From an optimization exercise on the open Yosys and OpenROAD flow, aimed at small area, a short achievable clock period and few clock cycles per item; shortcuts taken in it are not production practice. At most, simulation tests tie the RTL to the original design; equivalence was not proved. Some runs may be left out. An edit can pass the tests and still lose a function that they never use. No functional check of the RTL was part of runs 2 to 4 and 7 to 11. Power figures rest on the tool's default switching activity, not on a simulated workload.

File: config.mk
export PLATFORM = sky130hd
export DESIGN_NAME = huffman
export DESIGN_NICKNAME = huffman
export VERILOG_FILES = /design/flow/design.v
export SDC_FILE = /design/flow/constraint.sdc
export NUM_CORES = 4
export LEC_CHECK = 0
export CAP_MARGIN = 20
export CORE_MARGIN = 2
export CORE_UTILIZATION = 40
export SLEW_MARGIN = 20
File: constraint.sdc
create_clock -name core_clock -period 6.0 [get_ports {clk}]
set_input_delay 1.2000 -clock core_clock [delete_from_list [all_inputs] [get_ports {clk}]]
set_output_delay 1.2000 -clock core_clock [all_outputs]
set_load 0.01 [all_outputs]
File: run.sh
#!/bin/bash
# synth_recipe.tcl (not shown) runs the flow's synth.tcl, then flattens the netlist and writes it again
# the make line also repeats each setting of config.mk as NAME=value (left out here)
make -C /OpenROAD-flow-scripts/flow DESIGN_CONFIG=/design/flow/config.mk WORK_HOME=/design/flow/orfs CLKGATE_MAP_FILE= SYNTH_SCRIPT=/design/flow/synth_recipe.tcl finish
File: design.v
module huffman(clk, reset, gray_data, gray_valid, CNT_valid, CNT1, CNT2, CNT3, CNT4, CNT5, CNT6,
    code_valid, HC1, HC2, HC3, HC4, HC5, HC6, M1, M2, M3, M4, M5, M6);
input clk;
input reset;
input gray_valid;
input [7:0] gray_data;
output reg CNT_valid;
output [7:0] CNT1, CNT2, CNT3, CNT4, CNT5, CNT6;
output reg code_valid;
output [7:0] HC1, HC2, HC3, HC4, HC5, HC6;
output [7:0] M1, M2, M3, M4, M5, M6;
reg [7:0] cnt[0:5];
reg [6:0] pix_cnt;
reg [7:0] HC[0:5];
reg [7:0] M[0:5];
reg [7:0] weight[0:5];
reg [5:0] member[0:5];    
reg [2:0] len;            
reg [2:0] pos;            
reg [2:0] sort_cnt;
reg [2:0] state;
parameter IDLE    = 0;
parameter INPUT   = 1;
parameter LOAD    = 2;
parameter SORT    = 3;
parameter COMBINE = 4;
parameter REORDER = 5;
parameter OUT     = 6;
integer i;
wire [7:0] sum_w = weight[len - 2] + weight[len - 1];
wire [5:0] up_set = member[len - 2];
wire [5:0] lo_set = member[len - 1];
always @(posedge clk or posedge reset) begin
	if (reset) begin
		state <= IDLE;
	end
	else begin
		case(state)
			IDLE: if (gray_valid) state <= INPUT;
			INPUT: if (gray_valid && pix_cnt == 99) state <= LOAD;
			LOAD: state <= SORT;
			SORT: if (sort_cnt == 5) state <= COMBINE;
			COMBINE: state <= (len == 2) ? OUT : REORDER;
			REORDER: if (pos == 0 || weight[pos - 1] >= weight[pos]) state <= COMBINE;
			OUT: state <= IDLE;
			default: state <= IDLE;
		endcase
	end
end
always @(posedge clk or posedge reset) begin
	if (reset) begin
		pix_cnt <= 0;
		for(i = 0; i < 6; i = i + 1) begin
			cnt[i] <= 0;
		end
	end
	else begin
		case(state)
			IDLE, INPUT: begin
				if (gray_valid) begin
					pix_cnt <= pix_cnt + 1;
					case(gray_data)
						1: cnt[0] <= cnt[0] + 1;
						2: cnt[1] <= cnt[1] + 1;
						3: cnt[2] <= cnt[2] + 1;
						4: cnt[3] <= cnt[3] + 1;
						5: cnt[4] <= cnt[4] + 1;
						6: cnt[5] <= cnt[5] + 1;
						default: ;
					endcase
				end
			end
			OUT: begin
				pix_cnt <= 0;
				for(i = 0; i < 6; i = i + 1) begin
					cnt[i] <= 0;
				end
			end
			default: ;
		endcase
	end
end
always @(posedge clk or posedge reset) begin
	if (reset) begin
		CNT_valid <= 0;
	end
	else begin
		CNT_valid <= (state == IDLE || state == INPUT) && gray_valid && pix_cnt == 99;
	end
end
assign CNT1 = cnt[0];
assign CNT2 = cnt[1];
assign CNT3 = cnt[2];
assign CNT4 = cnt[3];
assign CNT5 = cnt[4];
assign CNT6 = cnt[5];
always @(posedge clk or posedge reset) begin
	if (reset) begin
		sort_cnt <= 0;
	end
	else begin
		case(state)
			SORT: sort_cnt <= (sort_cnt == 5) ? 0 : (sort_cnt + 1);
			default: sort_cnt <= 0;
		endcase
	end
end
always @(posedge clk or posedge reset) begin
	if (reset) begin
		len <= 0;
		pos <= 0;
		for(i = 0; i < 6; i = i + 1) begin
			weight[i] <= 0;
			member[i] <= 0;
		end
	end
	else begin
		case(state)
			LOAD: begin
				len <= 6;
				for(i = 0; i < 6; i = i + 1) begin
					weight[i] <= cnt[i];
					member[i] <= 6'b000001 << i;
				end
			end
			SORT: begin
				for(i = 0; i < 5; i = i + 1) begin
					if (i[0] == sort_cnt[0] && weight[i] < weight[i + 1]) begin
						weight[i] <= weight[i + 1];
						weight[i + 1] <= weight[i];
						member[i] <= member[i + 1];
						member[i + 1] <= member[i];
					end
				end
			end
			COMBINE: begin
				weight[len - 2] <= sum_w;
				member[len - 2] <= up_set | lo_set;
				weight[len - 1] <= 0;
				member[len - 1] <= 0;
				len <= len - 1;
				pos <= len - 2;
			end
			REORDER: begin
				if (pos != 0 && weight[pos - 1] < weight[pos]) begin
					weight[pos - 1] <= weight[pos];
					weight[pos] <= weight[pos - 1];
					member[pos - 1] <= member[pos];
					member[pos] <= member[pos - 1];
					pos <= pos - 1;
				end
			end
			default: ;
		endcase
	end
end
always @(posedge clk or posedge reset) begin
	if (reset) begin
		for(i = 0; i < 6; i = i + 1) begin
			HC[i] <= 0;
			M[i] <= 0;
		end
	end
	else begin
		case(state)
			LOAD: begin
				for(i = 0; i < 6; i = i + 1) begin
					HC[i] <= 0;
					M[i] <= 0;
				end
			end
			COMBINE: begin
				for(i = 0; i < 6; i = i + 1) begin
					if (lo_set[i]) begin
						HC[i] <= HC[i] | (M[i] + 1);
						M[i] <= (M[i] << 1) + 1;
					end
					else if (up_set[i]) begin
						M[i] <= (M[i] << 1) + 1;
					end
				end
			end
			default: ;
		endcase
	end
end
assign HC1 = HC[0];
assign HC2 = HC[1];
assign HC3 = HC[2];
assign HC4 = HC[3];
assign HC5 = HC[4];
assign HC6 = HC[5];
assign M1 = M[0];
assign M2 = M[1];
assign M3 = M[2];
assign M4 = M[3];
assign M5 = M[4];
assign M6 = M[5];
always @(posedge clk or posedge reset) begin
	if (reset) begin
		code_valid <= 0;
	end
	else begin
		code_valid <= (state == COMBINE && len == 2);
	end
end
endmodule
**Run 1: signal wires by layer**

Only two layers are drawn.
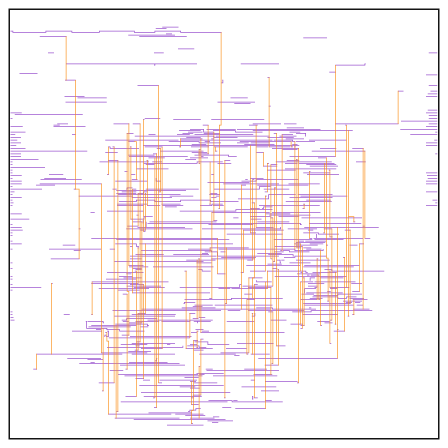
[M3] purple | wire length: 7380 um
[M4] orange | wire length: 4800 um
vias: 17.9k
WL per Instance: 26.2 um
Total GRT Usage: 0.320
total wire length: 73200 um

**Run 1: PDN straps and rails**

Pins as bars on the die edge.
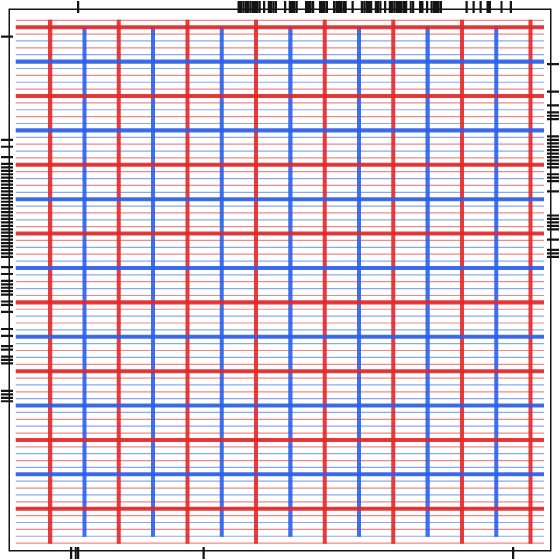
[VSS] red
[VDD] blue
met1 rails: 77
met5 straps: 15
die width: 214 um
Core ar.: 43200 sq um

**Run 1: cell density map**

The bar under the picture is 50 um long. 21 x 21 tiles, from white (low) to dark blue (high), 0 to 100% covered.
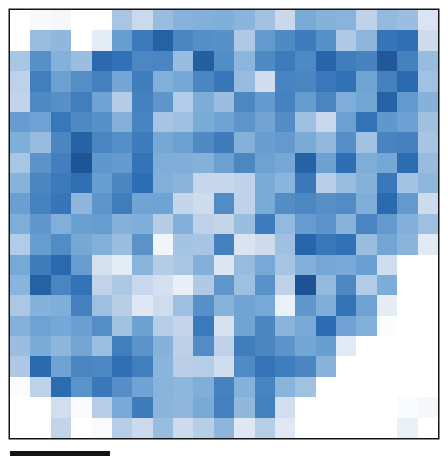
emptiest ninth of the die: bottom right
fullest tile: 86%
tiles over 75% full: 4.5%
mean over tiles: 44%
nearly empty tiles: 10%
Final Util: 0.484
Initial Util: 0.407

==> metrics.cfg, run 1 <==
[run_status]
outcome=complete, no violations

[detailed_routing]
drc=0
postRouteAntennaNets=0
routed_via_density=6.42
drtPass1Iterations=9
drtIter0Drc=2640

[final_layout]
layout_common_cells=nand2_1, dfrtp_1, nor2_1
layout_commonest_cell=nand2_1
drive_above_1_share=0.0882
diodes=0
nets=2273
syn2layout_area_growth_pct=19.1

[placed_design]
io_buffers=156
dp_slack_ns=0.963
gp_congestion=0.991
dp_hpwl_um=51000

[setup_path]
start_kind=flip-flop
worstPathArrival_ns=5.75
cpMaxStageDelayCell=o311a_1
critical_path_class=flip-flop to flip-flop
crit_chain=inv_1 -> ha_1 -> nor2_1 -> mux2_2 -> and2_1 -> a21oi_1 -> inv_1 -> ha_1 -> and4b_1 -> a211oi_1 -> o2111ai_1 -> nand2_1 -> o311a_1 -> buf_4 -> o21ai_0 -> o22a_1
critPathTopFamily=compound AO/OA/AOI/OAI gates
path_buf_inv=3
crit_required_ns=6.46
worstPathMaxFanout=18
cpPeakStageDelay_ns=0.54

[synth]
ys_types=80
yosys.area.top_type=dfrtp_1
synth-simple-area-share=0.164
synth_area_leaders=dfrtp_1, nand2_1, ha_1, a21oi_1, nor2_1
syn_area_sq_um=17600
ys.flop_type=dfrtp_1
synthCells=2090
synth_fa_ha_area_frac=0.0532
synth-xor-area-share=0.0448
avgSynthCellArea_sq_um=8.40
synthArstFlopShare=1.00
synthMuxAreaShare=0.0609
yosysTopAreaCellShare=0.355
synth_compound_area_frac=0.272
synth_warnings=6
ys_ff_latch=249
seq_area_frac_synth=0.355

[timing]
fin_crit_ns=5.29
layout_setup_ws_ns=0.714
clock_skew_ns=0.0140
rsz0062_at_grt=no
period_share=0.881
worst_pin_slew_ns=0.996
setup_tns_ns=0
slew_violations=0
setup_viol=0
max-slew-margin-rel=0.334

[die]
dieArea_sq_um=45600
ios=157

[clock_network]
htreeDepth=1
ctsHoldBuffers=0
ctsRootBufferMaster=clkbuf_16
cts_resized=0
clock_tree.buffer_depth=3
insertion_delay_ns=0.58
cts_sinks=249
cts_buffers=30
cts_tree=yes
cts_setup_buffers=0
path_clk_slew_ns=0.06

[pwr]
p_per_area_nw_per_um2=615
leakage_nw=8.72

[global_routing]
grt_max_degree=158
grt_antenna_before_repair=0
grt_overflow=0
first_global_vias=17029
grt_pass1_wl_um=110000

[job]
cap_viol_max_count=0

[worst_hold_path]
hold_class=flip-flop to flip-flop

Testbench counts for the RTL of run 1, summed over its fixed seeds: cycles 23,527, frames 192.
-- run 1: cell type report --
cell class	instances	area (sq um)
Fill cell	4229	22300
Multi-Input combinational cell	1619	10500
Sequential cell	249	6230
Timing Repair Buffer	226	2110
Clock buffer	40	860
Tap cell	585	732
Inverter	62	236
Clock inverter	16	230
-- run 1: where the power goes --
part / switching, mW / total, mW / internal [mW]
combinational: 5.34 / 8.04 / 2.70
clock: 0.788 / 2.01 / 1.22
sequential: 0.791 / 2.80 / 2.01
total: 6.92 / 12.9 / 5.94
-- run 1: cell usage after synthesis (all sizes together), types with 24 or more instances --
master and number:
xnor2 33, clkbuf 108, nand3 51, buf 52
a222oi 54, a22oi 39, xor2 53, dfrtp 249
mux2i 63, a31oi 32, a221o 24, a221oi 46
o21ai 147, ha 73, nor2 228, a21oi 180
mux2 39, inv 62, nand2 272
-- run 1: flip-flops by register name (all words and copies together), names as in the netlist --
register / count
len: 3
M: 48
HC: 48
weight: 48
code_valid: 1
state: 3
pos: 3
sort_cnt: 3
cnt: 48
CNT_valid: 1
member: 36
pix_cnt: 7
-- run 1: stage by stage --
step | total power, mW | hold slack (ns) | area [sq um] | std cells
finish | 12.9 | 0.493 | 20900 | 2797
global route | 13.5 | 0.511 | 20900 | 2797
CTS | 12.6 | 0.497 | 20900 | 2797
detailed placement | 10.5 | 0.484 | 19800 | 2741
global placement | 10.4 | 0.475 | 19800 | 2740
floorplan | 7.62 | 0.486 | 17600 | 2090
-- run 1: path summary, 6_finish.rpt --
kind	startpoint	to	slack [ns]	cells after the start
max in group asynchronous	reset	weight[0][2]$_DFFE_PP0P_	3.68	3
worst min-delay path	HC[4][3]$_DFFE_PP0P_	HC[4][3]$_DFFE_PP0P_	0.49	2
worst min register to register	HC[4][3]$_DFFE_PP0P_	HC[4][3]$_DFFE_PP0P_	0.49	2
min in group asynchronous	reset	len[2]$_DFFE_PP0P_	1.04	2
worst max register to register	pos[0]$_DFFE_PP0P_	weight[2][1]$_DFFE_PP0P_	0.71	16
worst max-delay path	pos[0]$_DFFE_PP0P_	weight[2][1]$_DFFE_PP0P_	0.71	16
-- run 1: routing by layer --
layer  global-route usage  part of all wire  up-vias
li1                     -                 -     7963
met1                0.434              0.40     8614
met2                0.483              0.43     1113
met3               0.0581              0.10      258
met4                0.175             0.066        0
met5                    0                 0        -
**Run 1: congestion heat map**

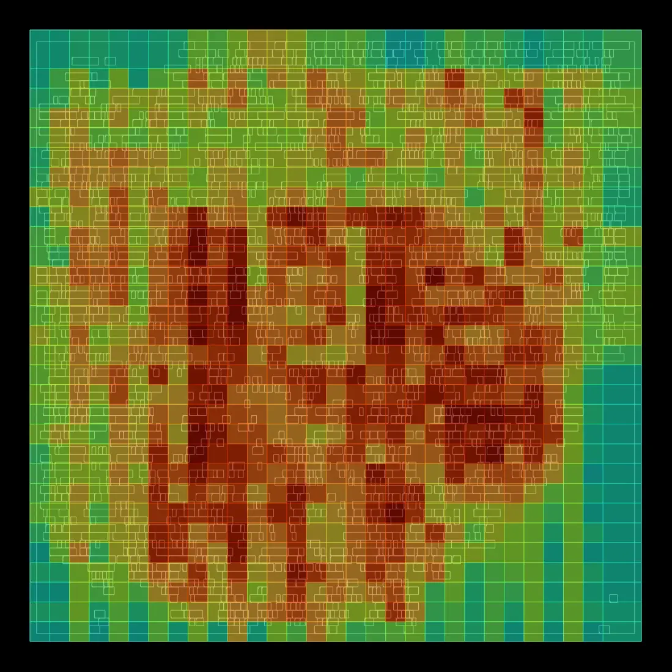

--- run 2 (diff from run 1) ---
==> design.v (replaced) <==
module huffman(clk, reset, gray_data, gray_valid, CNT_valid, CNT1, CNT2, CNT3, CNT4, CNT5, CNT6,
    code_valid, HC1, HC2, HC3, HC4, HC5, HC6, M1, M2, M3, M4, M5, M6);
input clk;
input reset;
input gray_valid;
input [7:0] gray_data;
output reg CNT_valid;
output [7:0] CNT1, CNT2, CNT3, CNT4, CNT5, CNT6;
output reg code_valid;
output [7:0] HC1, HC2, HC3, HC4, HC5, HC6;
output [7:0] M1, M2, M3, M4, M5, M6;
reg [1:0] st;
reg in_v;
reg [2:0] in_d;
reg [6:0] w[0:5];
reg [2:0] pos[0:5];
reg [4:0] hc[0:5];
reg [4:0] m[0:5];
reg par;         
reg merged;      
reg [2:0] ncomb;
integer i;
wire idle     = (st == 2'd0);
wire counting = (st == 2'd1);
wire build    = (st == 2'd2);
reg [5:0] sel;
reg [6:0] cur;
always @* begin
	cur = 7'd0;
	for (i = 0; i < 6; i = i + 1) begin
		sel[i] = in_v && (in_d == i + 1);
		cur = cur | ({7{sel[i]}} & w[i]);
	end
end
wire [6:0] inc = cur + 7'd1;
reg [4:0] lt, swap;
always @* begin
	for (i = 0; i < 5; i = i + 1) begin
		lt[i] = (w[i] < w[i + 1]);
		swap[i] = build && lt[i] && (merged || (i[0] == par));
	end
end
wire in_order = ~|lt;
wire comb = build && in_order;
wire last = comb && (ncomb == 3'd4);
wire [6:0] sum = w[4] + w[5];
reg [2:0] np[0:5];
always @* begin
	for (i = 0; i < 6; i = i + 1) begin
		if (comb)
			np[i] = (i >= 4) ? 3'd5 : i + 1;
		else if (i < 5 && swap[i])
			np[i] = i + 1;
		else if (i > 0 && swap[i - 1])
			np[i] = i - 1;
		else
			np[i] = i;
	end
end
always @(posedge clk or posedge reset) begin
	if (reset) begin
		st <= 2'd0;
		in_v <= 1'b0;
		CNT_valid <= 1'b0;
		code_valid <= 1'b0;
	end
	else begin
		if (idle)
			st <= gray_valid ? 2'd1 : 2'd0;
		else if (counting)
			st <= gray_valid ? 2'd1 : 2'd2;
		else if (last)
			st <= 2'd0;
		in_v <= gray_valid;
		CNT_valid <= counting && !gray_valid;
		code_valid <= last;
	end
end
always @(posedge clk) begin
	in_d <= gray_data[2:0];
	if (!build) begin
		par <= 1'b0;
		merged <= 1'b0;
		ncomb <= 3'd0;
	end
	else begin
		par <= ~par;
		if (comb) begin
			merged <= 1'b1;
			ncomb <= ncomb + 3'd1;
		end
	end
end
always @(posedge clk) begin
	for (i = 0; i < 6; i = i + 1) begin
		if (idle)
			w[i] <= 7'd0;
		else if (counting) begin
			if (sel[i])
				w[i] <= inc;
		end
		else if (i > 0 && (comb ? i < 5 : swap[i - 1]))
			w[i] <= w[i - 1];
		else if (i < 5 && swap[i])
			w[i] <= w[i + 1];
		else if (comb)
			w[i] <= (i == 0) ? 7'd127 : sum;
	end
end
always @(posedge clk) begin
	for (i = 0; i < 6; i = i + 1) begin
		if (!build) begin
			pos[i] <= i;
			hc[i] <= 5'd0;
			m[i] <= 5'd0;
		end
		else begin
			pos[i] <= np[pos[i]];
			if (comb && pos[i][2]) begin
				m[i] <= {m[i][3:0], 1'b1};
				if (pos[i][0])
					hc[i] <= hc[i] | ({m[i][3:0], 1'b1} & ~m[i]);
			end
		end
	end
end
assign CNT1 = {1'b0, w[0]};
assign CNT2 = {1'b0, w[1]};
assign CNT3 = {1'b0, w[2]};
assign CNT4 = {1'b0, w[3]};
assign CNT5 = {1'b0, w[4]};
assign CNT6 = {1'b0, w[5]};
assign HC1 = {3'b0, hc[0]};
assign HC2 = {3'b0, hc[1]};
assign HC3 = {3'b0, hc[2]};
assign HC4 = {3'b0, hc[3]};
assign HC5 = {3'b0, hc[4]};
assign HC6 = {3'b0, hc[5]};
assign M1 = {3'b0, m[0]};
assign M2 = {3'b0, m[1]};
assign M3 = {3'b0, m[2]};
assign M4 = {3'b0, m[3]};
assign M5 = {3'b0, m[4]};
assign M6 = {3'b0, m[5]};
endmodule
**Run 2: congestion heat map**

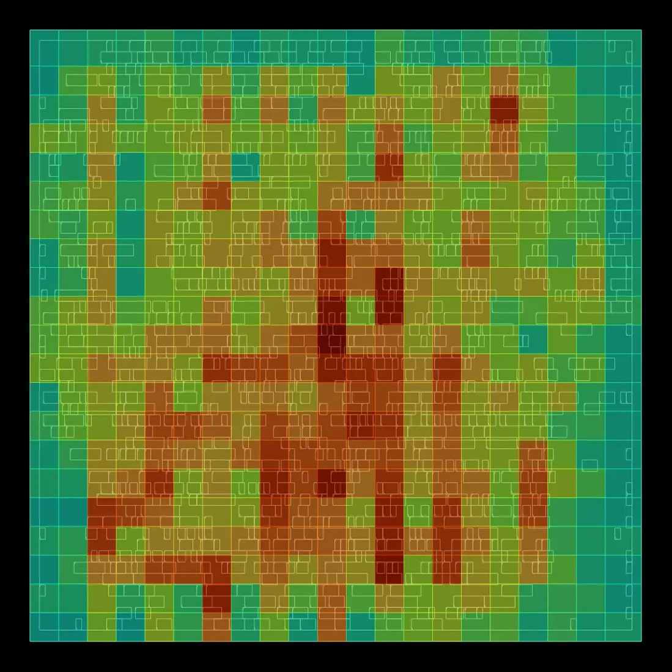
gr busiest metal: met2
Total GRT Usage: 0.229
GR Layer Usage met2: 0.352
Final Util: 0.489

**Run 2: PDN straps and rails**

Pins as bars on the die edge.
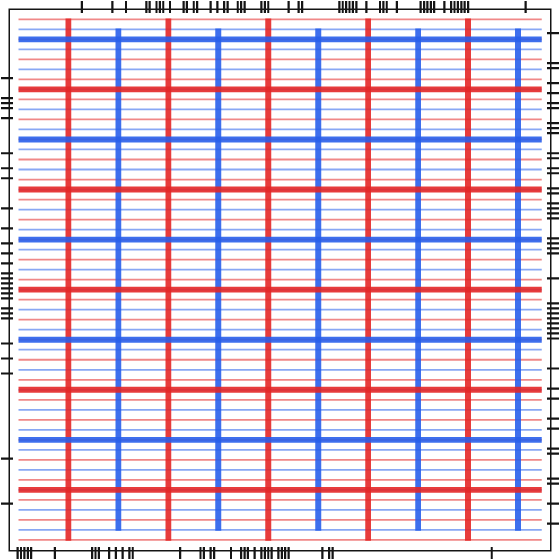
[VDD] blue
[VSS] red
met4 straps: 10
met5 straps: 10
rows: 52
signal pins: 157

**Run 2: signal wires by layer**

Only two layers are drawn.
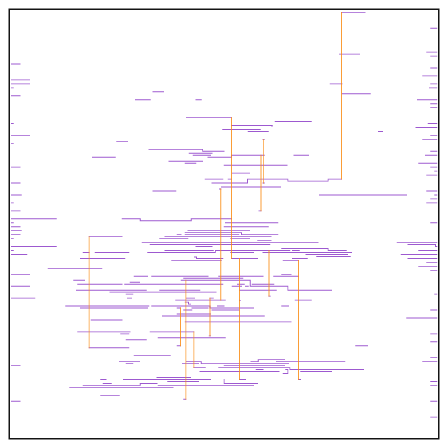
[M4] orange | wire length: 392 um
[M3] purple | wire length: 2190 um
vias: 7943
total wire length: 25000 um
WL per Instance: 17.8 um

==> metrics.cfg, run 2 <==
[run_status]
outcome=complete, no violations

[timing]
slew_violations=0  ; unchanged
period_share=0.651  ; -0.230
setup_viol=0  ; unchanged
worst_pin_slew_ns=0.992  ; -0.00423 ns
holdWs_ns=0.462  ; -0.0309 ns
setup_tns_ns=0  ; unchanged
rsz0062_at_grt=no
clock_skew_ns=0.0134  ; -0.000627 ns

[setup_path]
worstPathArrival_ns=4.20  ; -1.55 ns
critical_path_class=flip-flop to flip-flop
path_buf_inv=2  ; -1
worstPathMaxFanout=52  ; +34
crit_chain=inv_1 -> ha_1 -> a21oi_1 -> a21oi_1 -> o22ai_1 -> nor4_4 -> and2_2 -> nor3_1 -> buf_4 -> o21ai_0 -> a32oi_1
crit_required_ns=6.30  ; -0.16 ns
cpMaxStageDelayCell=and2_2

[final_layout]
reg.largest.list=w (42), hc (30), m (30)
drive_above_1_share=0.0644  ; -0.0237
layout_commonest_cell=dfxtp_1
final_area_sq_um=9820  ; -53%
syn2layout_area_growth_pct=20.6
fin_cells=1403  ; -50%
largest_reg_flops=42
layout_common_cells=dfxtp_1, clkdlybuf4s50_1, nor2_1
top_register=w

[synth]
ys_types=79  ; -1.3%
yosys.area.top_type=dfxtp_1
avgSynthCellArea_sq_um=7.79  ; -7.2%
syn_area_sq_um=8140  ; -54%
synthArstFlopShare=0.0376  ; -0.962
ys.flop_type=dfxtp_1
synth_area_leaders=dfxtp_1, ha_1, a21oi_1, nor2_1, nand2_1
synth_warnings=10  ; +4
post-synth-top-count-cell=dfxtp_1
seq_area_frac_synth=0.330  ; -0.0248
ys_ff_latch=133  ; -47%
synth_common_cells=dfxtp_1, nor2_1, nand2_1, a21oi_1, inv_1

[global_routing]
first_global_vias=7131  ; -58%
grt_overflow=0  ; unchanged
grt_pass1_wl_um=39500  ; -64%
grt_antenna_before_repair=0  ; unchanged

[clock_network]
insertion_delay_ns=0.43  ; -0.15 ns
cts_tree=yes
cts_buffers=17  ; -43%
path_clk_slew_ns=0.06  ; about the same
ctsRootBufferMaster=clkbuf_16

[detailed_routing]
routed_via_density=5.66  ; -12%
drtPass1Iterations=5  ; -4
postRouteAntennaNets=0  ; unchanged

[pwr]
power.group.top=combinational logic
seqPwrFrac=0.271  ; +0.053
power_frac_comb=0.540  ; -0.086
swShare=0.468  ; -0.0704
p_per_area_nw_per_um2=548  ; -11%
intPower_mw=2.87  ; -52%
power.switching_mw=2.52  ; -64%
powerSeq_mw=1.46  ; -48%
comb-power_mw=2.91  ; -64%

[die]
ios=157  ; unchanged
start_util=0.405  ; -0.00167
core_region_area_sq_um=20100  ; -53%

[placed_design]
dp_hpwl_um=17900  ; -65%
place_inst=1371  ; -50%
dpl_cell_area_sq_um=9250  ; -53%
gp_congestion=0.954  ; -3.8%
io_buffers=109  ; -30%

[worst_hold_path]
hold_class=flip-flop to flip-flop

[job]
cap_viol_max_count=0  ; unchanged

==> run 2: changes by cell type after synthesis, sizes merged, moves of 33 or more <==
cell,delta
clkbuf,-64
xor2,-51
a222oi,-48
dfrtp,-244
dfxtp,+128
ha,-33
a21oi,-95
o21ai,-88
nor2,-120
a22oi,-34
nand2,-175
mux2i,-48
a221oi,-36
==> run 2: cell type report <==
cell class	instances	area (sq um)
inverter	69	259
timing repair buffer	124	1200
multi-input combinational	775	4770
fill	1996	10300
tap	270	338
clock inverter	14	130
sequential	133	2690
clock buffer	18	439
==> run 2: cell families after synthesis <==
family                     share of synthesized area
buffers and inverters                          0.105
adders and majority gates                     0.0639
DFF                                            0.330
AOI/OAI and AO/OA                              0.262
muxes                                         0.0309
other                                       0.000460
and+or+nand+nor                                0.199
xor gates and xnor gates                     0.00860
==> run 2: path summary, 6_finish.rpt <==
check / end / from / cells past startpoint / slack, ns
max: w[2][4]$_SDFFE_PP0P_ / w[5][2]$_SDFFE_PP0P_ / 11 / 2.10
min in group asynchronous: code_valid$_DFF_PP0_ / reset / 2 / 0.97
max in group asynchronous: in_v$_DFF_PP0_ / reset / 2 / 4.86
min: par$_SDFF_PP0_ / par$_SDFF_PP0_ / 1 / 0.46
min reg2reg: par$_SDFF_PP0_ / par$_SDFF_PP0_ / 1 / 0.46
max reg2reg: w[2][4]$_SDFFE_PP0P_ / w[5][2]$_SDFFE_PP0P_ / 11 / 2.10
==> run 2: metrics by stage <==
stage | utilization | setup slack [ns]
final | 0.489 | 2.10
after global routing | 0.489 | 1.76
after CTS | 0.488 | 1.94
after detailed placement | 0.460 | 2.00
after global placement | 0.460 | 2.00
after floorplan | - | 3.22
==> run 2: worst register-to-register path: stages, from the launching register on <==
cell	delay [ns]
dfxtp_1	0.51
inv_1	0.11
ha_1	0.40
a21oi_1	0.09
a21oi_1	0.20
o22ai_1	0.26
nor4_4	0.57
and2_2	0.90
nor3_1	0.20
buf_4	0.23
o21ai_0	0.19
a32oi_1	0.13
==> run 2: routing by layer <==
layer / vias up / GRT usage / part of all wire
li1: 3828 / - / -
met1: 3719 / 0.325 / 0.46
met2: 363 / 0.352 / 0.44
met3: 33 / 0.0500 / 0.087
met4: 0 / 0.0597 / 0.016
met5: - / 0 / 0
**Run 2: cell density map**

The bar under the picture is 50 um long. 15 x 15 tiles, from white (low) to dark blue (high), 0 to 100% covered.
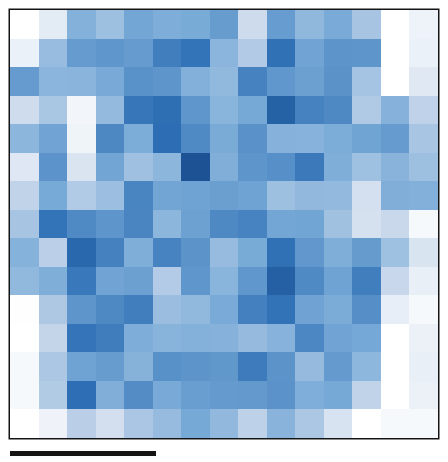

--- run 3 (diff from run 2) ---
--- a/config.mk
+++ b/config.mk
@@ -7,2 +7,3 @@
 export LEC_CHECK = 0
+export ABC_CLOCK_PERIOD_IN_PS = 2500
 export CAP_MARGIN = 20
@@ -10,2 +11,3 @@
 export CORE_UTILIZATION = 40
+export SETUP_SLACK_MARGIN = 3.5
 export SLEW_MARGIN = 20
**Run 3: cell density map**

The bar under the picture is 50 um long. 15 x 15 tiles, from white (low) to dark blue (high), 0 to 100% covered.
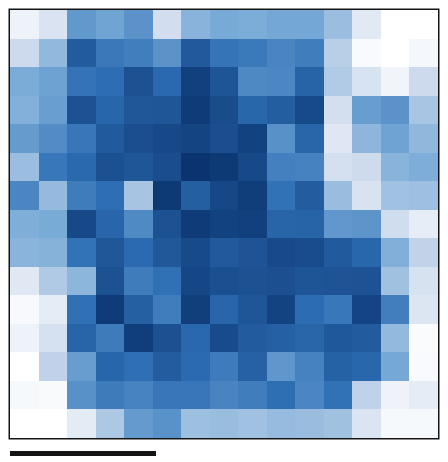
densest ninth of the die: middle
nearly empty tiles: 2.7%
fullest tile: 99%
mean over tiles: 59%
emptiest ninth of the die: top right

**Run 3: signal wires by layer**

Only two layers are drawn.
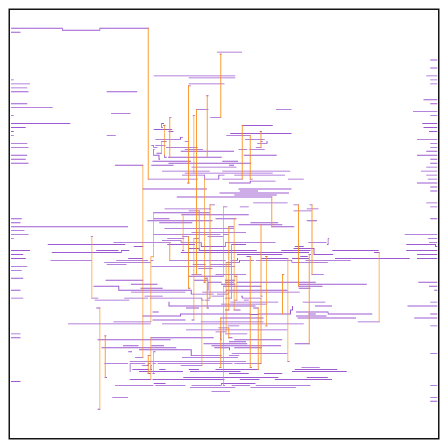
[M4] orange | wire length: 1130 um
[M3] purple | wire length: 3180 um
vias: 9213
Total GRT Usage: 0.266

==> metrics.cfg, run 3 <==
[timing]
rsz0062_at_grt=yes
setup_tns_ns=0  ; unchanged
clock_skew_ns=0.00871  ; -0.00467 ns
layout_setup_ws_ns=3.03  ; +0.931 ns
period_share=0.495  ; -0.155

[clock_network]
insertion_delay_ns=0.43  ; about the same
path_clk_slew_ns=0.07  ; about the same
cts_buffers=17  ; unchanged
ctsRootBufferMaster=clkbuf_16
cts_tree=yes

[pwr]
intPower_mw=4.04  ; +41%
seqPwrFrac=0.207  ; -0.064
swShare=0.461  ; -0.00699
p_per_area_nw_per_um2=577  ; +5.2%

[synth]
ys_types=79  ; unchanged
post-synth-top-count-cell=dfxtp_1
synth_area_leaders=dfxtp_1, ha_1, a21oi_1, nor2_1, nand2_1
synth_common_cells=dfxtp_1, nor2_1, nand2_1, a21oi_1, inv_1
syn_area_sq_um=8140  ; unchanged
avgSynthCellArea_sq_um=7.79  ; unchanged
seq_area_frac_synth=0.330  ; unchanged
yosys.area.top_type=dfxtp_1
ys.flop_type=dfxtp_1
ys_ff_latch=133  ; unchanged
synthArstFlopShare=0.0376  ; unchanged
synth_warnings=10  ; unchanged

[detailed_routing]
wire_per_inst_um=20.3  ; +14%
postRouteAntennaNets=0  ; unchanged

[final_layout]
layout_commonest_cell=dlygate4sd2_1
syn2layout_area_growth_pct=59.5
drive_above_1_share=0.390  ; +0.326
largest_reg_flops=42  ; unchanged
layout_common_cells=dlygate4sd2_1, nor2_1, buf_4
reg.largest.list=w (42), hc (30), m (30)
utilization=0.646  ; +0.157

[placed_design]
dp_hpwl_um=17600  ; -1.9%
dp_slack_ns=2.43  ; +0.427 ns
gp_congestion=0.931  ; -2.4%

[setup_path]
r2r_slack_ns=3.03  ; +0.93 ns
worstPathMaxFanout=6  ; -88%
cpMaxStageDelayCell=mux4_2
r2r_end=pos[1][0]$_SDFF_PP1_
worstPathArrival_ns=3.33  ; -0.87 ns
cp_num_cells=13  ; +2
path_buf_inv=4  ; +2
r2r_cells=13  ; +2
crit_required_ns=6.36  ; +0.06 ns
r2r-start=w[1][6]$_SDFFE_PP0P_
crit_path_end=pos[1][0]$_SDFF_PP1_
startpoint=w[1][6]$_SDFFE_PP0P_

[global_routing]
grt_overflow=0  ; unchanged
first_global_vias=8405  ; +18%
grt_pass1_wl_um=45800  ; +16%

[worst_hold_path]
hold_depth=1  ; unchanged

[run_status]
outcome=complete, no violations

[job]
cap_viol_max_count=0  ; unchanged

[die]
ios=157  ; unchanged

**Run 3: PDN straps and rails**

Pins as bars on the die edge.
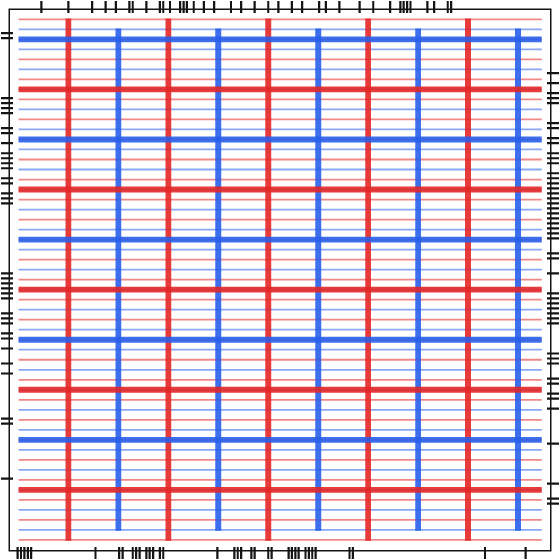
[VDD] blue
[VSS] red
met5 straps: 10
rows: 52
Die Y: 147 um
die width: 147 um
Core ar.: 20100 sq um
Peak VDD IR: 0.000328 V

## run 3: cell counts after synthesis
Identical to the previous run, type by type.
## run 3: kinds of logic after synthesis
| logic type | share of synthesized area |
|---|---|
| flip-flops | 0.330 |
| AO/OA/AOI/OAI | 0.262 |
| XOR/XNOR | 0.00860 |
| adder cells (fa/ha/maj) | 0.0639 |
| AND/OR/NAND/NOR | 0.199 |
| other | 0.000460 |
| buffers and inverters | 0.105 |
| multiplexers | 0.0309 |
## run 3: area by class of cell
cell class                      instances  area (sq um)
Multi-Input combinational cell        779          6410
Timing Repair Buffer                  260          2530
Clock inverter                         15           159
Tap cell                              270           338
Clock buffer                           17           425
Inverter                               69           264
Fill cell                            1583          7120
Sequential cell                       133          2850
## run 3: routing by layer
layer	global-route usage	up-vias	wire [um]
met5	0	-	0
met4	0.0903	0	1130
met3	0.0484	111	3180
met2	0.413	573	14100
met1	0.372	4407	12900
li1	-	4122	-
## run 3: metrics by stage
step                      std cells  area [sq um]  hold slack [ns]
after floorplan                1086          8490            0.422
after global placement         1369          9390            0.438
after detailed placement       1369          9400            0.450
after CTS                      1519         12100            0.461
after global routing           1543         13000            0.474
final                          1543         13000            0.455
## run 3: repair_timing
item,CTS,global route
pin swaps,133,70
cloned,7,3
setup buffers,111,21
hold buffers,0,0
resized for setup,416,145
endpoints found under the setup margin,222,133
endpoints found under the hold margin,0,0
## run 3: worst min path at each step
stage                                  endpoint             startpoint  slack [ns]
after global placement           par$_SDFF_PP0_         par$_SDFF_PP0_        0.44
final                     hc[5][3]$_SDFFE_PP0P_  hc[5][3]$_SDFFE_PP0P_        0.46
after floorplan                  par$_SDFF_PP0_         par$_SDFF_PP0_        0.42
after CTS                        par$_SDFF_PP0_         par$_SDFF_PP0_        0.46
after global routing      hc[5][3]$_SDFFE_PP0P_  hc[5][3]$_SDFFE_PP0P_        0.47
after detailed placement         par$_SDFF_PP0_         par$_SDFF_PP0_        0.45
## run 3: power groups by stage
stage	clock network, mW	logic, mW	registers [mW]
floorplan	0	2.17	1.35
global placement	0	2.90	1.50
detailed placement	0	2.94	1.50
CTS	1.06	4.26	1.49
global route	1.11	5.21	1.57
finish	1.05	4.89	1.55
**Run 3: pin map**

Pins as bars across the die edge, other pins in grey.
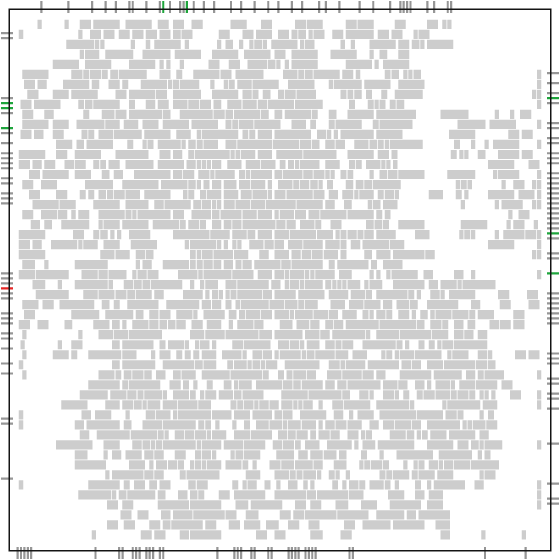

--- run 4 (diff from run 3) ---
--- a/config.mk
+++ b/config.mk
@@ -7,3 +7,3 @@
 export LEC_CHECK = 0
-export ABC_CLOCK_PERIOD_IN_PS = 2500
+export ABC_CLOCK_PERIOD_IN_PS = 2000
 export CAP_MARGIN = 20
@@ -11,3 +11,3 @@
 export CORE_UTILIZATION = 40
-export SETUP_SLACK_MARGIN = 3.5
+export SETUP_SLACK_MARGIN = 4.0
 export SLEW_MARGIN = 20
**Run 4: pin map**

Pins as bars across the die edge, other pins in grey.
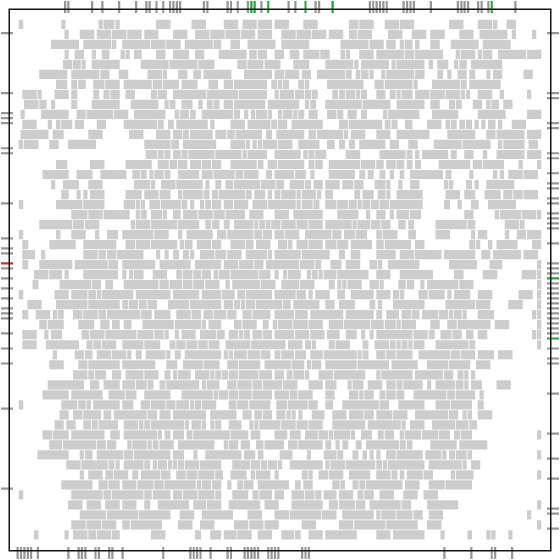
[CNT_valid] red | pins: 1 | direction: output | edge: left
[HC4] green | pins: 8 | direction: output | edge: 6 top, 2 right

**Run 4: congestion heat map**

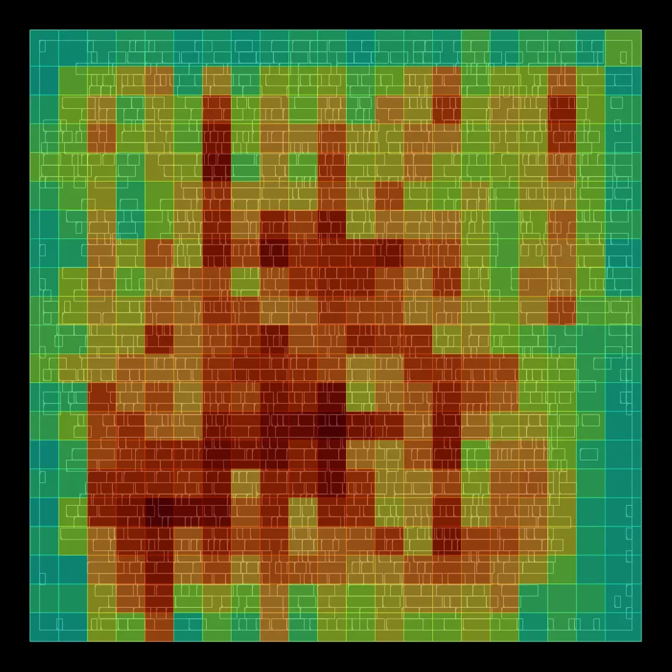
Total GRT Usage: 0.279
met1 usage: 0.367

**Run 4: signal wires by layer**

Only two layers are drawn.
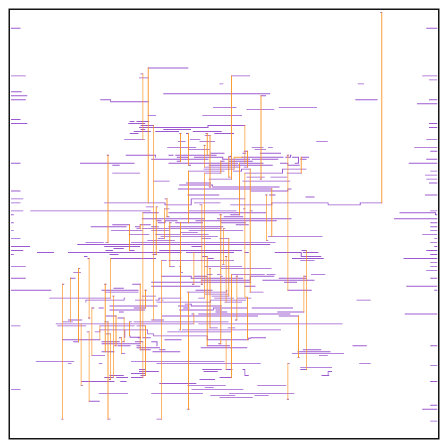
[M4] orange | wire length: 1570 um
[M3] purple | wire length: 3160 um

==> metrics.cfg, run 4 <==
[run_status]
outcome=complete, no violations

[timing]
rsz0062_at_grt=yes
fin_crit_ns=2.92
slew_violations=0
max_freq_ghz=0.342
period_share=0.487  ; -0.00864
clock_skew_ns=0.0105  ; +0.00177 ns
hold_viol=0
setup_tns_ns=0  ; unchanged

[setup_path]
worstPathMaxFanout=7  ; +1
crit_chain=inv_4 -> ha_4 -> o21a_1 -> a221o_1 -> a41oi_4 -> buf_12 -> nor4_4 -> buf_4 -> a211oi_4 -> and2b_4 -> o21ai_1 -> a2111oi_1
startpoint=w[1][6]$_SDFFE_PP0P_
r2r-start=w[1][6]$_SDFFE_PP0P_
critical_path_class=flip-flop to flip-flop
crit_path_end=w[3][0]$_SDFFE_PP0P_
crit_required_ns=6.31  ; -0.05 ns
cpMaxStageDelayCell=dfxtp_4
r2r_slack_ns=3.08  ; +0.05 ns
r2r_cells=12  ; -1
worstPathArrival_ns=3.23  ; -0.10 ns
cpPeakStageDelay_ns=0.38
r2r_end=w[3][0]$_SDFFE_PP0P_

[die]
ios=157  ; unchanged
core_region_area_sq_um=20100  ; unchanged
die_h_um=147  ; unchanged
die_w_um=147  ; unchanged
rows=52

[synth]
post-synth-top-count-cell=dfxtp_1
synth-edff-count=0
ys_types=79  ; unchanged
seq_area_frac_synth=0.330  ; unchanged
synth_warnings=10  ; unchanged
synth_area_leaders=dfxtp_1, ha_1, a21oi_1, nor2_1, nand2_1
synthCells=1045
ys.flop_type=dfxtp_1
synth_common_cells=dfxtp_1, nor2_1, nand2_1, a21oi_1, inv_1
avgSynthCellArea_sq_um=7.79  ; unchanged
ys_ff_latch=133  ; unchanged
yosys.area.top_type=dfxtp_1
syn_area_sq_um=8140  ; unchanged
synthArstFlopShare=0.0376  ; unchanged

[pwr]
intPower_mw=4.63  ; +15%
swShare=0.450  ; -0.0113
seqPwrFrac=0.177  ; -0.030
clkPwrFrac=0.125
vdd_drop_max_v=0.000483  ; +47%
p_per_area_nw_per_um2=589  ; +2.1%

[clock_network]
ctsHoldBuffers=0  ; unchanged
path_clk_slew_ns=0.07  ; about the same
insertion_delay_ns=0.44  ; about the same
cts_tree=yes
ctsRootBufferMaster=clkbuf_16
cts_buffers=17  ; unchanged

[global_routing]
grt_max_degree=57
grt_antenna_before_repair=0
grt_pass1_wl_um=47800  ; +4.4%
first_global_vias=8700  ; +3.5%
grt_overflow=0  ; unchanged

[job]
cap_viol_max_count=0  ; unchanged

[final_layout]
diodes=0
layout_commonest_cell=buf_6
largest_reg_flops=42  ; unchanged
syn2layout_area_growth_pct=75.6
final_area_sq_um=14300  ; +10%
reg.largest.list=w (42), hc (30), m (30)
layout_common_cells=buf_6, buf_4, nor2_1
drive_above_1_share=0.545  ; +0.155

[detailed_routing]
drtPass1Iterations=7
wire_per_inst_um=20.8  ; +2.3%
drtIter0Drc=1133
routed_via_density=5.96
vias=9807  ; +6.4%
drc=0
postRouteAntennaNets=0  ; unchanged

[placed_design]
dpl_cell_area_sq_um=9650  ; +2.6%
dp_hpwl_um=17900  ; +1.5%
gp_congestion=0.934  ; +0.35%

[worst_hold_path]
hold_depth=1  ; unchanged
min_from=hc[3][0]$_SDFFE_PP0P_
hold_path_end=hc[3][0]$_SDFFE_PP0P_

## run 4: changes by cell type in the layout (fill, tap and decap cells not counted), sizes merged, moves of 2 or more
cell           before  now
and2                5    8
clkdlybuf4s15       0    2
buf               151  349
dlygate4sd2        96    0
dlymetal6s2s        8    0
clkbuf             17   19
## run 4: power groups by stage
stage / combinational [mW] / sequential [mW] / clock, mW
global placement: 3.03 / 1.52 / 0
finish: 5.88 / 1.49 / 1.05
floorplan: 2.33 / 1.37 / 0
global route: 6.14 / 1.51 / 1.10
detailed placement: 3.06 / 1.52 / 0
CTS: 4.80 / 1.46 / 1.06
## run 4: worst max-delay path, delay by kind of cell, from the launching register on
kind / cells / cell delay [ns]
AO/OA/AOI/OAI: 6 / 1.51
adder cells (fa/ha/maj): 1 / 0.20
buffers and inverters: 3 / 0.37
flip-flops: 1 / 0.38
AND/OR/NAND/NOR: 2 / 0.33
## run 4: layer usage
layer,track usage,vias to the layer above,part of all wire
met1,0.367,4647,0.40
met4,0.115,0,0.046
met3,0.0661,172,0.092
met5,0,-,0
li1,-,4352,-
met2,0.443,636,0.46
## run 4: kinds of logic after synthesis
family / Yosys count / share of synthesized area
muxes: 23 / 0.0309
and+or+nand+nor: 340 / 0.199
xor gates and xnor gates: 8 / 0.00860
other: 1 / 0.000460
AOI/OAI and AO/OA: 321 / 0.262
buffers and inverters: 178 / 0.105
DFF: 133 / 0.330
adders and majority gates: 41 / 0.0639
## run 4: through the flow
stage / total power, mW / cells / utilization / hold WS [ns] / setup WS, ns
after global routing: 8.76 / 1645 / 0.711 / 0.484 / 3.02
after detailed placement: 4.58 / 1369 / 0.480 / 0.444 / 2.35
final: 8.42 / 1645 / 0.711 / 0.471 / 3.08
after global placement: 4.55 / 1369 / 0.480 / 0.437 / 2.40
after floorplan: 3.70 / 1086 / - / 0.422 / 3.48
after CTS: 7.32 / 1582 / 0.649 / 0.469 / 3.22
## run 4: area by class of cell
class | count | area, sq um
well taps | 270 | 338
multi-input cells | 783 | 6460
inverters | 69 | 272
flip-flops and latches | 133 | 2960
repair buffers | 358 | 3680
clock buffers | 18 | 450
fillers | 1437 | 5800
clock inverters | 14 | 131
## run 4: timing repair
action / 4_1_cts / 5_1_grt
setup buffers: 170 / 60
hold endpoints to repair: 0 / 0
pin swaps: 89 / 94
resized for setup: 854 / 163
cloned: 11 / 3
setup endpoints to repair: 230 / 230
**Run 4: cell density map**

The bar under the picture is 50 um long. 15 x 15 tiles, from white (low) to dark blue (high), 0 to 100% covered.
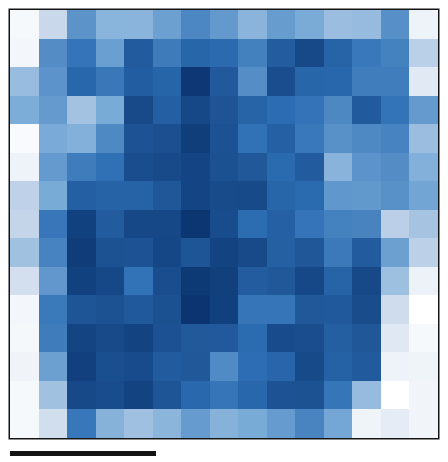

--- run 5 (diff from run 4) ---
--- a/design.v
+++ b/design.v
@@ -21,2 +21,4 @@
 reg [2:0] ncomb;
+reg srt;         
+reg [4:1] pend;  
 integer i;
@@ -39,3 +41,6 @@
 		lt[i] = (w[i] < w[i + 1]);
-		swap[i] = build && lt[i] && (merged || (i[0] == par));
+		if (merged)
+			swap[i] = build && (i > 0) && pend[i] && (i == 4 || !pend[i + 1]);
+		else
+			swap[i] = build && lt[i] && (i[0] == par);
 	end
@@ -43,3 +48,3 @@
 wire in_order = ~|lt;
-wire comb = build && in_order;
+wire comb = build && (merged ? ~|pend : srt);
 wire last = comb && (ncomb == 3'd4);
@@ -84,2 +89,3 @@
 		ncomb <= 3'd0;
+		srt <= 1'b0;
 	end
@@ -87,2 +93,8 @@
 		par <= ~par;
+		srt <= in_order;
+		if (comb)
+			for (i = 1; i < 5; i = i + 1)
+				pend[i] <= (w[i - 1] < sum);
+		else
+			pend <= pend & ~swap[4:1];
 		if (comb) begin
--- a/config.mk
+++ b/config.mk
@@ -7,3 +7,2 @@
 export LEC_CHECK = 0
-export ABC_CLOCK_PERIOD_IN_PS = 2000
 export CAP_MARGIN = 20
@@ -11,3 +10,2 @@
 export CORE_UTILIZATION = 40
-export SETUP_SLACK_MARGIN = 4.0
 export SLEW_MARGIN = 20
**Run 5: cell density map**

The bar under the picture is 50 um long. 15 x 15 tiles, from white (low) to dark blue (high), 0 to 100% covered.
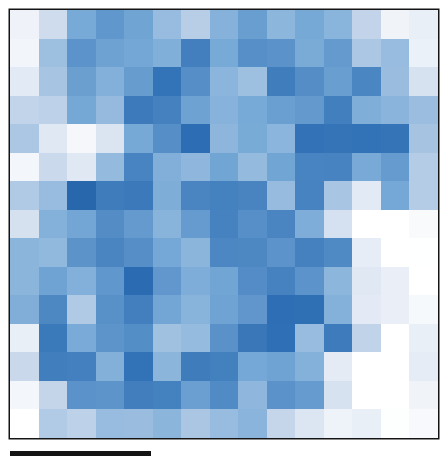
nearly empty tiles: 5.3%
fullest tile: 78%
mean over tiles: 44%
tiles over 75% full: 1.3%
emptiest ninth of the die: bottom right

**Run 5: pin map**

Pins as bars across the die edge, other pins in grey.
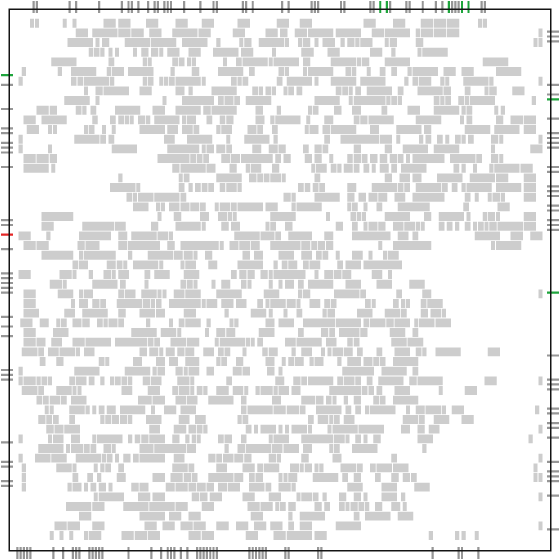
[CNT_valid] red | pins: 1 | direction: output | edge: left
[HC4] green | pins: 8 | direction: output | edge: 5 top, 2 right, 1 left
Port Buffers: 109
die width: 152 um
Die Y: 152 um

**Run 5: PDN straps and rails**

Pins as bars on the die edge.
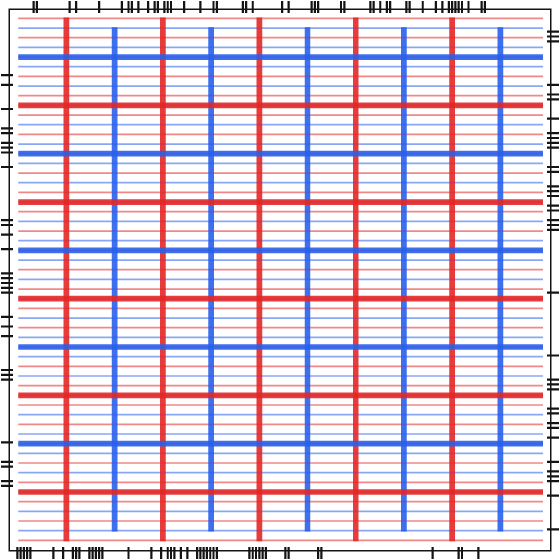
[VDD] blue
[VSS] red
signal pins: 157
met4 straps: 10

==> metrics.cfg, run 5 <==
[clock_network]
htreeDepth=4
cts_sinks=138
cts_buffers=17  ; unchanged
cts_setup_buffers=0  ; -100%
path_clk_slew_ns=0.06  ; about the same
cts_tree=yes
ctsRootBufferMaster=clkbuf_16
ctsHoldBuffers=0  ; unchanged
cts_resized=0  ; -100%
insertion_delay_ns=0.43  ; about the same
clock_tree.buffer_depth=2

[synth]
syn_area_sq_um=8760  ; +7.5%
ys.flop_type=dfxtp_1
ys_ff_latch=138  ; +3.8%
seq_area_frac_synth=0.323  ; -0.00710
synth-xor-area-share=0.0100  ; +0.00140
avgSynthCellArea_sq_um=7.80  ; about the same
synth-edff-count=4  ; +4
ys_types=75  ; -5.1%
yosysTopAreaCellShare=0.295
synth_compound_area_frac=0.252  ; -0.0104
synth_warnings=12  ; +2
synthArstFlopShare=0.0362  ; -0.00136
yosys.area.top_type=dfxtp_1
synth_area_leaders=dfxtp_1, ha_1, a21oi_1, nor2_1, buf_4
synth_top_family_by_area=compound AO/OA/AOI/OAI gates
post-synth-top-count-cell=dfxtp_1
synth_common_cells=dfxtp_1, a21oi_1, nor2_1, nand2_1, inv_1
synthMuxAreaShare=0.0197  ; -0.0112
synth_fa_ha_area_frac=0.0937  ; +0.0298
synthCells=1123  ; +7.5%
synth-simple-area-share=0.196  ; -0.00278

[timing]
slew_violations=0  ; unchanged
worst_pin_slew_ns=1.00
rsz0062_at_grt=no
fin_crit_ns=4.03  ; +1.11 ns
clock_skew_ns=0.0138  ; +0.00331 ns
period_share=0.672  ; +0.185
layout_setup_ws_ns=1.97  ; -1.11 ns
max-slew-margin-rel=0.327
max_freq_ghz=0.248  ; -28%
hold_viol=0  ; unchanged
setup_tns_ns=0  ; unchanged

[global_routing]
grt_usage=0.227  ; -0.0529
grt_overflow=0  ; unchanged
grt_max_degree=41  ; -28%
grt_pass1_wl_um=42300  ; -12%
first_global_vias=7526  ; -13%
grt_antenna_before_repair=0  ; unchanged

[setup_path]
r2r_slack_ns=1.97  ; -1.11 ns
r2r-start=in_d[0]$_DFF_P_
worstPathArrival_ns=4.35  ; +1.12 ns
r2r_cells=10  ; -2
cpMaxStageDelayCell=dfxtp_1
start_kind=flip-flop
critPathTopFamily=simple AND/OR/NAND/NOR gates
endpoint_kind=flip-flop
r2r_end=w[4][6]$_SDFFE_PP0P_
crit_required_ns=6.32  ; about the same
crit_chain=nor3b_1 -> a32o_1 -> or2_2 -> ha_1 -> o21ai_0 -> nor4b_1 -> mux2i_1 -> nand2_1 -> a211oi_1 -> nor2_1
cpPeakStageDelay_ns=0.90  ; +0.52 ns
critical_path_class=flip-flop to flip-flop
path_buf_inv=0  ; -3
worstPathMaxFanout=22  ; +15

[placed_design]
dp_hpwl_um=19100  ; +6.6%
dpl_cell_area_sq_um=9840  ; +2.0%
dp_slack_ns=2.18  ; -0.171 ns
gp_congestion=0.896  ; -4.1%

[final_layout]
multiInputGateArea_sq_um=5170  ; -20%
syn2layout_area_growth_pct=19.0
top_register=w
reg.largest.list=w (42), hc (30), m (30)
drive_above_1_share=0.0529  ; -0.493
final_area_sq_um=10400  ; -27%
diodes=0  ; unchanged
regArea_sq_um=2830  ; -4.5%
layout_common_cells=dfxtp_1, a21oi_1, nor2_1
largest_reg_flops=42  ; unchanged
layout_commonest_cell=dfxtp_1
n_fill_cell=2133  ; +48%

[pwr]
p_per_area_nw_per_um2=566  ; -3.9%
vdd_drop_max_v=0.000431  ; -11%
leakage_nw=4.23

[detailed_routing]
postRouteAntennaNets=0  ; unchanged
drtPass1Iterations=6  ; -1
drc=0  ; unchanged
routed_wl_um=26600
routed_via_density=5.64  ; -5.4%
vias=8394  ; -14%
drtIter0Drc=811  ; -28%
wire_per_inst_um=17.9  ; -14%

[worst_hold_path]
hold_depth=2  ; +1
hold_class=flip-flop to flip-flop
min_from=hc[2][4]$_SDFFE_PP0P_
hold_path_end=hc[2][4]$_SDFFE_PP0P_

[die]
ios=157  ; unchanged
dieArea_sq_um=23100
rows=54  ; +3.8%
core_region_area_sq_um=21700  ; +7.9%
start_util=0.404

[job]
cap_viol_max_count=0  ; unchanged

[run_status]
outcome=complete, no violations

Testbench counts for the RTL of run 5, summed over its fixed seeds: cycles 22,627, frames 192.
==> run 5: cell types whose count changed in the layout (fill, tap and decap cells not counted), sizes merged, moves of 9 or more <==
cell / change
nand2: -10
ha: +24
buf: -337
a21oi: +34
clkdlybuf4s50: +103
nand2b: +16
a31oi: +18
inv: +13
nand3b: +9
a211oi: +10
==> run 5: worst min-delay path, delay by kind of cell, from the launching register on <==
| kind | cells | cell delay [ns] |
|---|---|---|
| flip-flops | 1 | 0.33 |
| AND/OR/NAND/NOR | 1 | 0.07 |
| AO/OA/AOI/OAI | 1 | 0.04 |
==> run 5: per-layer routing <==
layer,track usage,vias to the layer above,share of wire
met5,0,-,0
met4,0.0788,0,0.024
met3,0.0473,44,0.073
met2,0.341,333,0.44
met1,0.322,3939,0.47
li1,-,4078,-
==> run 5: worst max-delay path by stage <==
stage	startpoint	end	cells past startpoint
after floorplan	in_d[2]$_DFF_P_	w[4][6]$_SDFFE_PP0P_	12
after global placement	in_d[0]$_DFF_P_	w[4][6]$_SDFFE_PP0P_	10
after detailed placement	in_d[0]$_DFF_P_	w[4][6]$_SDFFE_PP0P_	10
after CTS	in_d[0]$_DFF_P_	w[4][6]$_SDFFE_PP0P_	10
after global routing	in_d[0]$_DFF_P_	w[4][6]$_SDFFE_PP0P_	10
final	in_d[0]$_DFF_P_	w[4][6]$_SDFFE_PP0P_	10
==> run 5: power by group <==
part           switching [mW]  internal [mW]
Clock                   0.473          0.587
Combinational            1.87           1.40
Sequential              0.453           1.12
==> run 5: area by class of cell <==
cell class / instances / area share
clock inverter: 15 / 0.0152
multi-input combinational: 835 / 0.496
inverter: 83 / 0.0299
timing repair buffer: 121 / 0.113
tap: 280 / 0.0336
sequential: 138 / 0.271
clock buffer: 17 / 0.0408
==> run 5: kinds of logic (layout without fill, tap and decap cells) <==
kind of cell,Yosys count,in the layout
AOI/OAI and AO/OA,351,351
xor gates and xnor gates,10,10
adders and majority gates,65,65
buffers and inverters,191,236
DFF,138,138
muxes,17,17
other,1,42
and+or+nand+nor,350,350
==> run 5: through the flow <==
stage,cells,total power [mW],hold WS [ns],utilization
global route,1489,6.42,0.491,0.481
global placement,1457,4.74,0.447,0.454
floorplan,1164,3.68,0.450,-
finish,1489,5.90,0.467,0.481
CTS,1489,5.89,0.473,0.480
detailed placement,1457,4.81,0.458,0.454
**Run 5: congestion heat map**

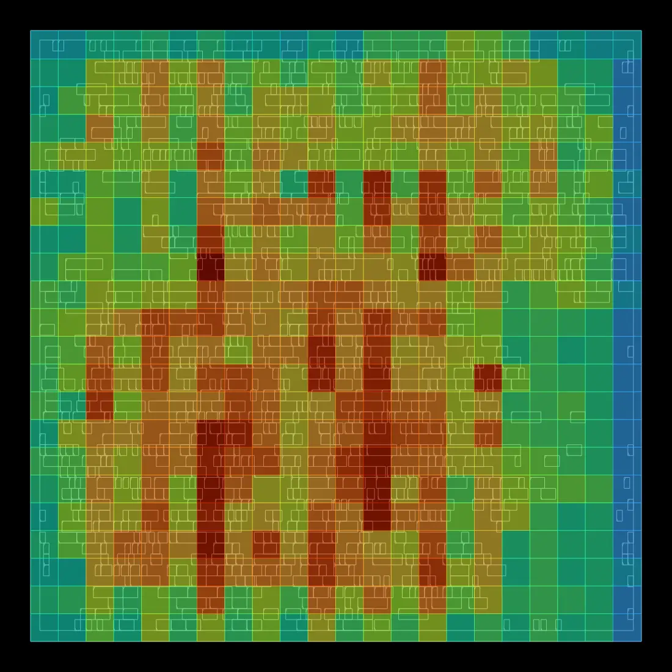

--- run 6 (diff from run 5) ---
--- a/config.mk
+++ b/config.mk
@@ -10,2 +10,4 @@
 export CORE_UTILIZATION = 40
+export SETUP_SLACK_MARGIN = 3.4
 export SLEW_MARGIN = 20
+export TNS_END_PERCENT = 10
**Run 6: congestion heat map**

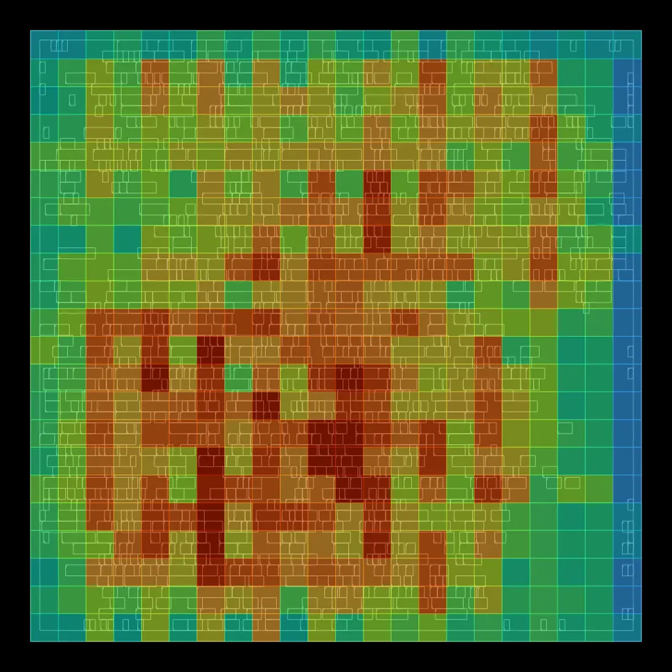
WL per Instance: 18.6 um
GR Layer Usage met2: 0.360
Final Util: 0.532
met1 usage: 0.334
met3 usage: 0.0568

**Run 6: PDN straps and rails**

Pins as bars on the die edge.
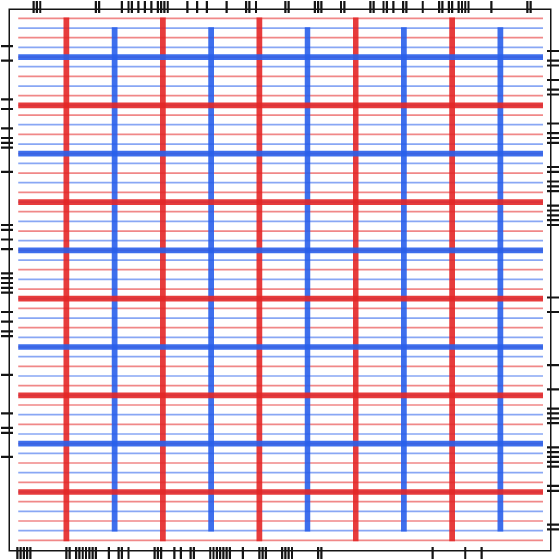
[VDD] blue
[VSS] red
signal pins: 157
met1 rails: 55
rows: 54
Core ar.: 21700 sq um
Peak VDD IR: 0.000641 V

==> metrics.cfg, run 6 <==
[timing]
max_freq_ghz=0.372  ; +50%
worst_pin_slew_ns=0.699  ; -0.303 ns
period_share=0.448  ; -0.223
slew_violations=0  ; unchanged

[global_routing]
grt_max_degree=41  ; unchanged
grt_pass1_wl_um=44400  ; +5.0%

[setup_path]
critical_path_class=flip-flop to output pin
worstPathArrival_ns=1.49  ; -2.86 ns
crit_chain=clkdlybuf4s50_1
path_buf_inv=1  ; +1
worstPathMaxFanout=8  ; -64%
crit_required_ns=4.80  ; -1.52 ns
r2r_end=pos[4][1]$_SDFF_PP0_
cpPeakStageDelay_ns=0.59  ; -0.31 ns
r2r_slack_ns=3.33  ; +1.36 ns

[worst_hold_path]
hold_depth=2  ; unchanged
hold_path_end=hc[1][3]$_SDFFE_PP0P_
min_from=hc[1][3]$_SDFFE_PP0P_

[detailed_routing]
postRouteAntennaNets=0  ; unchanged
drtPass1Iterations=5  ; -1
routed_via_density=5.68  ; +0.70%
routed_wl_um=28800  ; +8.5%
wl_met2_um=12800  ; +10%
drtIter0Drc=775  ; -4.4%

[clock_network]
clock_tree.buffer_depth=2  ; unchanged
cts_sinks=138  ; unchanged
insertion_delay_ns=0.42  ; about the same

[placed_design]
dpl_cell_area_sq_um=9840  ; about the same
gp_congestion=0.887  ; -0.95%
dp_hpwl_um=19300  ; +1.1%

[final_layout]
top_register=w
syn2layout_area_growth_pct=31.8
largest_reg_flops=42  ; unchanged
diodes=0  ; unchanged
final_area_sq_um=11500  ; +11%
layout_commonest_cell=clkdlybuf4s50_1

[die]
dieArea_sq_um=23100  ; unchanged
rows=54  ; unchanged
die_w_um=152  ; unchanged

[synth]
seq_area_frac_synth=0.323  ; unchanged
synth-edff-count=4  ; unchanged
post-synth-top-count-cell=dfxtp_1
ys_ff_latch=138  ; unchanged
synthArstFlopShare=0.0362  ; unchanged
avgSynthCellArea_sq_um=7.80  ; unchanged
ys.flop_type=dfxtp_1
yosysTopAreaCellShare=0.295  ; unchanged
synth_warnings=12  ; unchanged

[pwr]
p_total_mw=6.96  ; +18%
power.switching_mw=3.17  ; +13%
p_per_area_nw_per_um2=603  ; +6.5%
swShare=0.456  ; -0.0180

[job]
cap_viol_max_count=0  ; unchanged

[run_status]
outcome=complete, no violations

**Run 6: signal wires by layer**

Only two layers are drawn.
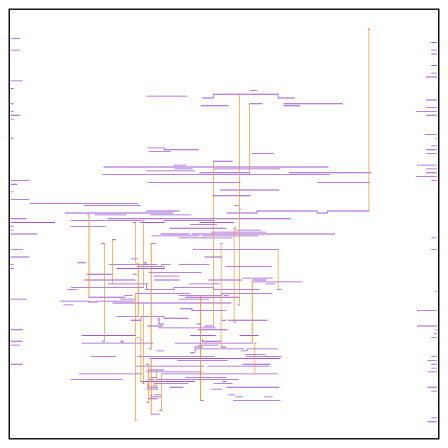
[M3] purple | wire length: 2370 um
[M4] orange | wire length: 703 um
vias: 8793
Total GRT Usage: 0.239

run 6: cell count changes in the layout (fill, tap and decap cells not counted), moves of 6 or more:
cell / change
buf_4: +46
dfxtp_1: -45
dfxtp_2: +32
dfxtp_4: +13
a21oi_1: -11
nand2_1: -8
o21ai_0: -8
a21oi_2: +7
buf_12: +7
nor2_1: -6
o21ai_1: +6
run 6: what timing repair did:
item                       in CTS  in global routing
buffers inserted               28                 29
pin swaps                      14                 20
setup endpoints to repair     115                117
cloned                          2                  0
gates resized for setup       118                 66
run 6: layout make-up:
cell class	instances	area (sq um)
clock buffers	17	425
clock inverters	15	154
fillers	2059	10100
inverters	83	315
multi-input cells	837	5660
flip-flops and latches	138	2920
well taps	280	350
repair buffers	179	1720
run 6: worst max-delay path by stage:
stage / slack, ns / end / cells after the start
CTS: 3.30 / w[1][0]$_SDFFE_PP0P_ / 8
finish: 3.31 / CNT2[3] / 1
global route: 3.25 / pend[1]$_DFFE_PN_ / 11
floorplan: 3.45 / w[4][6]$_SDFFE_PP0P_ / 11
global placement: 2.20 / w[4][6]$_SDFFE_PP0P_ / 10
detailed placement: 2.10 / w[4][6]$_SDFFE_PP0P_ / 10
run 6: cells by family after synthesis:
kind of cell,synth area share
DFF,0.323
and+or+nand+nor,0.196
adders and majority gates,0.0937
buffers and inverters,0.105
AOI/OAI and AO/OA,0.252
other,0.000428
xor gates and xnor gates,0.0100
muxes,0.0197
run 6: through the flow:
stage                     hold WS, ns  worst slack, ns   util
after detailed placement        0.455             2.10  0.454
after floorplan                 0.450             3.45      -
after CTS                       0.475             3.30  0.510
after global placement          0.447             2.20  0.454
final                           0.469             3.31  0.532
after global routing            0.486             3.25  0.532
run 6: metal layers:
| metal | vias up | track usage |
|---|---|---|
| met5 | - | 0 |
| met4 | 0 | 0.0823 |
| met3 | 53 | 0.0568 |
| met2 | 376 | 0.360 |
| met1 | 4164 | 0.334 |
| li1 | 4200 | - |
run 6: tightest hold or removal path: cells and delay by family, from the launching register on:
family,cells,cell delay (ns)
flip-flops,1,0.33
AND/OR/NAND/NOR,1,0.07
AO/OA/AOI/OAI,1,0.04
run 6: power by group through the flow:
stage	combinational [mW]	clock, mW	sequential, mW
after floorplan	2.26	0	1.41
after global placement	3.17	0	1.58
after detailed placement	3.23	0	1.58
after CTS	3.70	1.07	1.60
after global routing	4.73	1.12	1.66
final	4.27	1.06	1.63
**Run 6: cell density map**

The bar under the picture is 50 um long. 15 x 15 tiles, from white (low) to dark blue (high), 0 to 100% covered.
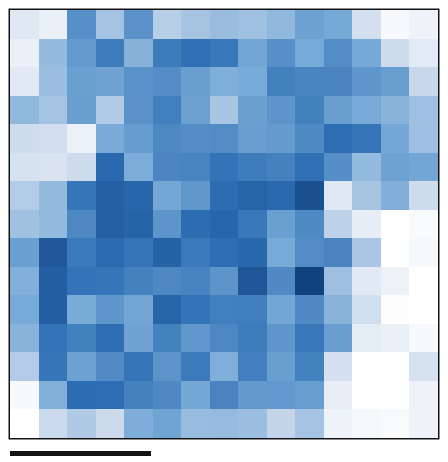

--- run 7 (diff from run 6) ---
--- a/design.v
+++ b/design.v
@@ -150,8 +150,8 @@
 assign HC6 = {3'b0, hc[5]};
-assign M1 = {3'b0, m[0]};
-assign M2 = {3'b0, m[1]};
-assign M3 = {3'b0, m[2]};
-assign M4 = {3'b0, m[3]};
-assign M5 = {3'b0, m[4]};
-assign M6 = {3'b0, m[5]};
+assign M1 = {3'b0, m[0][4:1], 1'b1};
+assign M2 = {3'b0, m[1][4:1], 1'b1};
+assign M3 = {3'b0, m[2][4:1], 1'b1};
+assign M4 = {3'b0, m[3][4:1], 1'b1};
+assign M5 = {3'b0, m[4][4:1], 1'b1};
+assign M6 = {3'b0, m[5][4:1], 1'b1};
 endmodule
==> flow/run.sh (new file) <==
#!/bin/bash
# Standard layout, with plain buffers (instead of the delay buffers buffer_ports picks by
# default) on the input and output ports.
set -euo pipefail
export BUFFER_PORTS_ARGS="-buffer_cell sky130_fd_sc_hd__buf_2"
bash standard.sh > standard_flow.log 2>&1
==> standard.sh (new file) <==
#!/bin/bash
# synth_recipe.tcl (not shown) runs the flow's synth.tcl, then flattens the netlist and writes it again
# the make line also repeats each setting of config.mk as NAME=value (left out here)
make -C /OpenROAD-flow-scripts/flow DESIGN_CONFIG=/design/flow/config.mk WORK_HOME=/design/flow/orfs CLKGATE_MAP_FILE= SYNTH_SCRIPT=/design/flow/synth_recipe.tcl "${@:-finish}"
--- a/config.mk
+++ b/config.mk
@@ -10,3 +10,3 @@
 export CORE_UTILIZATION = 40
-export SETUP_SLACK_MARGIN = 3.4
+export SETUP_SLACK_MARGIN = 3.6
 export SLEW_MARGIN = 20
removed: run.sh
**Run 7: cell density map**

The bar under the picture is 50 um long. 15 x 15 tiles, from white (low) to dark blue (high), 0 to 100% covered.
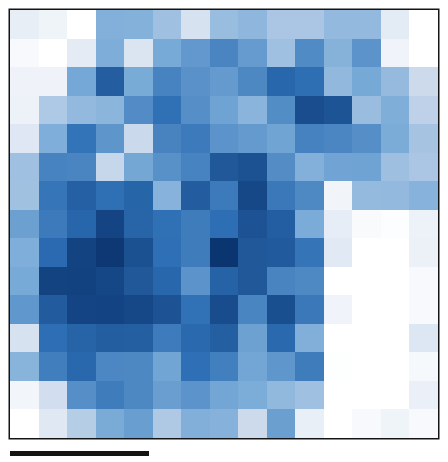
mean over tiles: 48%
tiles over 75% full: 20%
nearly empty tiles: 10%
Initial Util: 0.409
Final Util: 0.535
Core ar.: 22000 sq um

**Run 7: congestion heat map**

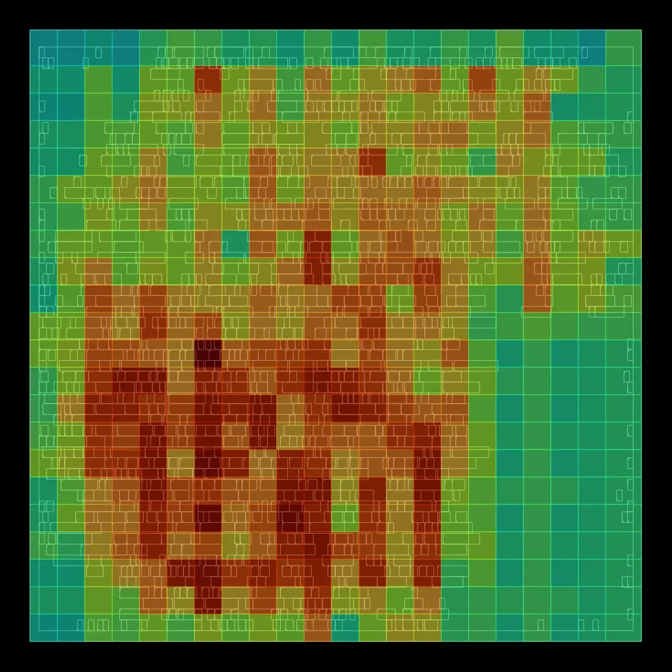
GR Layer Usage met2: 0.399
WL per Instance: 19.7 um
Total GRT Usage: 0.251
met1 usage: 0.338
met3 usage: 0.0536

==> metrics.cfg, run 7 <==
[run_status]
outcome=complete, no violations

[pwr]
seqPwrFrac=0.214
swShare=0.464  ; +0.00823
p_per_area_nw_per_um2=646  ; +7.2%
power_frac_comb=0.646
intPower_mw=4.07
power.switching_mw=3.52  ; +11%
vdd_drop_max_v=0.000661  ; +3.1%
leakage_nw=5.06
clkPwrFrac=0.140
p_total_mw=7.59  ; +9.1%

[synth]
synth-xor-area-share=0.00975  ; -0.000255
seq_area_frac_synth=0.315  ; -0.00823
ys_ff_latch=138  ; unchanged
synth_warnings=12  ; unchanged
synthArstFlopShare=0.0362  ; unchanged
avgSynthCellArea_sq_um=7.79  ; -0.14%
ys_types=75
synth_compound_area_frac=0.245  ; -0.00642
yosys.area.top_type=dfxtp_1
synth_area_leaders=dfxtp_1, ha_1, a21oi_1, buf_4, nor2_1
synth-simple-area-share=0.191  ; -0.00500
synth_common_cells=dfxtp_1, a21oi_1, nor2_1, nand2_1, inv_1
synthCells=1154
synth_top_family_by_area=compound AO/OA/AOI/OAI gates
post-synth-top-count-cell=dfxtp_1
synth_fa_ha_area_frac=0.0913  ; -0.00239
yosysTopAreaCellShare=0.287  ; -0.00751
synth-edff-count=4  ; unchanged
syn_area_sq_um=8990
ys.flop_type=dfxtp_1
synthMuxAreaShare=0.0192  ; -0.000502

[final_layout]
multiInputGateArea_sq_um=5930  ; +4.8%
fin_cells=1589
regArea_sq_um=2940  ; +0.69%
layout_commonest_cell=nor2_1
largest_reg_flops=42  ; unchanged
top_register=w
layout_common_cells=nor2_1, buf_2, a21oi_1
final_area_sq_um=11700  ; +1.8%
syn2layout_area_growth_pct=30.7
n_fill_cell=1980  ; -3.8%

[setup_path]
worstPathArrival_ns=2.96  ; +1.47 ns
r2r_slack_ns=3.34  ; about the same
worstPathMaxFanout=5  ; -3
start_kind=flip-flop
r2r_cells=11
r2r-start=in_d[1]$_DFF_P_
crit_required_ns=6.30  ; +1.50 ns
critical_path_class=flip-flop to flip-flop
r2r_end=w[2][6]$_SDFFE_PP0P_
endpoint_kind=flip-flop

[placed_design]
dpl_cell_area_sq_um=9340  ; -5.1%
dp_slack_ns=2.30  ; +0.201 ns
place_inst=1456
dp_hpwl_um=19000  ; -1.3%
gp_congestion=0.931  ; +4.9%
io_buffers=103

[detailed_routing]
drtPass1Iterations=5  ; unchanged
postRouteAntennaNets=0  ; unchanged
drtIter0Drc=1048  ; +35%
drc=0
routed_via_density=5.83  ; +2.8%

[clock_network]
path_clk_slew_ns=0.07
cts_tree=yes
ctsHoldBuffers=0
ctsRootBufferMaster=clkbuf_16
cts_sinks=138  ; unchanged
clock_tree.buffer_depth=2  ; unchanged
insertion_delay_ns=0.43  ; about the same
htreeDepth=4
cts_buffers=17

[global_routing]
grt_antenna_before_repair=1
grt_overflow=0
grt_max_degree=36  ; -12%
grt_pass1_wl_um=46800  ; +5.5%

[worst_hold_path]
min_from=hc[3][4]$_SDFFE_PP0P_
hold_depth=2  ; unchanged
hold_path_end=hc[3][4]$_SDFFE_PP0P_

[die]
dieArea_sq_um=23700  ; +2.5%
die_h_um=154
rows=54  ; unchanged
die_w_um=154  ; +1.3%
ios=157

[timing]
max_freq_ghz=0.376  ; +1.2%
hold_viol=0
layout_setup_ws_ns=3.34  ; +0.0324 ns
setup_viol=0
worst_pin_slew_ns=0.700  ; +0.000705 ns
holdWs_ns=0.459  ; -0.00953 ns
max-slew-margin-rel=0.532
rsz0062_at_grt=yes
period_share=0.443  ; -0.00540
slew_violations=0  ; unchanged

[job]
cap_viol_max_count=0  ; unchanged

**Run 7: signal wires by layer**

Only two layers are drawn.
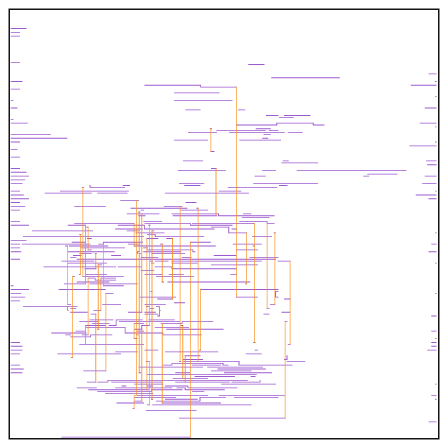
[M4] orange | wire length: 1210 um
[M3] purple | wire length: 3120 um
total wire length: 31300 um
vias: 9270

==> run 7: critical path, stage by stage (launching register included) <==
cell and delay [ns]:
dfxtp_4 0.37, buf_4 0.15, nor2b_1 0.19, a32oi_1 0.12
o211ai_1 0.25, ha_2 0.23, o21ai_2 0.10, nor4b_4 0.33
mux2i_4 0.43, buf_12 0.15, and3_1 0.14, a21oi_1 0.06
==> run 7: worst max path at each step <==
stage	to	from	depth (start not counted)
floorplan	pend[1]$_DFFE_PN_	w[4][0]$_SDFFE_PP0P_	11
global placement	w[4][6]$_SDFFE_PP0P_	in_d[0]$_DFF_P_	10
finish	w[2][6]$_SDFFE_PP0P_	in_d[1]$_DFF_P_	11
global route	w[4][6]$_SDFFE_PP0P_	in_d[1]$_DFF_P_	11
detailed placement	w[4][6]$_SDFFE_PP0P_	in_d[0]$_DFF_P_	10
CTS	pend[2]$_DFFE_PN_	w[5][0]$_SDFFE_PP0P_	12
==> run 7: metal layers <==
metal,GRT usage,wire length (um)
met1,0.338,13000
met2,0.399,13900
met3,0.0536,3120
met4,0.0917,1210
met5,0,0
==> run 7: cell families (layout without fill, tap and decap cells) <==
kind of cell	after synthesis	after routing
AOI/OAI and AO/OA	351	351
and+or+nand+nor	350	350
buffers and inverters	221	328
DFF	138	138
adders and majority gates	65	65
muxes	17	18
xor gates and xnor gates	10	10
other	2	49
==> run 7: layout make-up <==
| class | instances | share of cell area |
|---|---|---|
| antenna | 1 | 0.000213 |
| clock buffer | 17 | 0.0362 |
| clock inverter | 15 | 0.0133 |
| inverter | 83 | 0.0272 |
| multi-input combinational | 842 | 0.505 |
| sequential | 138 | 0.250 |
| tap | 280 | 0.0298 |
| timing repair buffer | 213 | 0.138 |
==> run 7: what timing repair did <==
| action | 4_1_cts | 5_1_grt |
|---|---|---|
| resized for setup | 150 | 82 |
| pin swaps | 33 | 34 |
| endpoints found under the hold margin | 0 | 0 |
| endpoints found under the setup margin | 111 | 70 |
| gates cloned | 3 | 2 |
| setup buffers | 59 | 36 |
==> run 7: power by group through the flow <==
| stage | combinational, mW | clock (mW) | sequential [mW] |
|---|---|---|---|
| detailed placement | 3.13 | 0 | 1.61 |
| global placement | 3.06 | 0 | 1.61 |
| CTS | 4.04 | 1.07 | 1.58 |
| finish | 4.90 | 1.06 | 1.63 |
| global route | 5.31 | 1.12 | 1.63 |
| floorplan | 2.31 | 0 | 1.42 |
**Run 7: PDN straps and rails**

Pins as bars on the die edge.
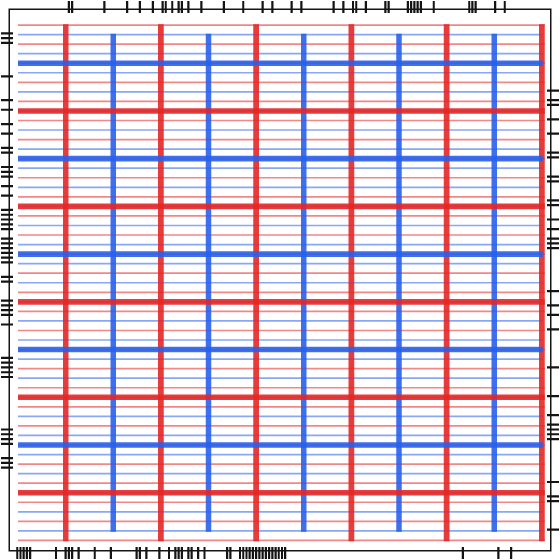

--- run 8 (diff from run 7) ---
--- a/design.v
+++ b/design.v
@@ -12,4 +12,3 @@
 reg [1:0] st;
-reg in_v;
-reg [2:0] in_d;
+reg [5:0] sel;
 reg [6:0] w[0:5];
@@ -20,6 +19,33 @@
 reg merged;      
+reg srt;         
+reg chk;         
+reg [3:1] pend;  
 reg [2:0] ncomb;
-reg srt;         
-reg [4:1] pend;  
 integer i;
+function lt7(input [6:0] x, input [6:0] z);
+	integer j;
+	reg r;
+	begin
+		r = 1'b0;
+		for (j = 0; j < 7; j = j + 1)
+			r = (~x[j] & z[j]) | (~(x[j] & ~z[j]) & r);
+		lt7 = r;
+	end
+endfunction
+function [6:0] add7(input [6:0] x, input [6:0] z);
+	integer j, k;
+	reg [6:0] g, p, c;
+	reg gg;
+	begin
+		g = x & z;
+		p = x ^ z;
+		for (j = 0; j < 7; j = j + 1) begin
+			gg = 1'b0;
+			for (k = 0; k < j; k = k + 1)
+				gg = g[k] | (p[k] & gg);
+			c[j] = gg;
+		end
+		add7 = p ^ c;
+	end
+endfunction
 wire idle     = (st == 2'd0);
@@ -27,26 +53,32 @@
 wire build    = (st == 2'd2);
-reg [5:0] sel;
-reg [6:0] cur;
+reg [6:0] cur, inc;
 always @* begin
 	cur = 7'd0;
-	for (i = 0; i < 6; i = i + 1) begin
-		sel[i] = in_v && (in_d == i + 1);
+	for (i = 0; i < 6; i = i + 1)
 		cur = cur | ({7{sel[i]}} & w[i]);
+	for (i = 0; i < 7; i = i + 1)
+		inc[i] = cur[i] ^ (&(cur | ~((7'd1 << i) - 7'd1)));
+end
+reg [4:0] lt;
+always @* begin
+	for (i = 0; i < 5; i = i + 1)
+		lt[i] = lt7(w[i], w[i + 1]);
+end
+wire in_order = ~|lt;
+wire comb = build && (merged ? (!chk && pend == 3'd0) : srt);
+wire last = comb && (ncomb == 3'd4);
+wire [6:0] sum = add7(w[4], w[5]);
+reg [4:0] swap;
+always @* begin
+	for (i = 0; i < 5; i = i + 1) begin
+		if (!build)
+			swap[i] = 1'b0;
+		else if (!merged)
+			swap[i] = lt[i] && (i[0] == par);
+		else if (chk)
+			swap[i] = (i == 4) && lt[4];
+		else
+			swap[i] = (i >= 1 && i <= 3) && pend[i] && (i == 3 || !pend[i + 1]);
 	end
 end
-wire [6:0] inc = cur + 7'd1;
-reg [4:0] lt, swap;
-always @* begin
-	for (i = 0; i < 5; i = i + 1) begin
-		lt[i] = (w[i] < w[i + 1]);
-		if (merged)
-			swap[i] = build && (i > 0) && pend[i] && (i == 4 || !pend[i + 1]);
-		else
-			swap[i] = build && lt[i] && (i[0] == par);
-	end
-end
-wire in_order = ~|lt;
-wire comb = build && (merged ? ~|pend : srt);
-wire last = comb && (ncomb == 3'd4);
-wire [6:0] sum = w[4] + w[5];
 reg [2:0] np[0:5];
@@ -67,3 +99,3 @@
 		st <= 2'd0;
-		in_v <= 1'b0;
+		sel <= 6'd0;
 		CNT_valid <= 1'b0;
@@ -78,3 +110,4 @@
 			st <= 2'd0;
-		in_v <= gray_valid;
+		for (i = 0; i < 6; i = i + 1)
+			sel[i] <= gray_valid && (gray_data[2:0] == i + 1);
 		CNT_valid <= counting && !gray_valid;
@@ -84,3 +117,2 @@
 always @(posedge clk) begin
-	in_d <= gray_data[2:0];
 	if (!build) begin
@@ -88,4 +120,5 @@
 		merged <= 1'b0;
+		srt <= 1'b0;
+		chk <= 1'b0;
 		ncomb <= 3'd0;
-		srt <= 1'b0;
 	end
@@ -94,7 +127,3 @@
 		srt <= in_order;
-		if (comb)
-			for (i = 1; i < 5; i = i + 1)
-				pend[i] <= (w[i - 1] < sum);
-		else
-			pend <= pend & ~swap[4:1];
+		chk <= comb;
 		if (comb) begin
@@ -104,2 +133,8 @@
 	end
+	if (chk) begin
+		for (i = 1; i < 4; i = i + 1)
+			pend[i] <= lt7(w[i], w[5]);
+	end
+	else
+		pend <= pend & ~swap[3:1];
 end
--- a/config.mk
+++ b/config.mk
@@ -9,4 +9,6 @@
 export CORE_MARGIN = 2
-export CORE_UTILIZATION = 40
-export SETUP_SLACK_MARGIN = 3.6
+export CORE_UTILIZATION = 55
+export CTS_BUF_LIST = sky130_fd_sc_hd__clkbuf_8
+export CTS_CLUSTER_SIZE = 30
+export SETUP_SLACK_MARGIN = 3.7
 export SLEW_MARGIN = 20
**Run 8: PDN straps and rails**

Pins as bars on the die edge.
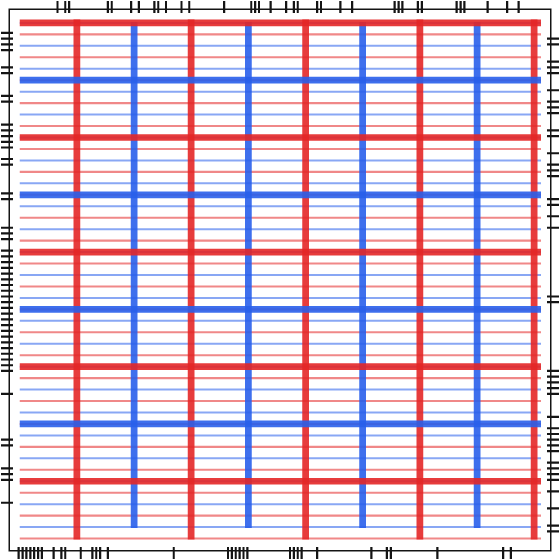
[VSS] red
[VDD] blue
signal pins: 157
met1 rails: 46
met5 straps: 9

**Run 8: pin map**

Pins as bars across the die edge, other pins in grey.
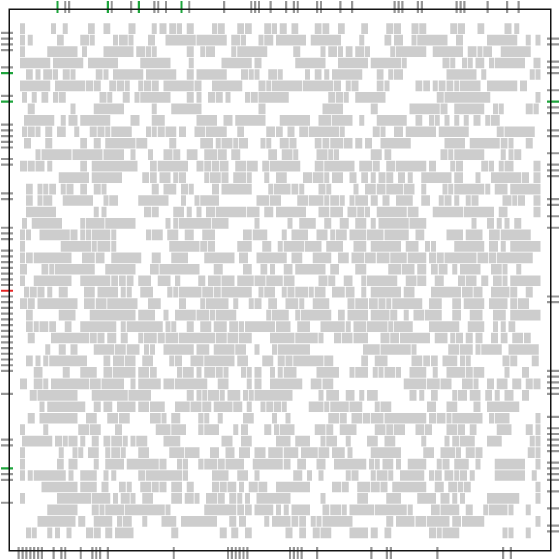
[CNT_valid] red | pins: 1 | direction: output | edge: left
[HC4] green | pins: 8 | direction: output | edge: 4 top, 3 left, 1 right

**Run 8: congestion heat map**

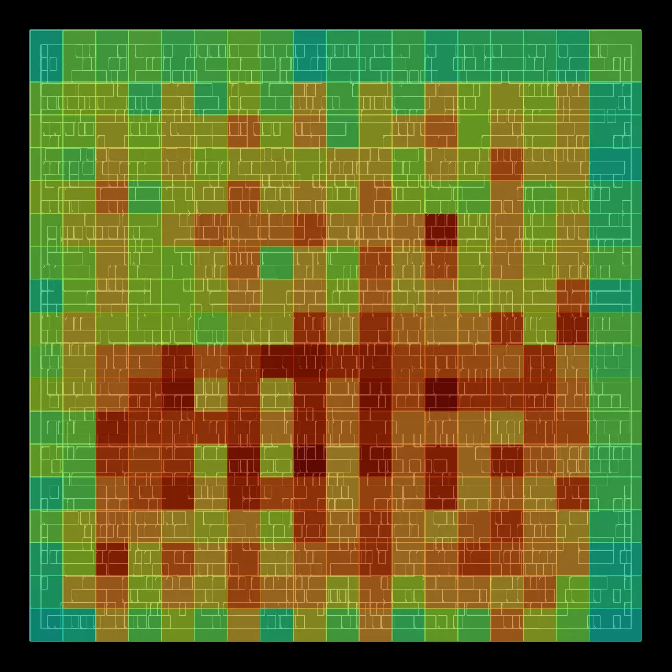
Final Util: 0.661
GR Layer Usage met2: 0.449

==> metrics.cfg, run 8 <==
[final_layout]
seq_cell_count=140  ; +1.4%
clkbuf_count=17  ; unchanged
n_fill_cell=1363  ; -31%
multi_input_cells=819  ; -2.7%
largest_reg_flops=42  ; unchanged
top_register=w
multiInputGateArea_sq_um=5130  ; -13%
inv_count=78  ; -6.0%
syn2layout_area_growth_pct=18.1
fin_cells=1416  ; -11%
area_share_nonclk_buffers=0.103  ; -0.0351
regArea_sq_um=2900  ; -1.4%
seq_share=0.290  ; +0.0393
dominant_cells=multi-input gates

[synth]
ys_types=66  ; -12%
synth_common_cells=dfxtp_1, nor2_1, nand2_1, a21oi_1, inv_1
seq_area_frac_synth=0.336  ; +0.0217
synthCells=1126  ; -2.4%
avgSynthCellArea_sq_um=7.53  ; -3.3%
synth_area_leaders=dfxtp_1, buf_4, a21oi_1, nor2_1, nand2_1
ys_ff_latch=140  ; +1.4%

[setup_path]
crit_chain=ha_4 -> fa_1 -> fa_2 -> inv_2 -> fa_2 -> fa_2 -> fa_2 -> xor2_4 -> nor4_2 -> a41oi_1 -> a32oi_1 -> a31oi_1
cpPeakStageDelay_ns=0.43  ; about the same
startpoint=w[4][0]$_SDFFE_PP0P_
start_kind=flip-flop
worstPathArrival_ns=3.37  ; +0.41 ns
r2r_cells=12  ; +1
worstPathMaxFanout=4  ; -1
endpoint_kind=flip-flop
r2r_slack_ns=2.97  ; -0.38 ns

[die]
die_w_um=128  ; -17%
n_tap_cell=188  ; -33%
rows=45  ; -17%
ios=157  ; unchanged

[detailed_routing]
postRouteAntennaNets=0  ; unchanged
routed_wl_um=26400  ; -15%
wire_per_inst_um=18.7  ; -5.1%
drtPass1Iterations=8  ; +3
vias=8619  ; -7.0%

[clock_network]
cts_buffers=17  ; unchanged
cts_sinks=140  ; +1.4%
ctsHoldBuffers=0  ; unchanged
htreeDepth=4  ; unchanged
insertion_delay_ns=0.46  ; +0.03 ns

[global_routing]
grt_antenna_before_repair=0  ; -1
grt_max_degree=65  ; +81%
grt_usage=0.311  ; +0.0601

[timing]
layout_setup_ws_ns=2.97  ; -0.377 ns
worst_pin_slew_ns=1.02  ; +0.322 ns
setup_viol=0  ; unchanged

[pwr]
power.switching_mw=2.89  ; -18%
intPower_mw=3.11  ; -23%
leakage_nw=4.19  ; -17%
vdd_drop_max_v=0.000285  ; -57%
power_frac_comb=0.593  ; -0.053

[placed_design]
dp_hpwl_um=17300  ; -9.2%
gp_congestion=0.892  ; -4.2%

[run_status]
outcome=complete, no violations

run 8: cell types whose count changed after synthesis, sizes merged, moves of 12 or more:
cell and change:
ha -45, a22oi +24, nand2 +20, clkbuf +19, maj3 +19, a21oi -18
buf -18, nor2 +18, o21ai -18, nor2b +15, o211ai +14, nand3b -13
mux2i -12, nand3 +12
run 8: repair_timing:
action	CTS	global route
pin swaps	22	13
cloned	1	4
setup endpoints to repair	130	133
setup buffers	25	15
resized for setup	64	58
run 8: power by group through the flow:
| stage | Sequential (mW) | Clock (mW) | Combinational [mW] |
|---|---|---|---|
| 2_1_floorplan | 1.44 | 0 | 2.06 |
| 3_3_place_gp | 1.60 | 0 | 2.77 |
| 3_5_place_dp | 1.60 | 0 | 2.79 |
| 4_1_cts | 1.57 | 0.847 | 3.21 |
| 5_1_grt | 1.63 | 0.890 | 3.85 |
| 6_report | 1.60 | 0.837 | 3.56 |
run 8: logic make-up (layout without fill, tap and decap cells):
logic type	after synthesis	in the layout	share of synthesized area
and+or+nand+nor	367	370	0.194
DFF	140	140	0.336
buffers and inverters	217	269	0.128
AOI/OAI and AO/OA	344	345	0.264
xor gates and xnor gates	7	7	0.00723
muxes	6	6	0.00752
adders and majority gates	43	43	0.0625
other	2	48	0.000885
run 8: how the worst min path moves through the flow:
stage,to,slack (ns)
2_1_floorplan,merged$_SDFFE_PN0P_,0.43
3_5_place_dp,merged$_SDFFE_PN0P_,0.45
4_1_cts,merged$_SDFFE_PN0P_,0.46
3_3_place_gp,merged$_SDFFE_PN0P_,0.44
5_1_grt,m[4][4]$_SDFFE_PN0P_,0.49
6_report,merged$_SDFFE_PN0P_,0.47
run 8: worst max-delay path: cells and delay by family, from the launching register on:
| kind | cells | cell delay (ns) |
|---|---|---|
| AO/OA/AOI/OAI | 3 | 0.40 |
| buffers and inverters | 1 | 0.05 |
| adder cells (fa/ha/maj) | 6 | 1.74 |
| XOR/XNOR | 1 | 0.20 |
| AND/OR/NAND/NOR | 1 | 0.16 |
| flip-flops | 1 | 0.38 |
run 8: per-stage QoR:
stage	area [sq um]	total power [mW]
after floorplan	8710	3.51
after global placement	8800	4.37
after detailed placement	8800	4.39
after CTS	9650	5.63
after global routing	10000	6.37
final	10000	6.00
run 8: per-layer routing:
metal,global-route usage,share of wire,wire (um)
met5,0,0,0
met4,0.102,0.026,685
met3,0.0743,0.11,2780
met2,0.449,0.43,11500
met1,0.456,0.44,11500
**Run 8: signal wires by layer**

Only two layers are drawn.
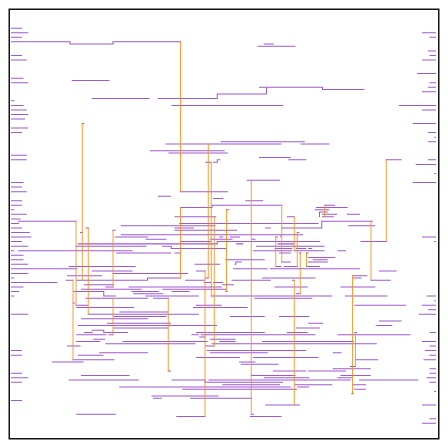

--- run 9 (diff from run 8) ---
--- a/config.mk
+++ b/config.mk
@@ -9,5 +9,3 @@
 export CORE_MARGIN = 2
-export CORE_UTILIZATION = 55
-export CTS_BUF_LIST = sky130_fd_sc_hd__clkbuf_8
-export CTS_CLUSTER_SIZE = 30
+export CORE_UTILIZATION = 40
 export SETUP_SLACK_MARGIN = 3.7
**Run 9: signal wires by layer**

Only two layers are drawn.
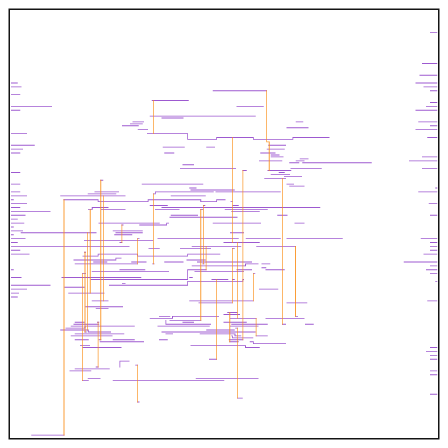
[M4] orange | wire length: 774 um
[M3] purple | wire length: 2200 um
vias: 8510
WL per Instance: 18.1 um
Total GRT Usage: 0.240

**Run 9: PDN straps and rails**

Pins as bars on the die edge.
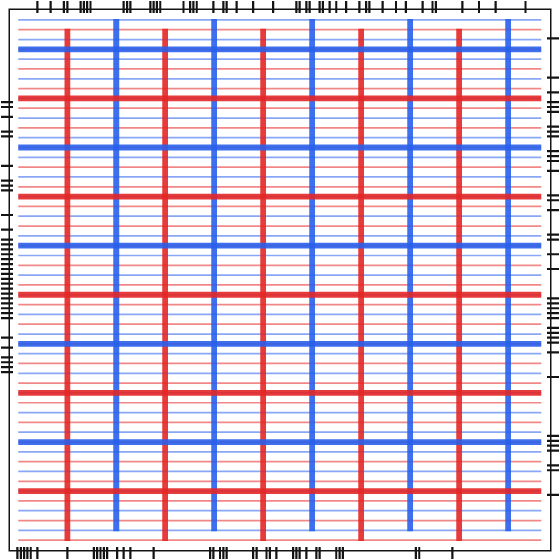
[VDD] blue
[VSS] red
met5 straps: 10
met4 straps: 10

==> metrics.cfg, run 9 <==
[run_status]
outcome=complete, no violations

[timing]
hold_viol=0
setup_viol=0  ; unchanged
layout_setup_ws_ns=3.01  ; +0.0402 ns
rsz0062_at_grt=yes
setup_tns_ns=0
clock_skew_ns=0.00667
fin_crit_ns=2.99
max-slew-margin-rel=0.519
worst_pin_slew_ns=0.719  ; -0.302 ns
slew_violations=0
max_freq_ghz=0.334
period_share=0.499

[clock_network]
cts_resized=77  ; +20%
cts_sinks=140  ; unchanged
clock_tree.buffer_depth=2
ctsHoldBuffers=0  ; unchanged
htreeDepth=4  ; unchanged
cts_setup_buffers=32  ; +28%
cts_buffers=17  ; unchanged
cts_tree=yes
path_clk_slew_ns=0.06
ctsRootBufferMaster=clkbuf_16
insertion_delay_ns=0.42  ; -0.04 ns

[final_layout]
final_area_sq_um=10300  ; +3.1%
diodes=0
nets=1258
drive_above_1_share=0.250
syn2layout_area_growth_pct=21.8
layout_commonest_cell=nor2_1
reg.largest.list=w (42), hc (30), m (30)
layout_common_cells=nor2_1, dfxtp_1, nand2_1
n_fill_cell=2077  ; +52%
largest_reg_flops=42  ; unchanged
top_register=w

[setup_path]
path_common_cell=maj3_2
crit_chain=nor2b_4 -> maj3_2 -> o311a_1 -> o31a_1 -> maj3_2 -> o21ai_2 -> buf_6 -> mux2_2 -> a221oi_2 -> a21oi_1
worstPathMaxFanout=6  ; +2
worstPathArrival_ns=3.30  ; -0.07 ns
crit_required_ns=6.31
start_kind=flip-flop
endpoint_kind=flip-flop
cpPeakStageDelay_ns=0.40  ; -0.03 ns
cpMaxStageDelayCell=maj3_2
critical_path_class=flip-flop to flip-flop

[global_routing]
grt_antenna_before_repair=0  ; unchanged
first_global_vias=7667
grt_pass1_wl_um=42000
grt_overflow=0
grt_max_degree=53  ; -18%

[die]
die_w_um=150  ; +17%
die_h_um=150
ios=157  ; unchanged
dieArea_sq_um=22400
start_util=0.406
rows=53  ; +18%
core_region_area_sq_um=20900

[pwr]
leakage_nw=4.28  ; +2.2%
swShare=0.467
intPower_mw=3.28  ; +5.4%
p_total_mw=6.16  ; +2.6%
vdd_drop_max_v=0.000292  ; +2.3%
powerClk_mw=1.08  ; +29%
clkPwrFrac=0.176
power.group.top=combinational logic
p_per_area_nw_per_um2=596
power.switching_mw=2.88  ; -0.32%
comb-power_mw=3.47  ; -3%
powerSeq_mw=1.60  ; about the same
power_frac_comb=0.564  ; -0.029
seqPwrFrac=0.260

[placed_design]
gp_congestion=0.901  ; +1.0%
dp_hpwl_um=17800  ; +3.3%
dpl_cell_area_sq_um=8910  ; +1.2%
dp_slack_ns=2.25
io_buffers=103

[synth]
ys_types=66  ; unchanged
syn_area_sq_um=8480
synthCells=1126  ; unchanged
seq_area_frac_synth=0.336  ; unchanged
synth-edff-count=0
synth_common_cells=dfxtp_1, nor2_1, nand2_1, a21oi_1, inv_1
synth_area_leaders=dfxtp_1, buf_4, a21oi_1, nor2_1, nand2_1
yosys.area.top_type=dfxtp_1
ys.flop_type=dfxtp_1
synth_warnings=14
yosysTopAreaCellShare=0.307
ys_ff_latch=140  ; unchanged
synthArstFlopShare=0.0714
avgSynthCellArea_sq_um=7.53  ; unchanged

[detailed_routing]
routed_via_density=5.63
drtPass1Iterations=5  ; -3
drtIter0Drc=810
postRouteAntennaNets=0  ; unchanged
routed_wl_um=27400  ; +3.5%
drc=0

[worst_hold_path]
hold_class=flip-flop to flip-flop

[job]
cap_viol_max_count=0

**Run 9: congestion heat map**

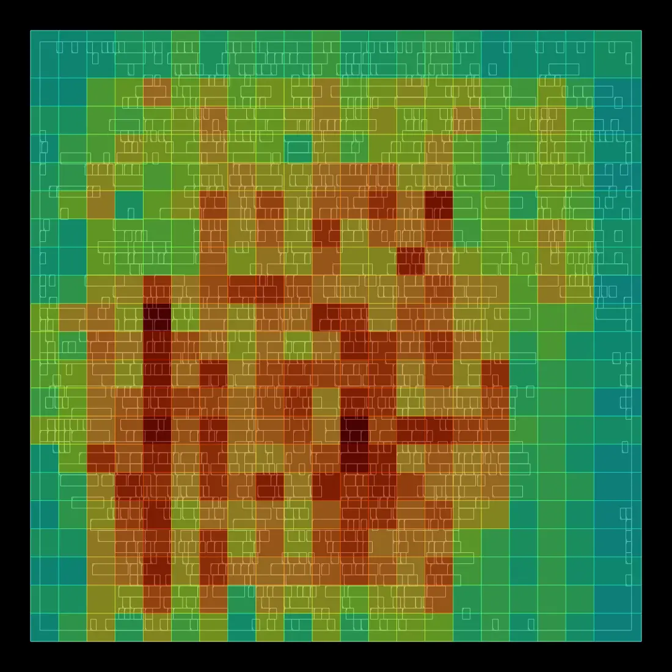
GR Layer Usage met2: 0.370
met3 usage: 0.0460
met1 usage: 0.331
Final Util: 0.494

## run 9: cell count changes in the layout (fill, tap and decap cells not counted), sizes merged
cell      before  now
or3            1    2
a21oi        102  101
clkbuf        18   21
clkinv         4    6
nor2         132  131
buf          158  167
bufinv         3    1
inv           83   81
clkinvlp       3    2
## run 9: path summary, 6_finish.rpt
path                                      startpoint                    to  slack [ns]  cells after the start
worst max-delay path            w[2][0]$_SDFFE_PP0P_  w[1][2]$_SDFFE_PP0P_        3.01                     10
worst min-delay path                  srt$_SDFF_PN0_   merged$_SDFFE_PN0P_        0.46                      2
worst max register to register  w[2][0]$_SDFFE_PP0P_  w[1][2]$_SDFFE_PP0P_        3.01                     10
worst min register to register        srt$_SDFF_PN0_   merged$_SDFFE_PN0P_        0.46                      2
max in group asynchronous                      reset      sel[0]$_DFF_PP0_        4.97                      2
min in group asynchronous                      reset  code_valid$_DFF_PP0_        0.74                      2
## run 9: kinds of logic after synthesis
| logic type | after synthesis | synth area share |
|---|---|---|
| other cells | 2 | 0.000885 |
| compound gates | 344 | 0.264 |
| simple gates | 367 | 0.194 |
| xor+xnor | 7 | 0.00723 |
| buf+inv | 217 | 0.128 |
| fa+ha+maj | 43 | 0.0625 |
| flops | 140 | 0.336 |
| mux | 6 | 0.00752 |
## run 9: stage by stage
step / cells / utilization / hold slack, ns
CTS: 1492 / 0.479 / 0.459
finish: 1511 / 0.494 / 0.459
global placement: 1426 / 0.426 / 0.439
detailed placement: 1426 / 0.426 / 0.453
global route: 1511 / 0.494 / 0.488
floorplan: 1172 / - / 0.427
## run 9: layer usage
layer | GRT usage | routed length, um | vias up
met2 | 0.370 | 12400 | 422
met4 | 0.0967 | 774 | 0
met3 | 0.0460 | 2200 | 58
met1 | 0.331 | 12000 | 3964
met5 | 0 | 0 | -
li1 | - | - | 4066
## run 9: critical path, delay by kind of cell, from the launching register on
kind / cells / cell delay, ns
flip-flops: 1 / 0.34
multiplexers: 1 / 0.35
buffers and inverters: 1 / 0.16
AO/OA/AOI/OAI: 5 / 1.18
AND/OR/NAND/NOR: 1 / 0.12
adder cells (fa/ha/maj): 2 / 0.72
## run 9: area by class of cell
class	count	area, sq um	area share
clock buffers	20	478	0.0463
well taps	275	344	0.0333
clock inverters	12	121	0.0118
repair buffers	168	1090	0.106
multi-input cells	818	5080	0.492
inverters	78	300	0.0291
flip-flops and latches	140	2910	0.282
**Run 9: cell density map**

The bar under the picture is 50 um long. 15 x 15 tiles, from white (low) to dark blue (high), 0 to 100% covered.
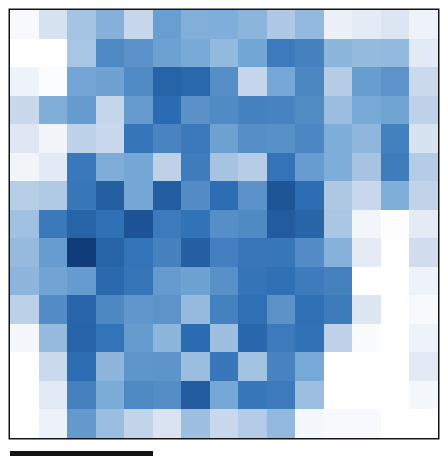

--- run 10 (diff from run 9) ---
--- a/design.v
+++ b/design.v
@@ -25,9 +25,17 @@
 function lt7(input [6:0] x, input [6:0] z);
-	integer j;
-	reg r;
+	reg [6:0] l, e;
+	reg l65, e65, l43, e43, l21, e21, l6to3, e6to3, l2to0;
 	begin
-		r = 1'b0;
-		for (j = 0; j < 7; j = j + 1)
-			r = (~x[j] & z[j]) | (~(x[j] & ~z[j]) & r);
-		lt7 = r;
+		l = ~x & z;
+		e = ~(x ^ z);
+		l65 = l[6] | (e[6] & l[5]);
+		e65 = e[6] & e[5];
+		l43 = l[4] | (e[4] & l[3]);
+		e43 = e[4] & e[3];
+		l21 = l[2] | (e[2] & l[1]);
+		e21 = e[2] & e[1];
+		l6to3 = l65 | (e65 & l43);
+		e6to3 = e65 & e43;
+		l2to0 = l21 | (e21 & l[0]);
+		lt7 = l6to3 | (e6to3 & l2to0);
 	end
**Run 10: cell density map**

The bar under the picture is 50 um long. 15 x 15 tiles, from white (low) to dark blue (high), 0 to 100% covered.
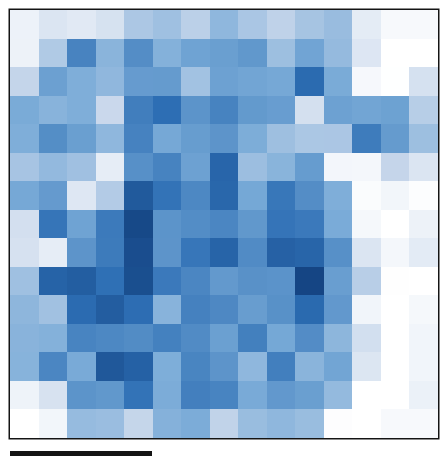
emptiest ninth of the die: bottom right
tiles over 75% full: 8.4%
fullest tile: 91%
mean over tiles: 44%
densest ninth of the die: middle
nearly empty tiles: 6.7%
Core ar.: 21100 sq um
Final Util: 0.491
Initial Util: 0.410

**Run 10: signal wires by layer**

Only two layers are drawn.
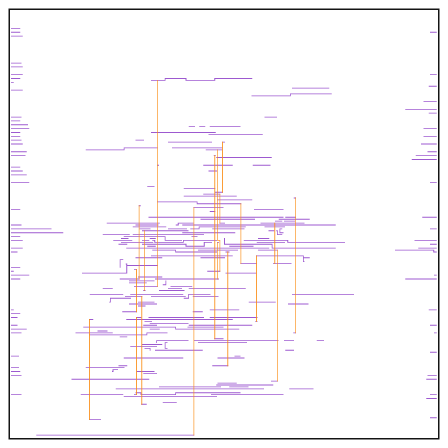
[M3] purple | wire length: 2400 um
[M4] orange | wire length: 657 um

**Run 10: PDN straps and rails**

Pins as bars on the die edge.
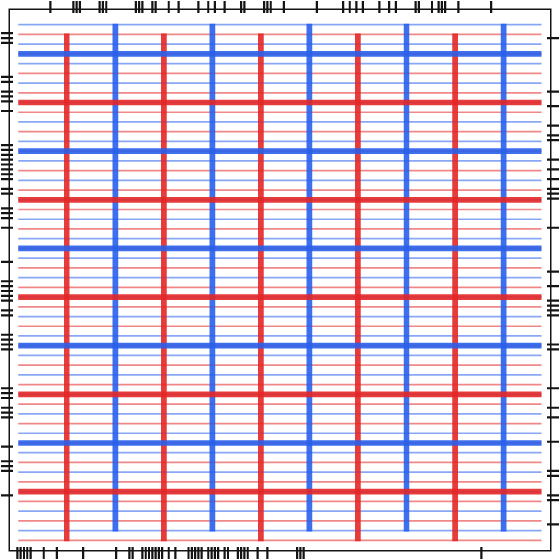
[VDD] blue
[VSS] red
met1 rails: 54
rows: 53
met5 straps: 10
Peak VDD IR: 0.000315 V
Die Y: 151 um
die width: 151 um

==> metrics.cfg, run 10 <==
[setup_path]
worstPathMaxFanout=5  ; -1
start_kind=flip-flop
cp_num_cells=13  ; +3
critPathTopFamily=adder cells
crit_chain=ha_4 -> inv_2 -> fa_2 -> inv_2 -> fa_2 -> inv_2 -> fa_2 -> fa_2 -> inv_2 -> fa_2 -> mux2_4 -> o21ai_1 -> a31oi_1
endpoint_kind=flip-flop
cpPeakStageDelay_ns=0.47  ; +0.07 ns
worstPathArrival_ns=3.29  ; about the same
r2r-start=w[4][0]$_SDFFE_PP0P_

[synth]
synth_warnings=14  ; unchanged
synth_common_cells=dfxtp_1, a21oi_1, nor2_1, inv_1, nand2_1
seq_area_frac_synth=0.330  ; -0.00623
synthArstFlopShare=0.0714  ; unchanged
synth_area_leaders=dfxtp_1, ha_1, buf_4, a21oi_1, nor2_1
synth-edff-count=0  ; unchanged
ys.flop_type=dfxtp_1
ys_ff_latch=140  ; unchanged

[clock_network]
path_clk_slew_ns=0.07  ; about the same
cts_tree=yes
insertion_delay_ns=0.44  ; +0.02 ns
clock_tree.buffer_depth=2  ; unchanged
cts_sinks=140  ; unchanged

[final_layout]
nets=1251  ; -0.56%
fin_cells=1468  ; -2.8%
layout_common_cells=buf_2, dfxtp_1, nor2_1, a21oi_1, nand2_1
reg.largest.list=w (42), hc (30), m (30)
diodes=0  ; unchanged
drive_above_1_share=0.263  ; +0.0132
top_register=w

[job]
cap_viol_max_count=0  ; unchanged

[timing]
setup_viol=0  ; unchanged
worst_pin_slew_ns=0.859  ; +0.139 ns
clock_skew_ns=0.0147  ; +0.00804 ns
rsz0062_at_grt=yes
setup_tns_ns=0  ; unchanged
fin_crit_ns=2.99  ; -0.00808 ns
max_freq_ghz=0.335  ; +0.27%

[global_routing]
first_global_vias=7665  ; -0.026%
grt_overflow=0  ; unchanged
grt_usage=0.244  ; +0.00359

[run_status]
outcome=complete, no violations

[die]
dieArea_sq_um=22800  ; +1.8%
rows=53  ; unchanged
ios=157  ; unchanged

[worst_hold_path]
hold_class=flip-flop to flip-flop

[detailed_routing]
drtPass1Iterations=6  ; +1
postRouteAntennaNets=0  ; unchanged
wire_per_inst_um=18.8  ; +3.6%

[pwr]
power_frac_comb=0.585  ; +0.021
comb-power_mw=3.81  ; +9.8%
power.group.top=combinational logic
p_per_area_nw_per_um2=629  ; +5.4%
swShare=0.487  ; +0.0198
powerClk_mw=1.06  ; about the same
intPower_mw=3.34  ; +1.8%

[placed_design]
gp_congestion=0.901  ; about the same

-- run 10: changes by cell type after synthesis, sizes merged, moves of 14 or more --
cell / before / now
maj3: 19 / 0
ha: 19 / 55
clkbuf: 61 / 33
nor2: 130 / 92
nand2: 108 / 85
buf: 78 / 97
o21ai: 48 / 62
-- run 10: final cells by class --
cell class	instances	area, sq um
Clock inverter	13	130
Timing Repair Buffer	157	946
Sequential cell	140	2950
Tap cell	275	344
Fill cell	2078	10700
Inverter	84	323
Multi-Input combinational cell	780	5210
Clock buffer	19	454
-- run 10: worst min path at each step --
stage / from / end / slack [ns] / cells past startpoint
after detailed placement: par$_SDFF_PN0_ / par$_SDFF_PN0_ / 0.44 / 1
final: par$_SDFF_PN0_ / par$_SDFF_PN0_ / 0.44 / 1
after floorplan: par$_SDFF_PN0_ / par$_SDFF_PN0_ / 0.41 / 1
after CTS: par$_SDFF_PN0_ / par$_SDFF_PN0_ / 0.45 / 1
after global placement: par$_SDFF_PN0_ / par$_SDFF_PN0_ / 0.42 / 1
after global routing: hc[5][1]$_SDFFE_PN0P_ / hc[5][1]$_SDFFE_PN0P_ / 0.48 / 2
-- run 10: repair_timing --
item | in CTS | in global routing
setup endpoints to repair | 118 | 111
setup buffers | 30 | 16
cloned | 1 | 1
resized for setup | 100 | 30
pin swaps | 19 | 4
-- run 10: metrics by stage --
stage	area [sq um]	utilization	power (mW)	worst slack, ns	hold slack (ns)
floorplan	8850	-	3.85	3.13	0.408
global placement	8970	0.425	4.76	2.41	0.425
detailed placement	8970	0.425	4.80	2.36	0.439
CTS	10100	0.480	6.32	3.04	0.454
global route	10400	0.491	6.97	2.97	0.476
finish	10400	0.491	6.51	3.01	0.444
-- run 10: per-layer routing --
layer | global-route usage | share of wire | up-vias
met5 | 0 | 0 | -
met4 | 0.0869 | 0.024 | 0
met3 | 0.0545 | 0.087 | 48
met2 | 0.367 | 0.44 | 428
met1 | 0.343 | 0.45 | 3987
li1 | - | - | 3970
-- run 10: kinds of logic (layout without fill, tap and decap cells) --
kind of cell,after synthesis,after routing,share of synthesized area
compound gates,323,323,0.242
xor+xnor,7,7,0.00709
fa+ha+maj,60,60,0.0912
buf+inv,214,273,0.129
flops,140,140,0.330
mux,13,14,0.0164
other cells,2,48,0.000869
simple gates,328,328,0.183
**Run 10: pin map**

Pins as bars across the die edge, other pins in grey.
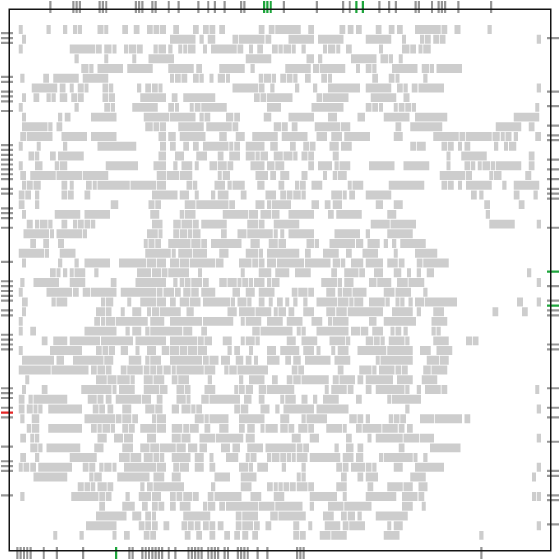

--- run 11 (diff from run 10) ---
--- a/design.v
+++ b/design.v
@@ -43,5 +43,4 @@
 function [6:0] add7(input [6:0] x, input [6:0] z);
-	integer j, k;
 	reg [6:0] g, p, c;
-	reg gg;
+	reg g10, g32, p32, g54, p54;
 	begin
@@ -49,8 +48,14 @@
 		p = x ^ z;
-		for (j = 0; j < 7; j = j + 1) begin
-			gg = 1'b0;
-			for (k = 0; k < j; k = k + 1)
-				gg = g[k] | (p[k] & gg);
-			c[j] = gg;
-		end
+		g10 = g[1] | (p[1] & g[0]);
+		g32 = g[3] | (p[3] & g[2]);
+		p32 = p[3] & p[2];
+		g54 = g[5] | (p[5] & g[4]);
+		p54 = p[5] & p[4];
+		c[0] = 1'b0;
+		c[1] = g[0];
+		c[2] = g10;
+		c[3] = g[2] | (p[2] & g10);
+		c[4] = g32 | (p32 & g10);
+		c[5] = g[4] | (p[4] & c[4]);
+		c[6] = g54 | (p54 & c[4]);
 		add7 = p ^ c;
**Run 11: pin map**

Pins as bars across the die edge, other pins in grey.
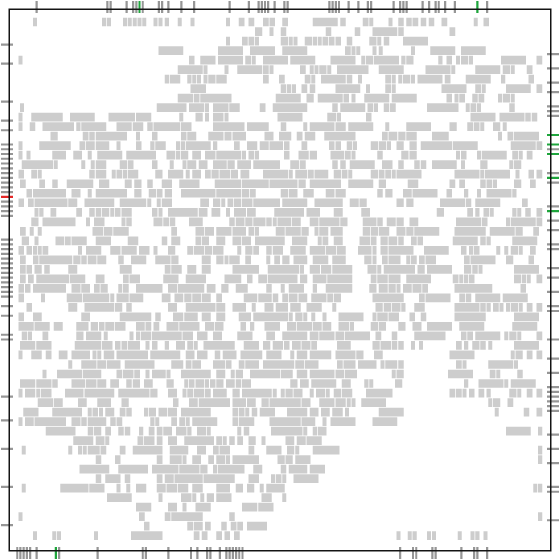
[CNT_valid] red | pins: 1 | direction: output | edge: left
[HC4] green | pins: 8 | direction: output | edge: 5 right, 2 top, 1 bottom

**Run 11: cell density map**

The bar under the picture is 50 um long. 15 x 15 tiles, from white (low) to dark blue (high), 0 to 100% covered.
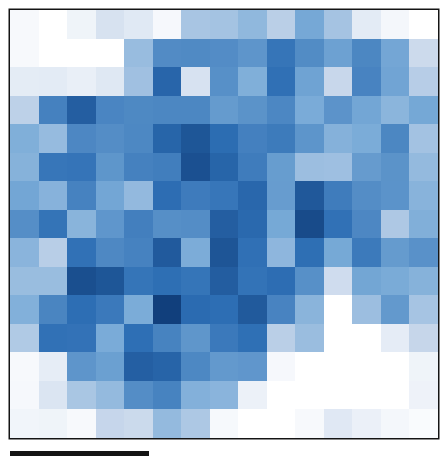
tiles over 75% full: 11%
emptiest ninth of the die: bottom right
fullest tile: 94%
mean over tiles: 47%
nearly empty tiles: 8.4%
densest ninth of the die: middle
Core ar.: 22400 sq um
Final Util: 0.510
Initial Util: 0.403

==> metrics.cfg, run 11 <==
[run_status]
outcome=complete, no violations

[detailed_routing]
postRouteAntennaNets=0  ; unchanged
drtIter0Drc=953
routed_via_density=6.06
drtPass1Iterations=5  ; -1
routed_wl_um=32800
drc=0
vias=9525
wire_per_inst_um=20.8  ; +11%

[clock_network]
cts_buffers=17
ctsRootBufferMaster=clkbuf_16
clock_tree.buffer_depth=2  ; unchanged
insertion_delay_ns=0.45  ; about the same
ctsHoldBuffers=0
cts_sinks=140  ; unchanged
cts_tree=yes
htreeDepth=4
path_clk_slew_ns=0.07  ; about the same

[setup_path]
endpoint_kind=flip-flop
r2r_cells=6
critical_path_class=flip-flop to flip-flop
start_kind=flip-flop
crit_required_ns=6.37
worstPathMaxFanout=25  ; +20
worstPathArrival_ns=3.03  ; -0.26 ns

[global_routing]
grt_max_degree=77
first_global_vias=8409  ; +9.7%
grt_pass1_wl_um=48300
grt_overflow=0  ; unchanged
grt_antenna_before_repair=1
grt_usage=0.261  ; +0.0173

[timing]
setup_tns_ns=0  ; unchanged
slew_violations=0
holdWs_ns=0.461  ; +0.0174 ns
max-slew-margin-rel=0.301
fin_crit_ns=2.66  ; -0.326 ns
setup_viol=0  ; unchanged
rsz0062_at_grt=yes
hold_viol=0
max_freq_ghz=0.376  ; +12%
clock_skew_ns=0.00829  ; -0.00643 ns
worst_pin_slew_ns=1.02  ; +0.160 ns
period_share=0.443

[die]
die_h_um=154  ; +2.3%
dieArea_sq_um=23800  ; +4.6%
rows=55  ; +3.8%
ios=157  ; unchanged
die_w_um=154  ; +2.3%

[final_layout]
top_register=w
regArea_sq_um=2970  ; +0.47%
layout_commonest_cell=buf_2
layout_common_cells=buf_2, a21oi_1, dfxtp_1
n_fill_cell=2142  ; +3.1%
reg.largest.list=w (42), hc (30), m (30)
multiInputGateArea_sq_um=5790  ; +11%
largest_reg_flops=42
diodes=0  ; unchanged
drive_above_1_share=0.313  ; +0.0497
syn2layout_area_growth_pct=26.5
nets=1348  ; +7.8%

[synth]
ys_ff_latch=140  ; unchanged
yosysTopAreaCellShare=0.288
synth-simple-area-share=0.164  ; -0.0193
synthArstFlopShare=0.0714  ; unchanged
synthCells=1139
ys.flop_type=dfxtp_1
seq_area_frac_synth=0.315  ; -0.0148
synthMuxAreaShare=0.0292  ; +0.0128
synth_area_leaders=dfxtp_1, ha_1, buf_4, a21oi_1, nor2_1
syn_area_sq_um=9050
synth-xor-area-share=0.00581  ; -0.00129
synth_top_family_by_area=compound AO/OA/AOI/OAI gates
synth_common_cells=dfxtp_1, a21oi_1, nor2_1, inv_1, nand2_1
post-synth-top-count-cell=dfxtp_1
synth-edff-count=0  ; unchanged
synth_compound_area_frac=0.268  ; +0.0259
synth_fa_ha_area_frac=0.0882  ; -0.00298
synth_warnings=14  ; unchanged
ys_types=80
avgSynthCellArea_sq_um=7.94
yosys.area.top_type=dfxtp_1

[placed_design]
gp_congestion=0.990  ; +9.9%
io_buffers=103
dp_hpwl_um=20300

[pwr]
vdd_drop_max_v=0.000314  ; -0.36%
leakage_nw=4.85
p_per_area_nw_per_um2=694  ; +10%

[worst_hold_path]
hold_depth=1  ; unchanged
hold_class=flip-flop to flip-flop

[job]
cap_viol_max_count=0  ; unchanged

**Run 11: signal wires by layer**

Only two layers are drawn.
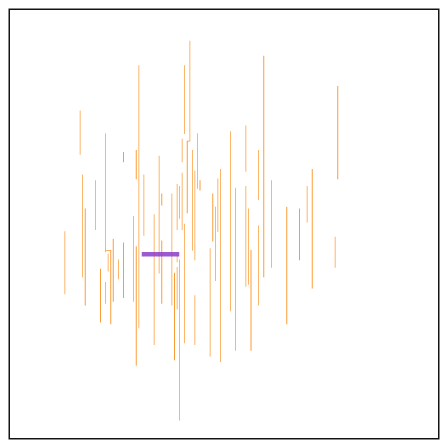
[M4] orange | wire length: 1770 um
[M5] purple | wire length: 12.0 um

-- run 11: final cells by class --
class | count | share of cell area
Tap cell | 285 | 0.0312
Clock buffer | 20 | 0.0409
Inverter | 89 | 0.0307
Clock inverter | 12 | 0.0107
Sequential cell | 140 | 0.259
Timing Repair Buffer | 201 | 0.122
Multi-Input combinational cell | 826 | 0.506
-- run 11: worst max-delay path: stages (launching register included) --
cell and delay, ns:
dfrtp_1 0.37, buf_12 0.20, clkinvlp_4 0.50, and3_1 0.42, or4_4 0.58, mux2_4 0.32
a211oi_2 0.19
-- run 11: stage by stage --
step / instances / power [mW] / instance area (sq um) / utilization / worst slack, ns
3_5_place_dp: 1449 / 5.41 / 9440 / 0.421 / 2.54
5_1_grt: 1573 / 8.36 / 11400 / 0.510 / 3.32
4_1_cts: 1529 / 7.22 / 10800 / 0.482 / 3.38
6_report: 1573 / 7.94 / 11400 / 0.510 / 3.34
3_3_place_gp: 1449 / 5.37 / 9440 / 0.421 / 2.56
2_1_floorplan: 1185 / 4.25 / 9310 / - / 3.48
-- run 11: path summary, 6_finish.rpt --
| path | from | endpoint | slack [ns] |
|---|---|---|---|
| setup / recovery | st[1]$_DFFE_PP0P_ | w[3][0]$_SDFFE_PP0P_ | 3.34 |
| hold / removal | par$_SDFF_PN0_ | par$_SDFF_PN0_ | 0.46 |
| setup reg to reg | st[1]$_DFFE_PP0P_ | w[3][0]$_SDFFE_PP0P_ | 3.34 |
| hold reg to reg | par$_SDFF_PN0_ | par$_SDFF_PN0_ | 0.46 |
| max in group asynchronous | reset | sel[2]$_DFF_PP0_ | 5.01 |
| min in group asynchronous | reset | sel[3]$_DFF_PP0_ | 0.71 |
-- run 11: metal layers --
layer,global-route usage,up-vias,wire length [um],share of wire
li1,-,4327,-,-
met1,0.329,4447,13200,0.40
met2,0.411,610,14600,0.45
met3,0.0670,139,3160,0.096
met4,0.144,2,1770,0.054
met5,0,-,11,0.00034
-- run 11: power breakdown --
group | internal (mW) | switching [mW]
sequential | 1.23 | 0.432
combinational | 2.26 | 2.94
clock | 0.616 | 0.468
total | 4.10 | 3.84
-- run 11: repair_timing --
action,in CTS,in global routing
pin swaps,19,23
cloned,5,3
gates resized for setup,120,72
setup buffers,43,41
endpoints found under the setup margin,146,128

==> screenshots <==
Pin map.
Pins as bars across the die edge, other pins in grey.
panel A
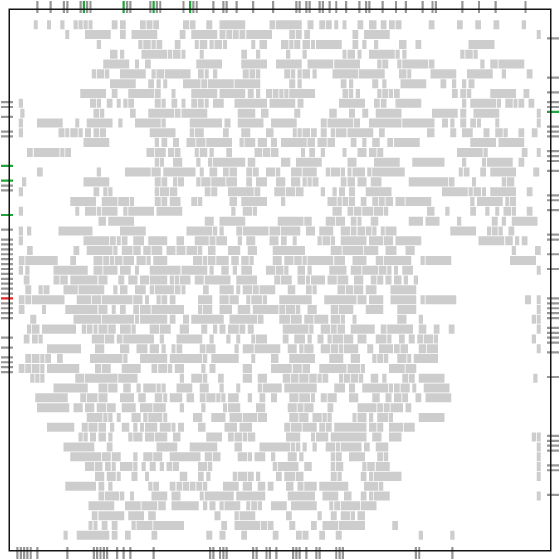
panel B
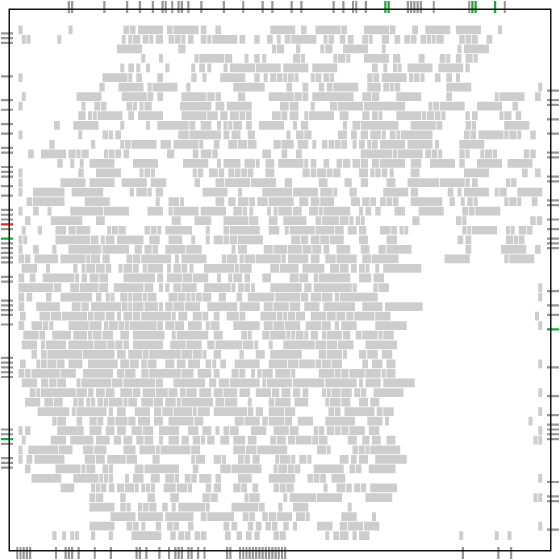
panel C
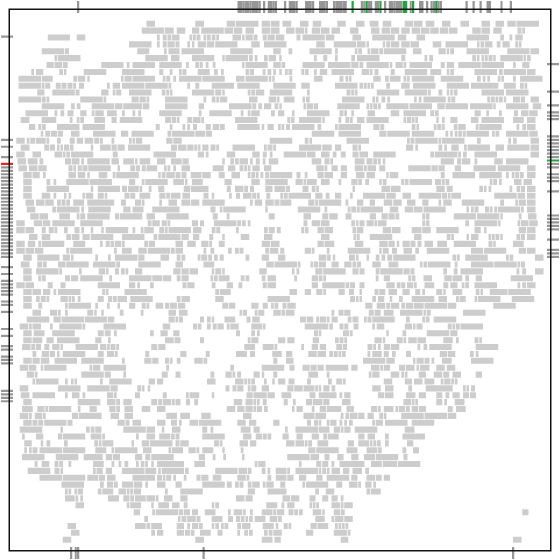
panel D
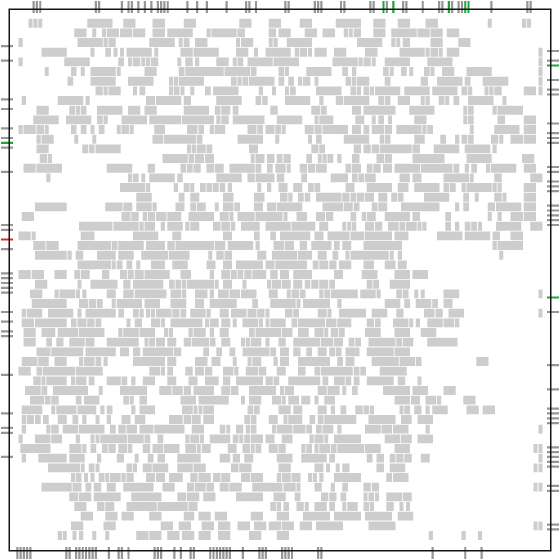
panel E
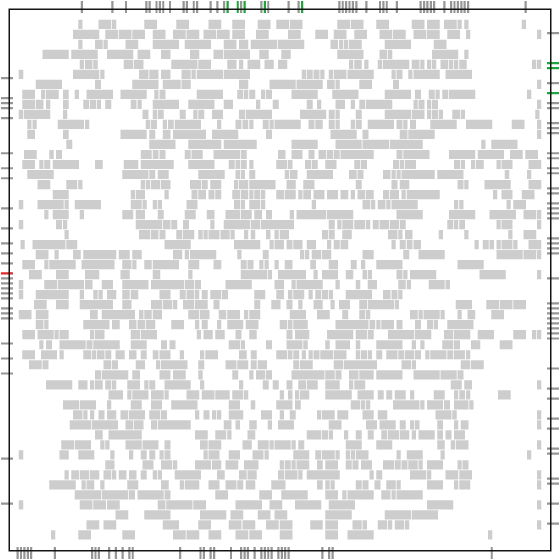
Panel D is run 6.
Panel C is run 1.
Panel B is run 7.
Panel E is run 2.
Panel A is run 9.


==> layout pictures side by side <==
Congestion heat map.
Plate I
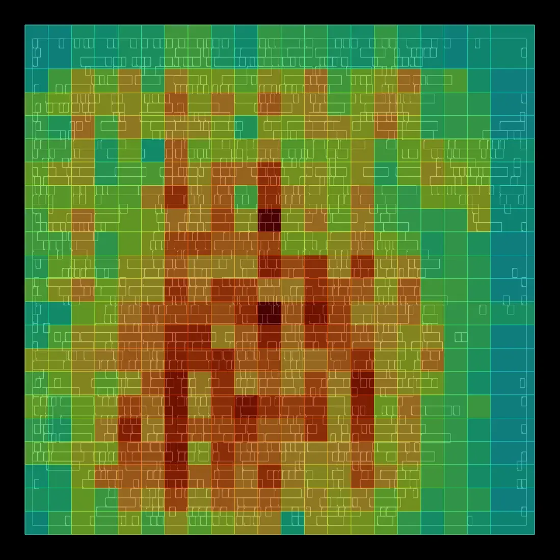
Plate II
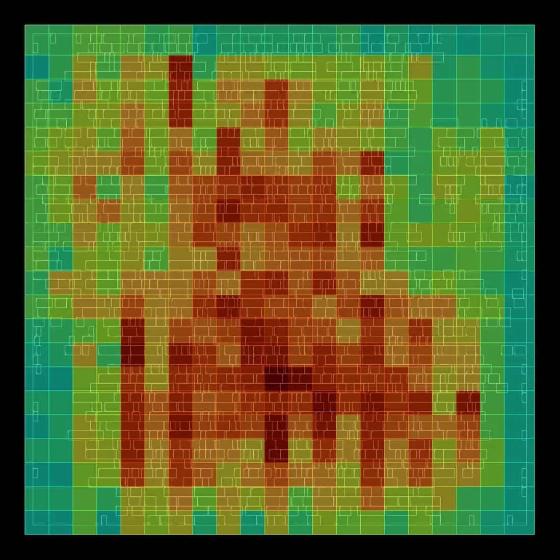
Plate III
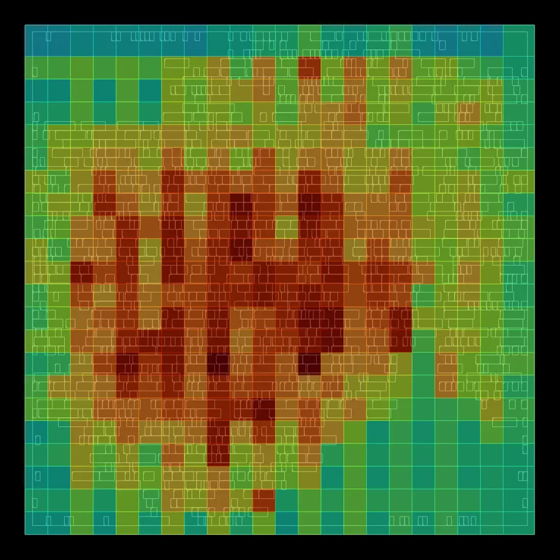
- highest utilization: Plate II
Plate III is run 11.
Plate II is run 3.
Plate I is run 10.

==> port drivers added, routing unchanged <==
No port has a modelled driver above. Below, the same layouts with a new extraction and two added sets of constraints. Step 1: set_driving_cell puts a clkbuf_16 on clk and a buf_2 on each other input, an assumption about the parent block. Step 2 adds t to the input delays and takes it off the output delays; t is the mean of the earliest and latest rising clock arrival at the registers after step 1. Input paths then give back, and output paths get back, about the clock's delay inside the block. Slacks: ideal / step 1 / step 2; pairs: ideal / step 1.
run | shift t [ns] | setup slack, ns | worst setup path after step 2 | worst data-port slew with drivers (ns) | pins driven straight from the clock port
run 1 | 0.629 | 0.714 / 0.714 / 0.714 | register to register | 0.03 | 1
run 2 | 0.467 | 2.097 / 2.097 / 2.097 | register to register | 0.03 | 1
run 3 | 0.468 | 3.028 / 3.028 / 3.028 | register to register | 0.03 | 1
run 4 | 0.478 | 3.080 / 3.080 / 3.080 | register to register | 0.03 | 1
run 5 | 0.473 | 1.971 / 1.971 / 1.971 | register to register | 0.03 | 1
run 6 | 0.464 | 3.310 / 3.265 / 3.329 | register to register | 0.03 | 1
run 7 | 0.463 | 3.342 / 3.342 / 3.342 | register to register | 0.03 | 1
run 8 | 0.493 | 2.966 / 2.966 / 2.966 | register to register | 0.03 | 1
run 9 | 0.472 | 3.006 / 3.006 / 3.006 | register to register | 0.03 | 1
run 10 | 0.479 | 3.014 / 3.014 / 3.014 | register to register | 0.03 | 1
run 11 | 0.487 | 3.340 / 3.340 / 3.340 | register to register | 0.03 | 1
After both steps every run listed still meets setup and hold.
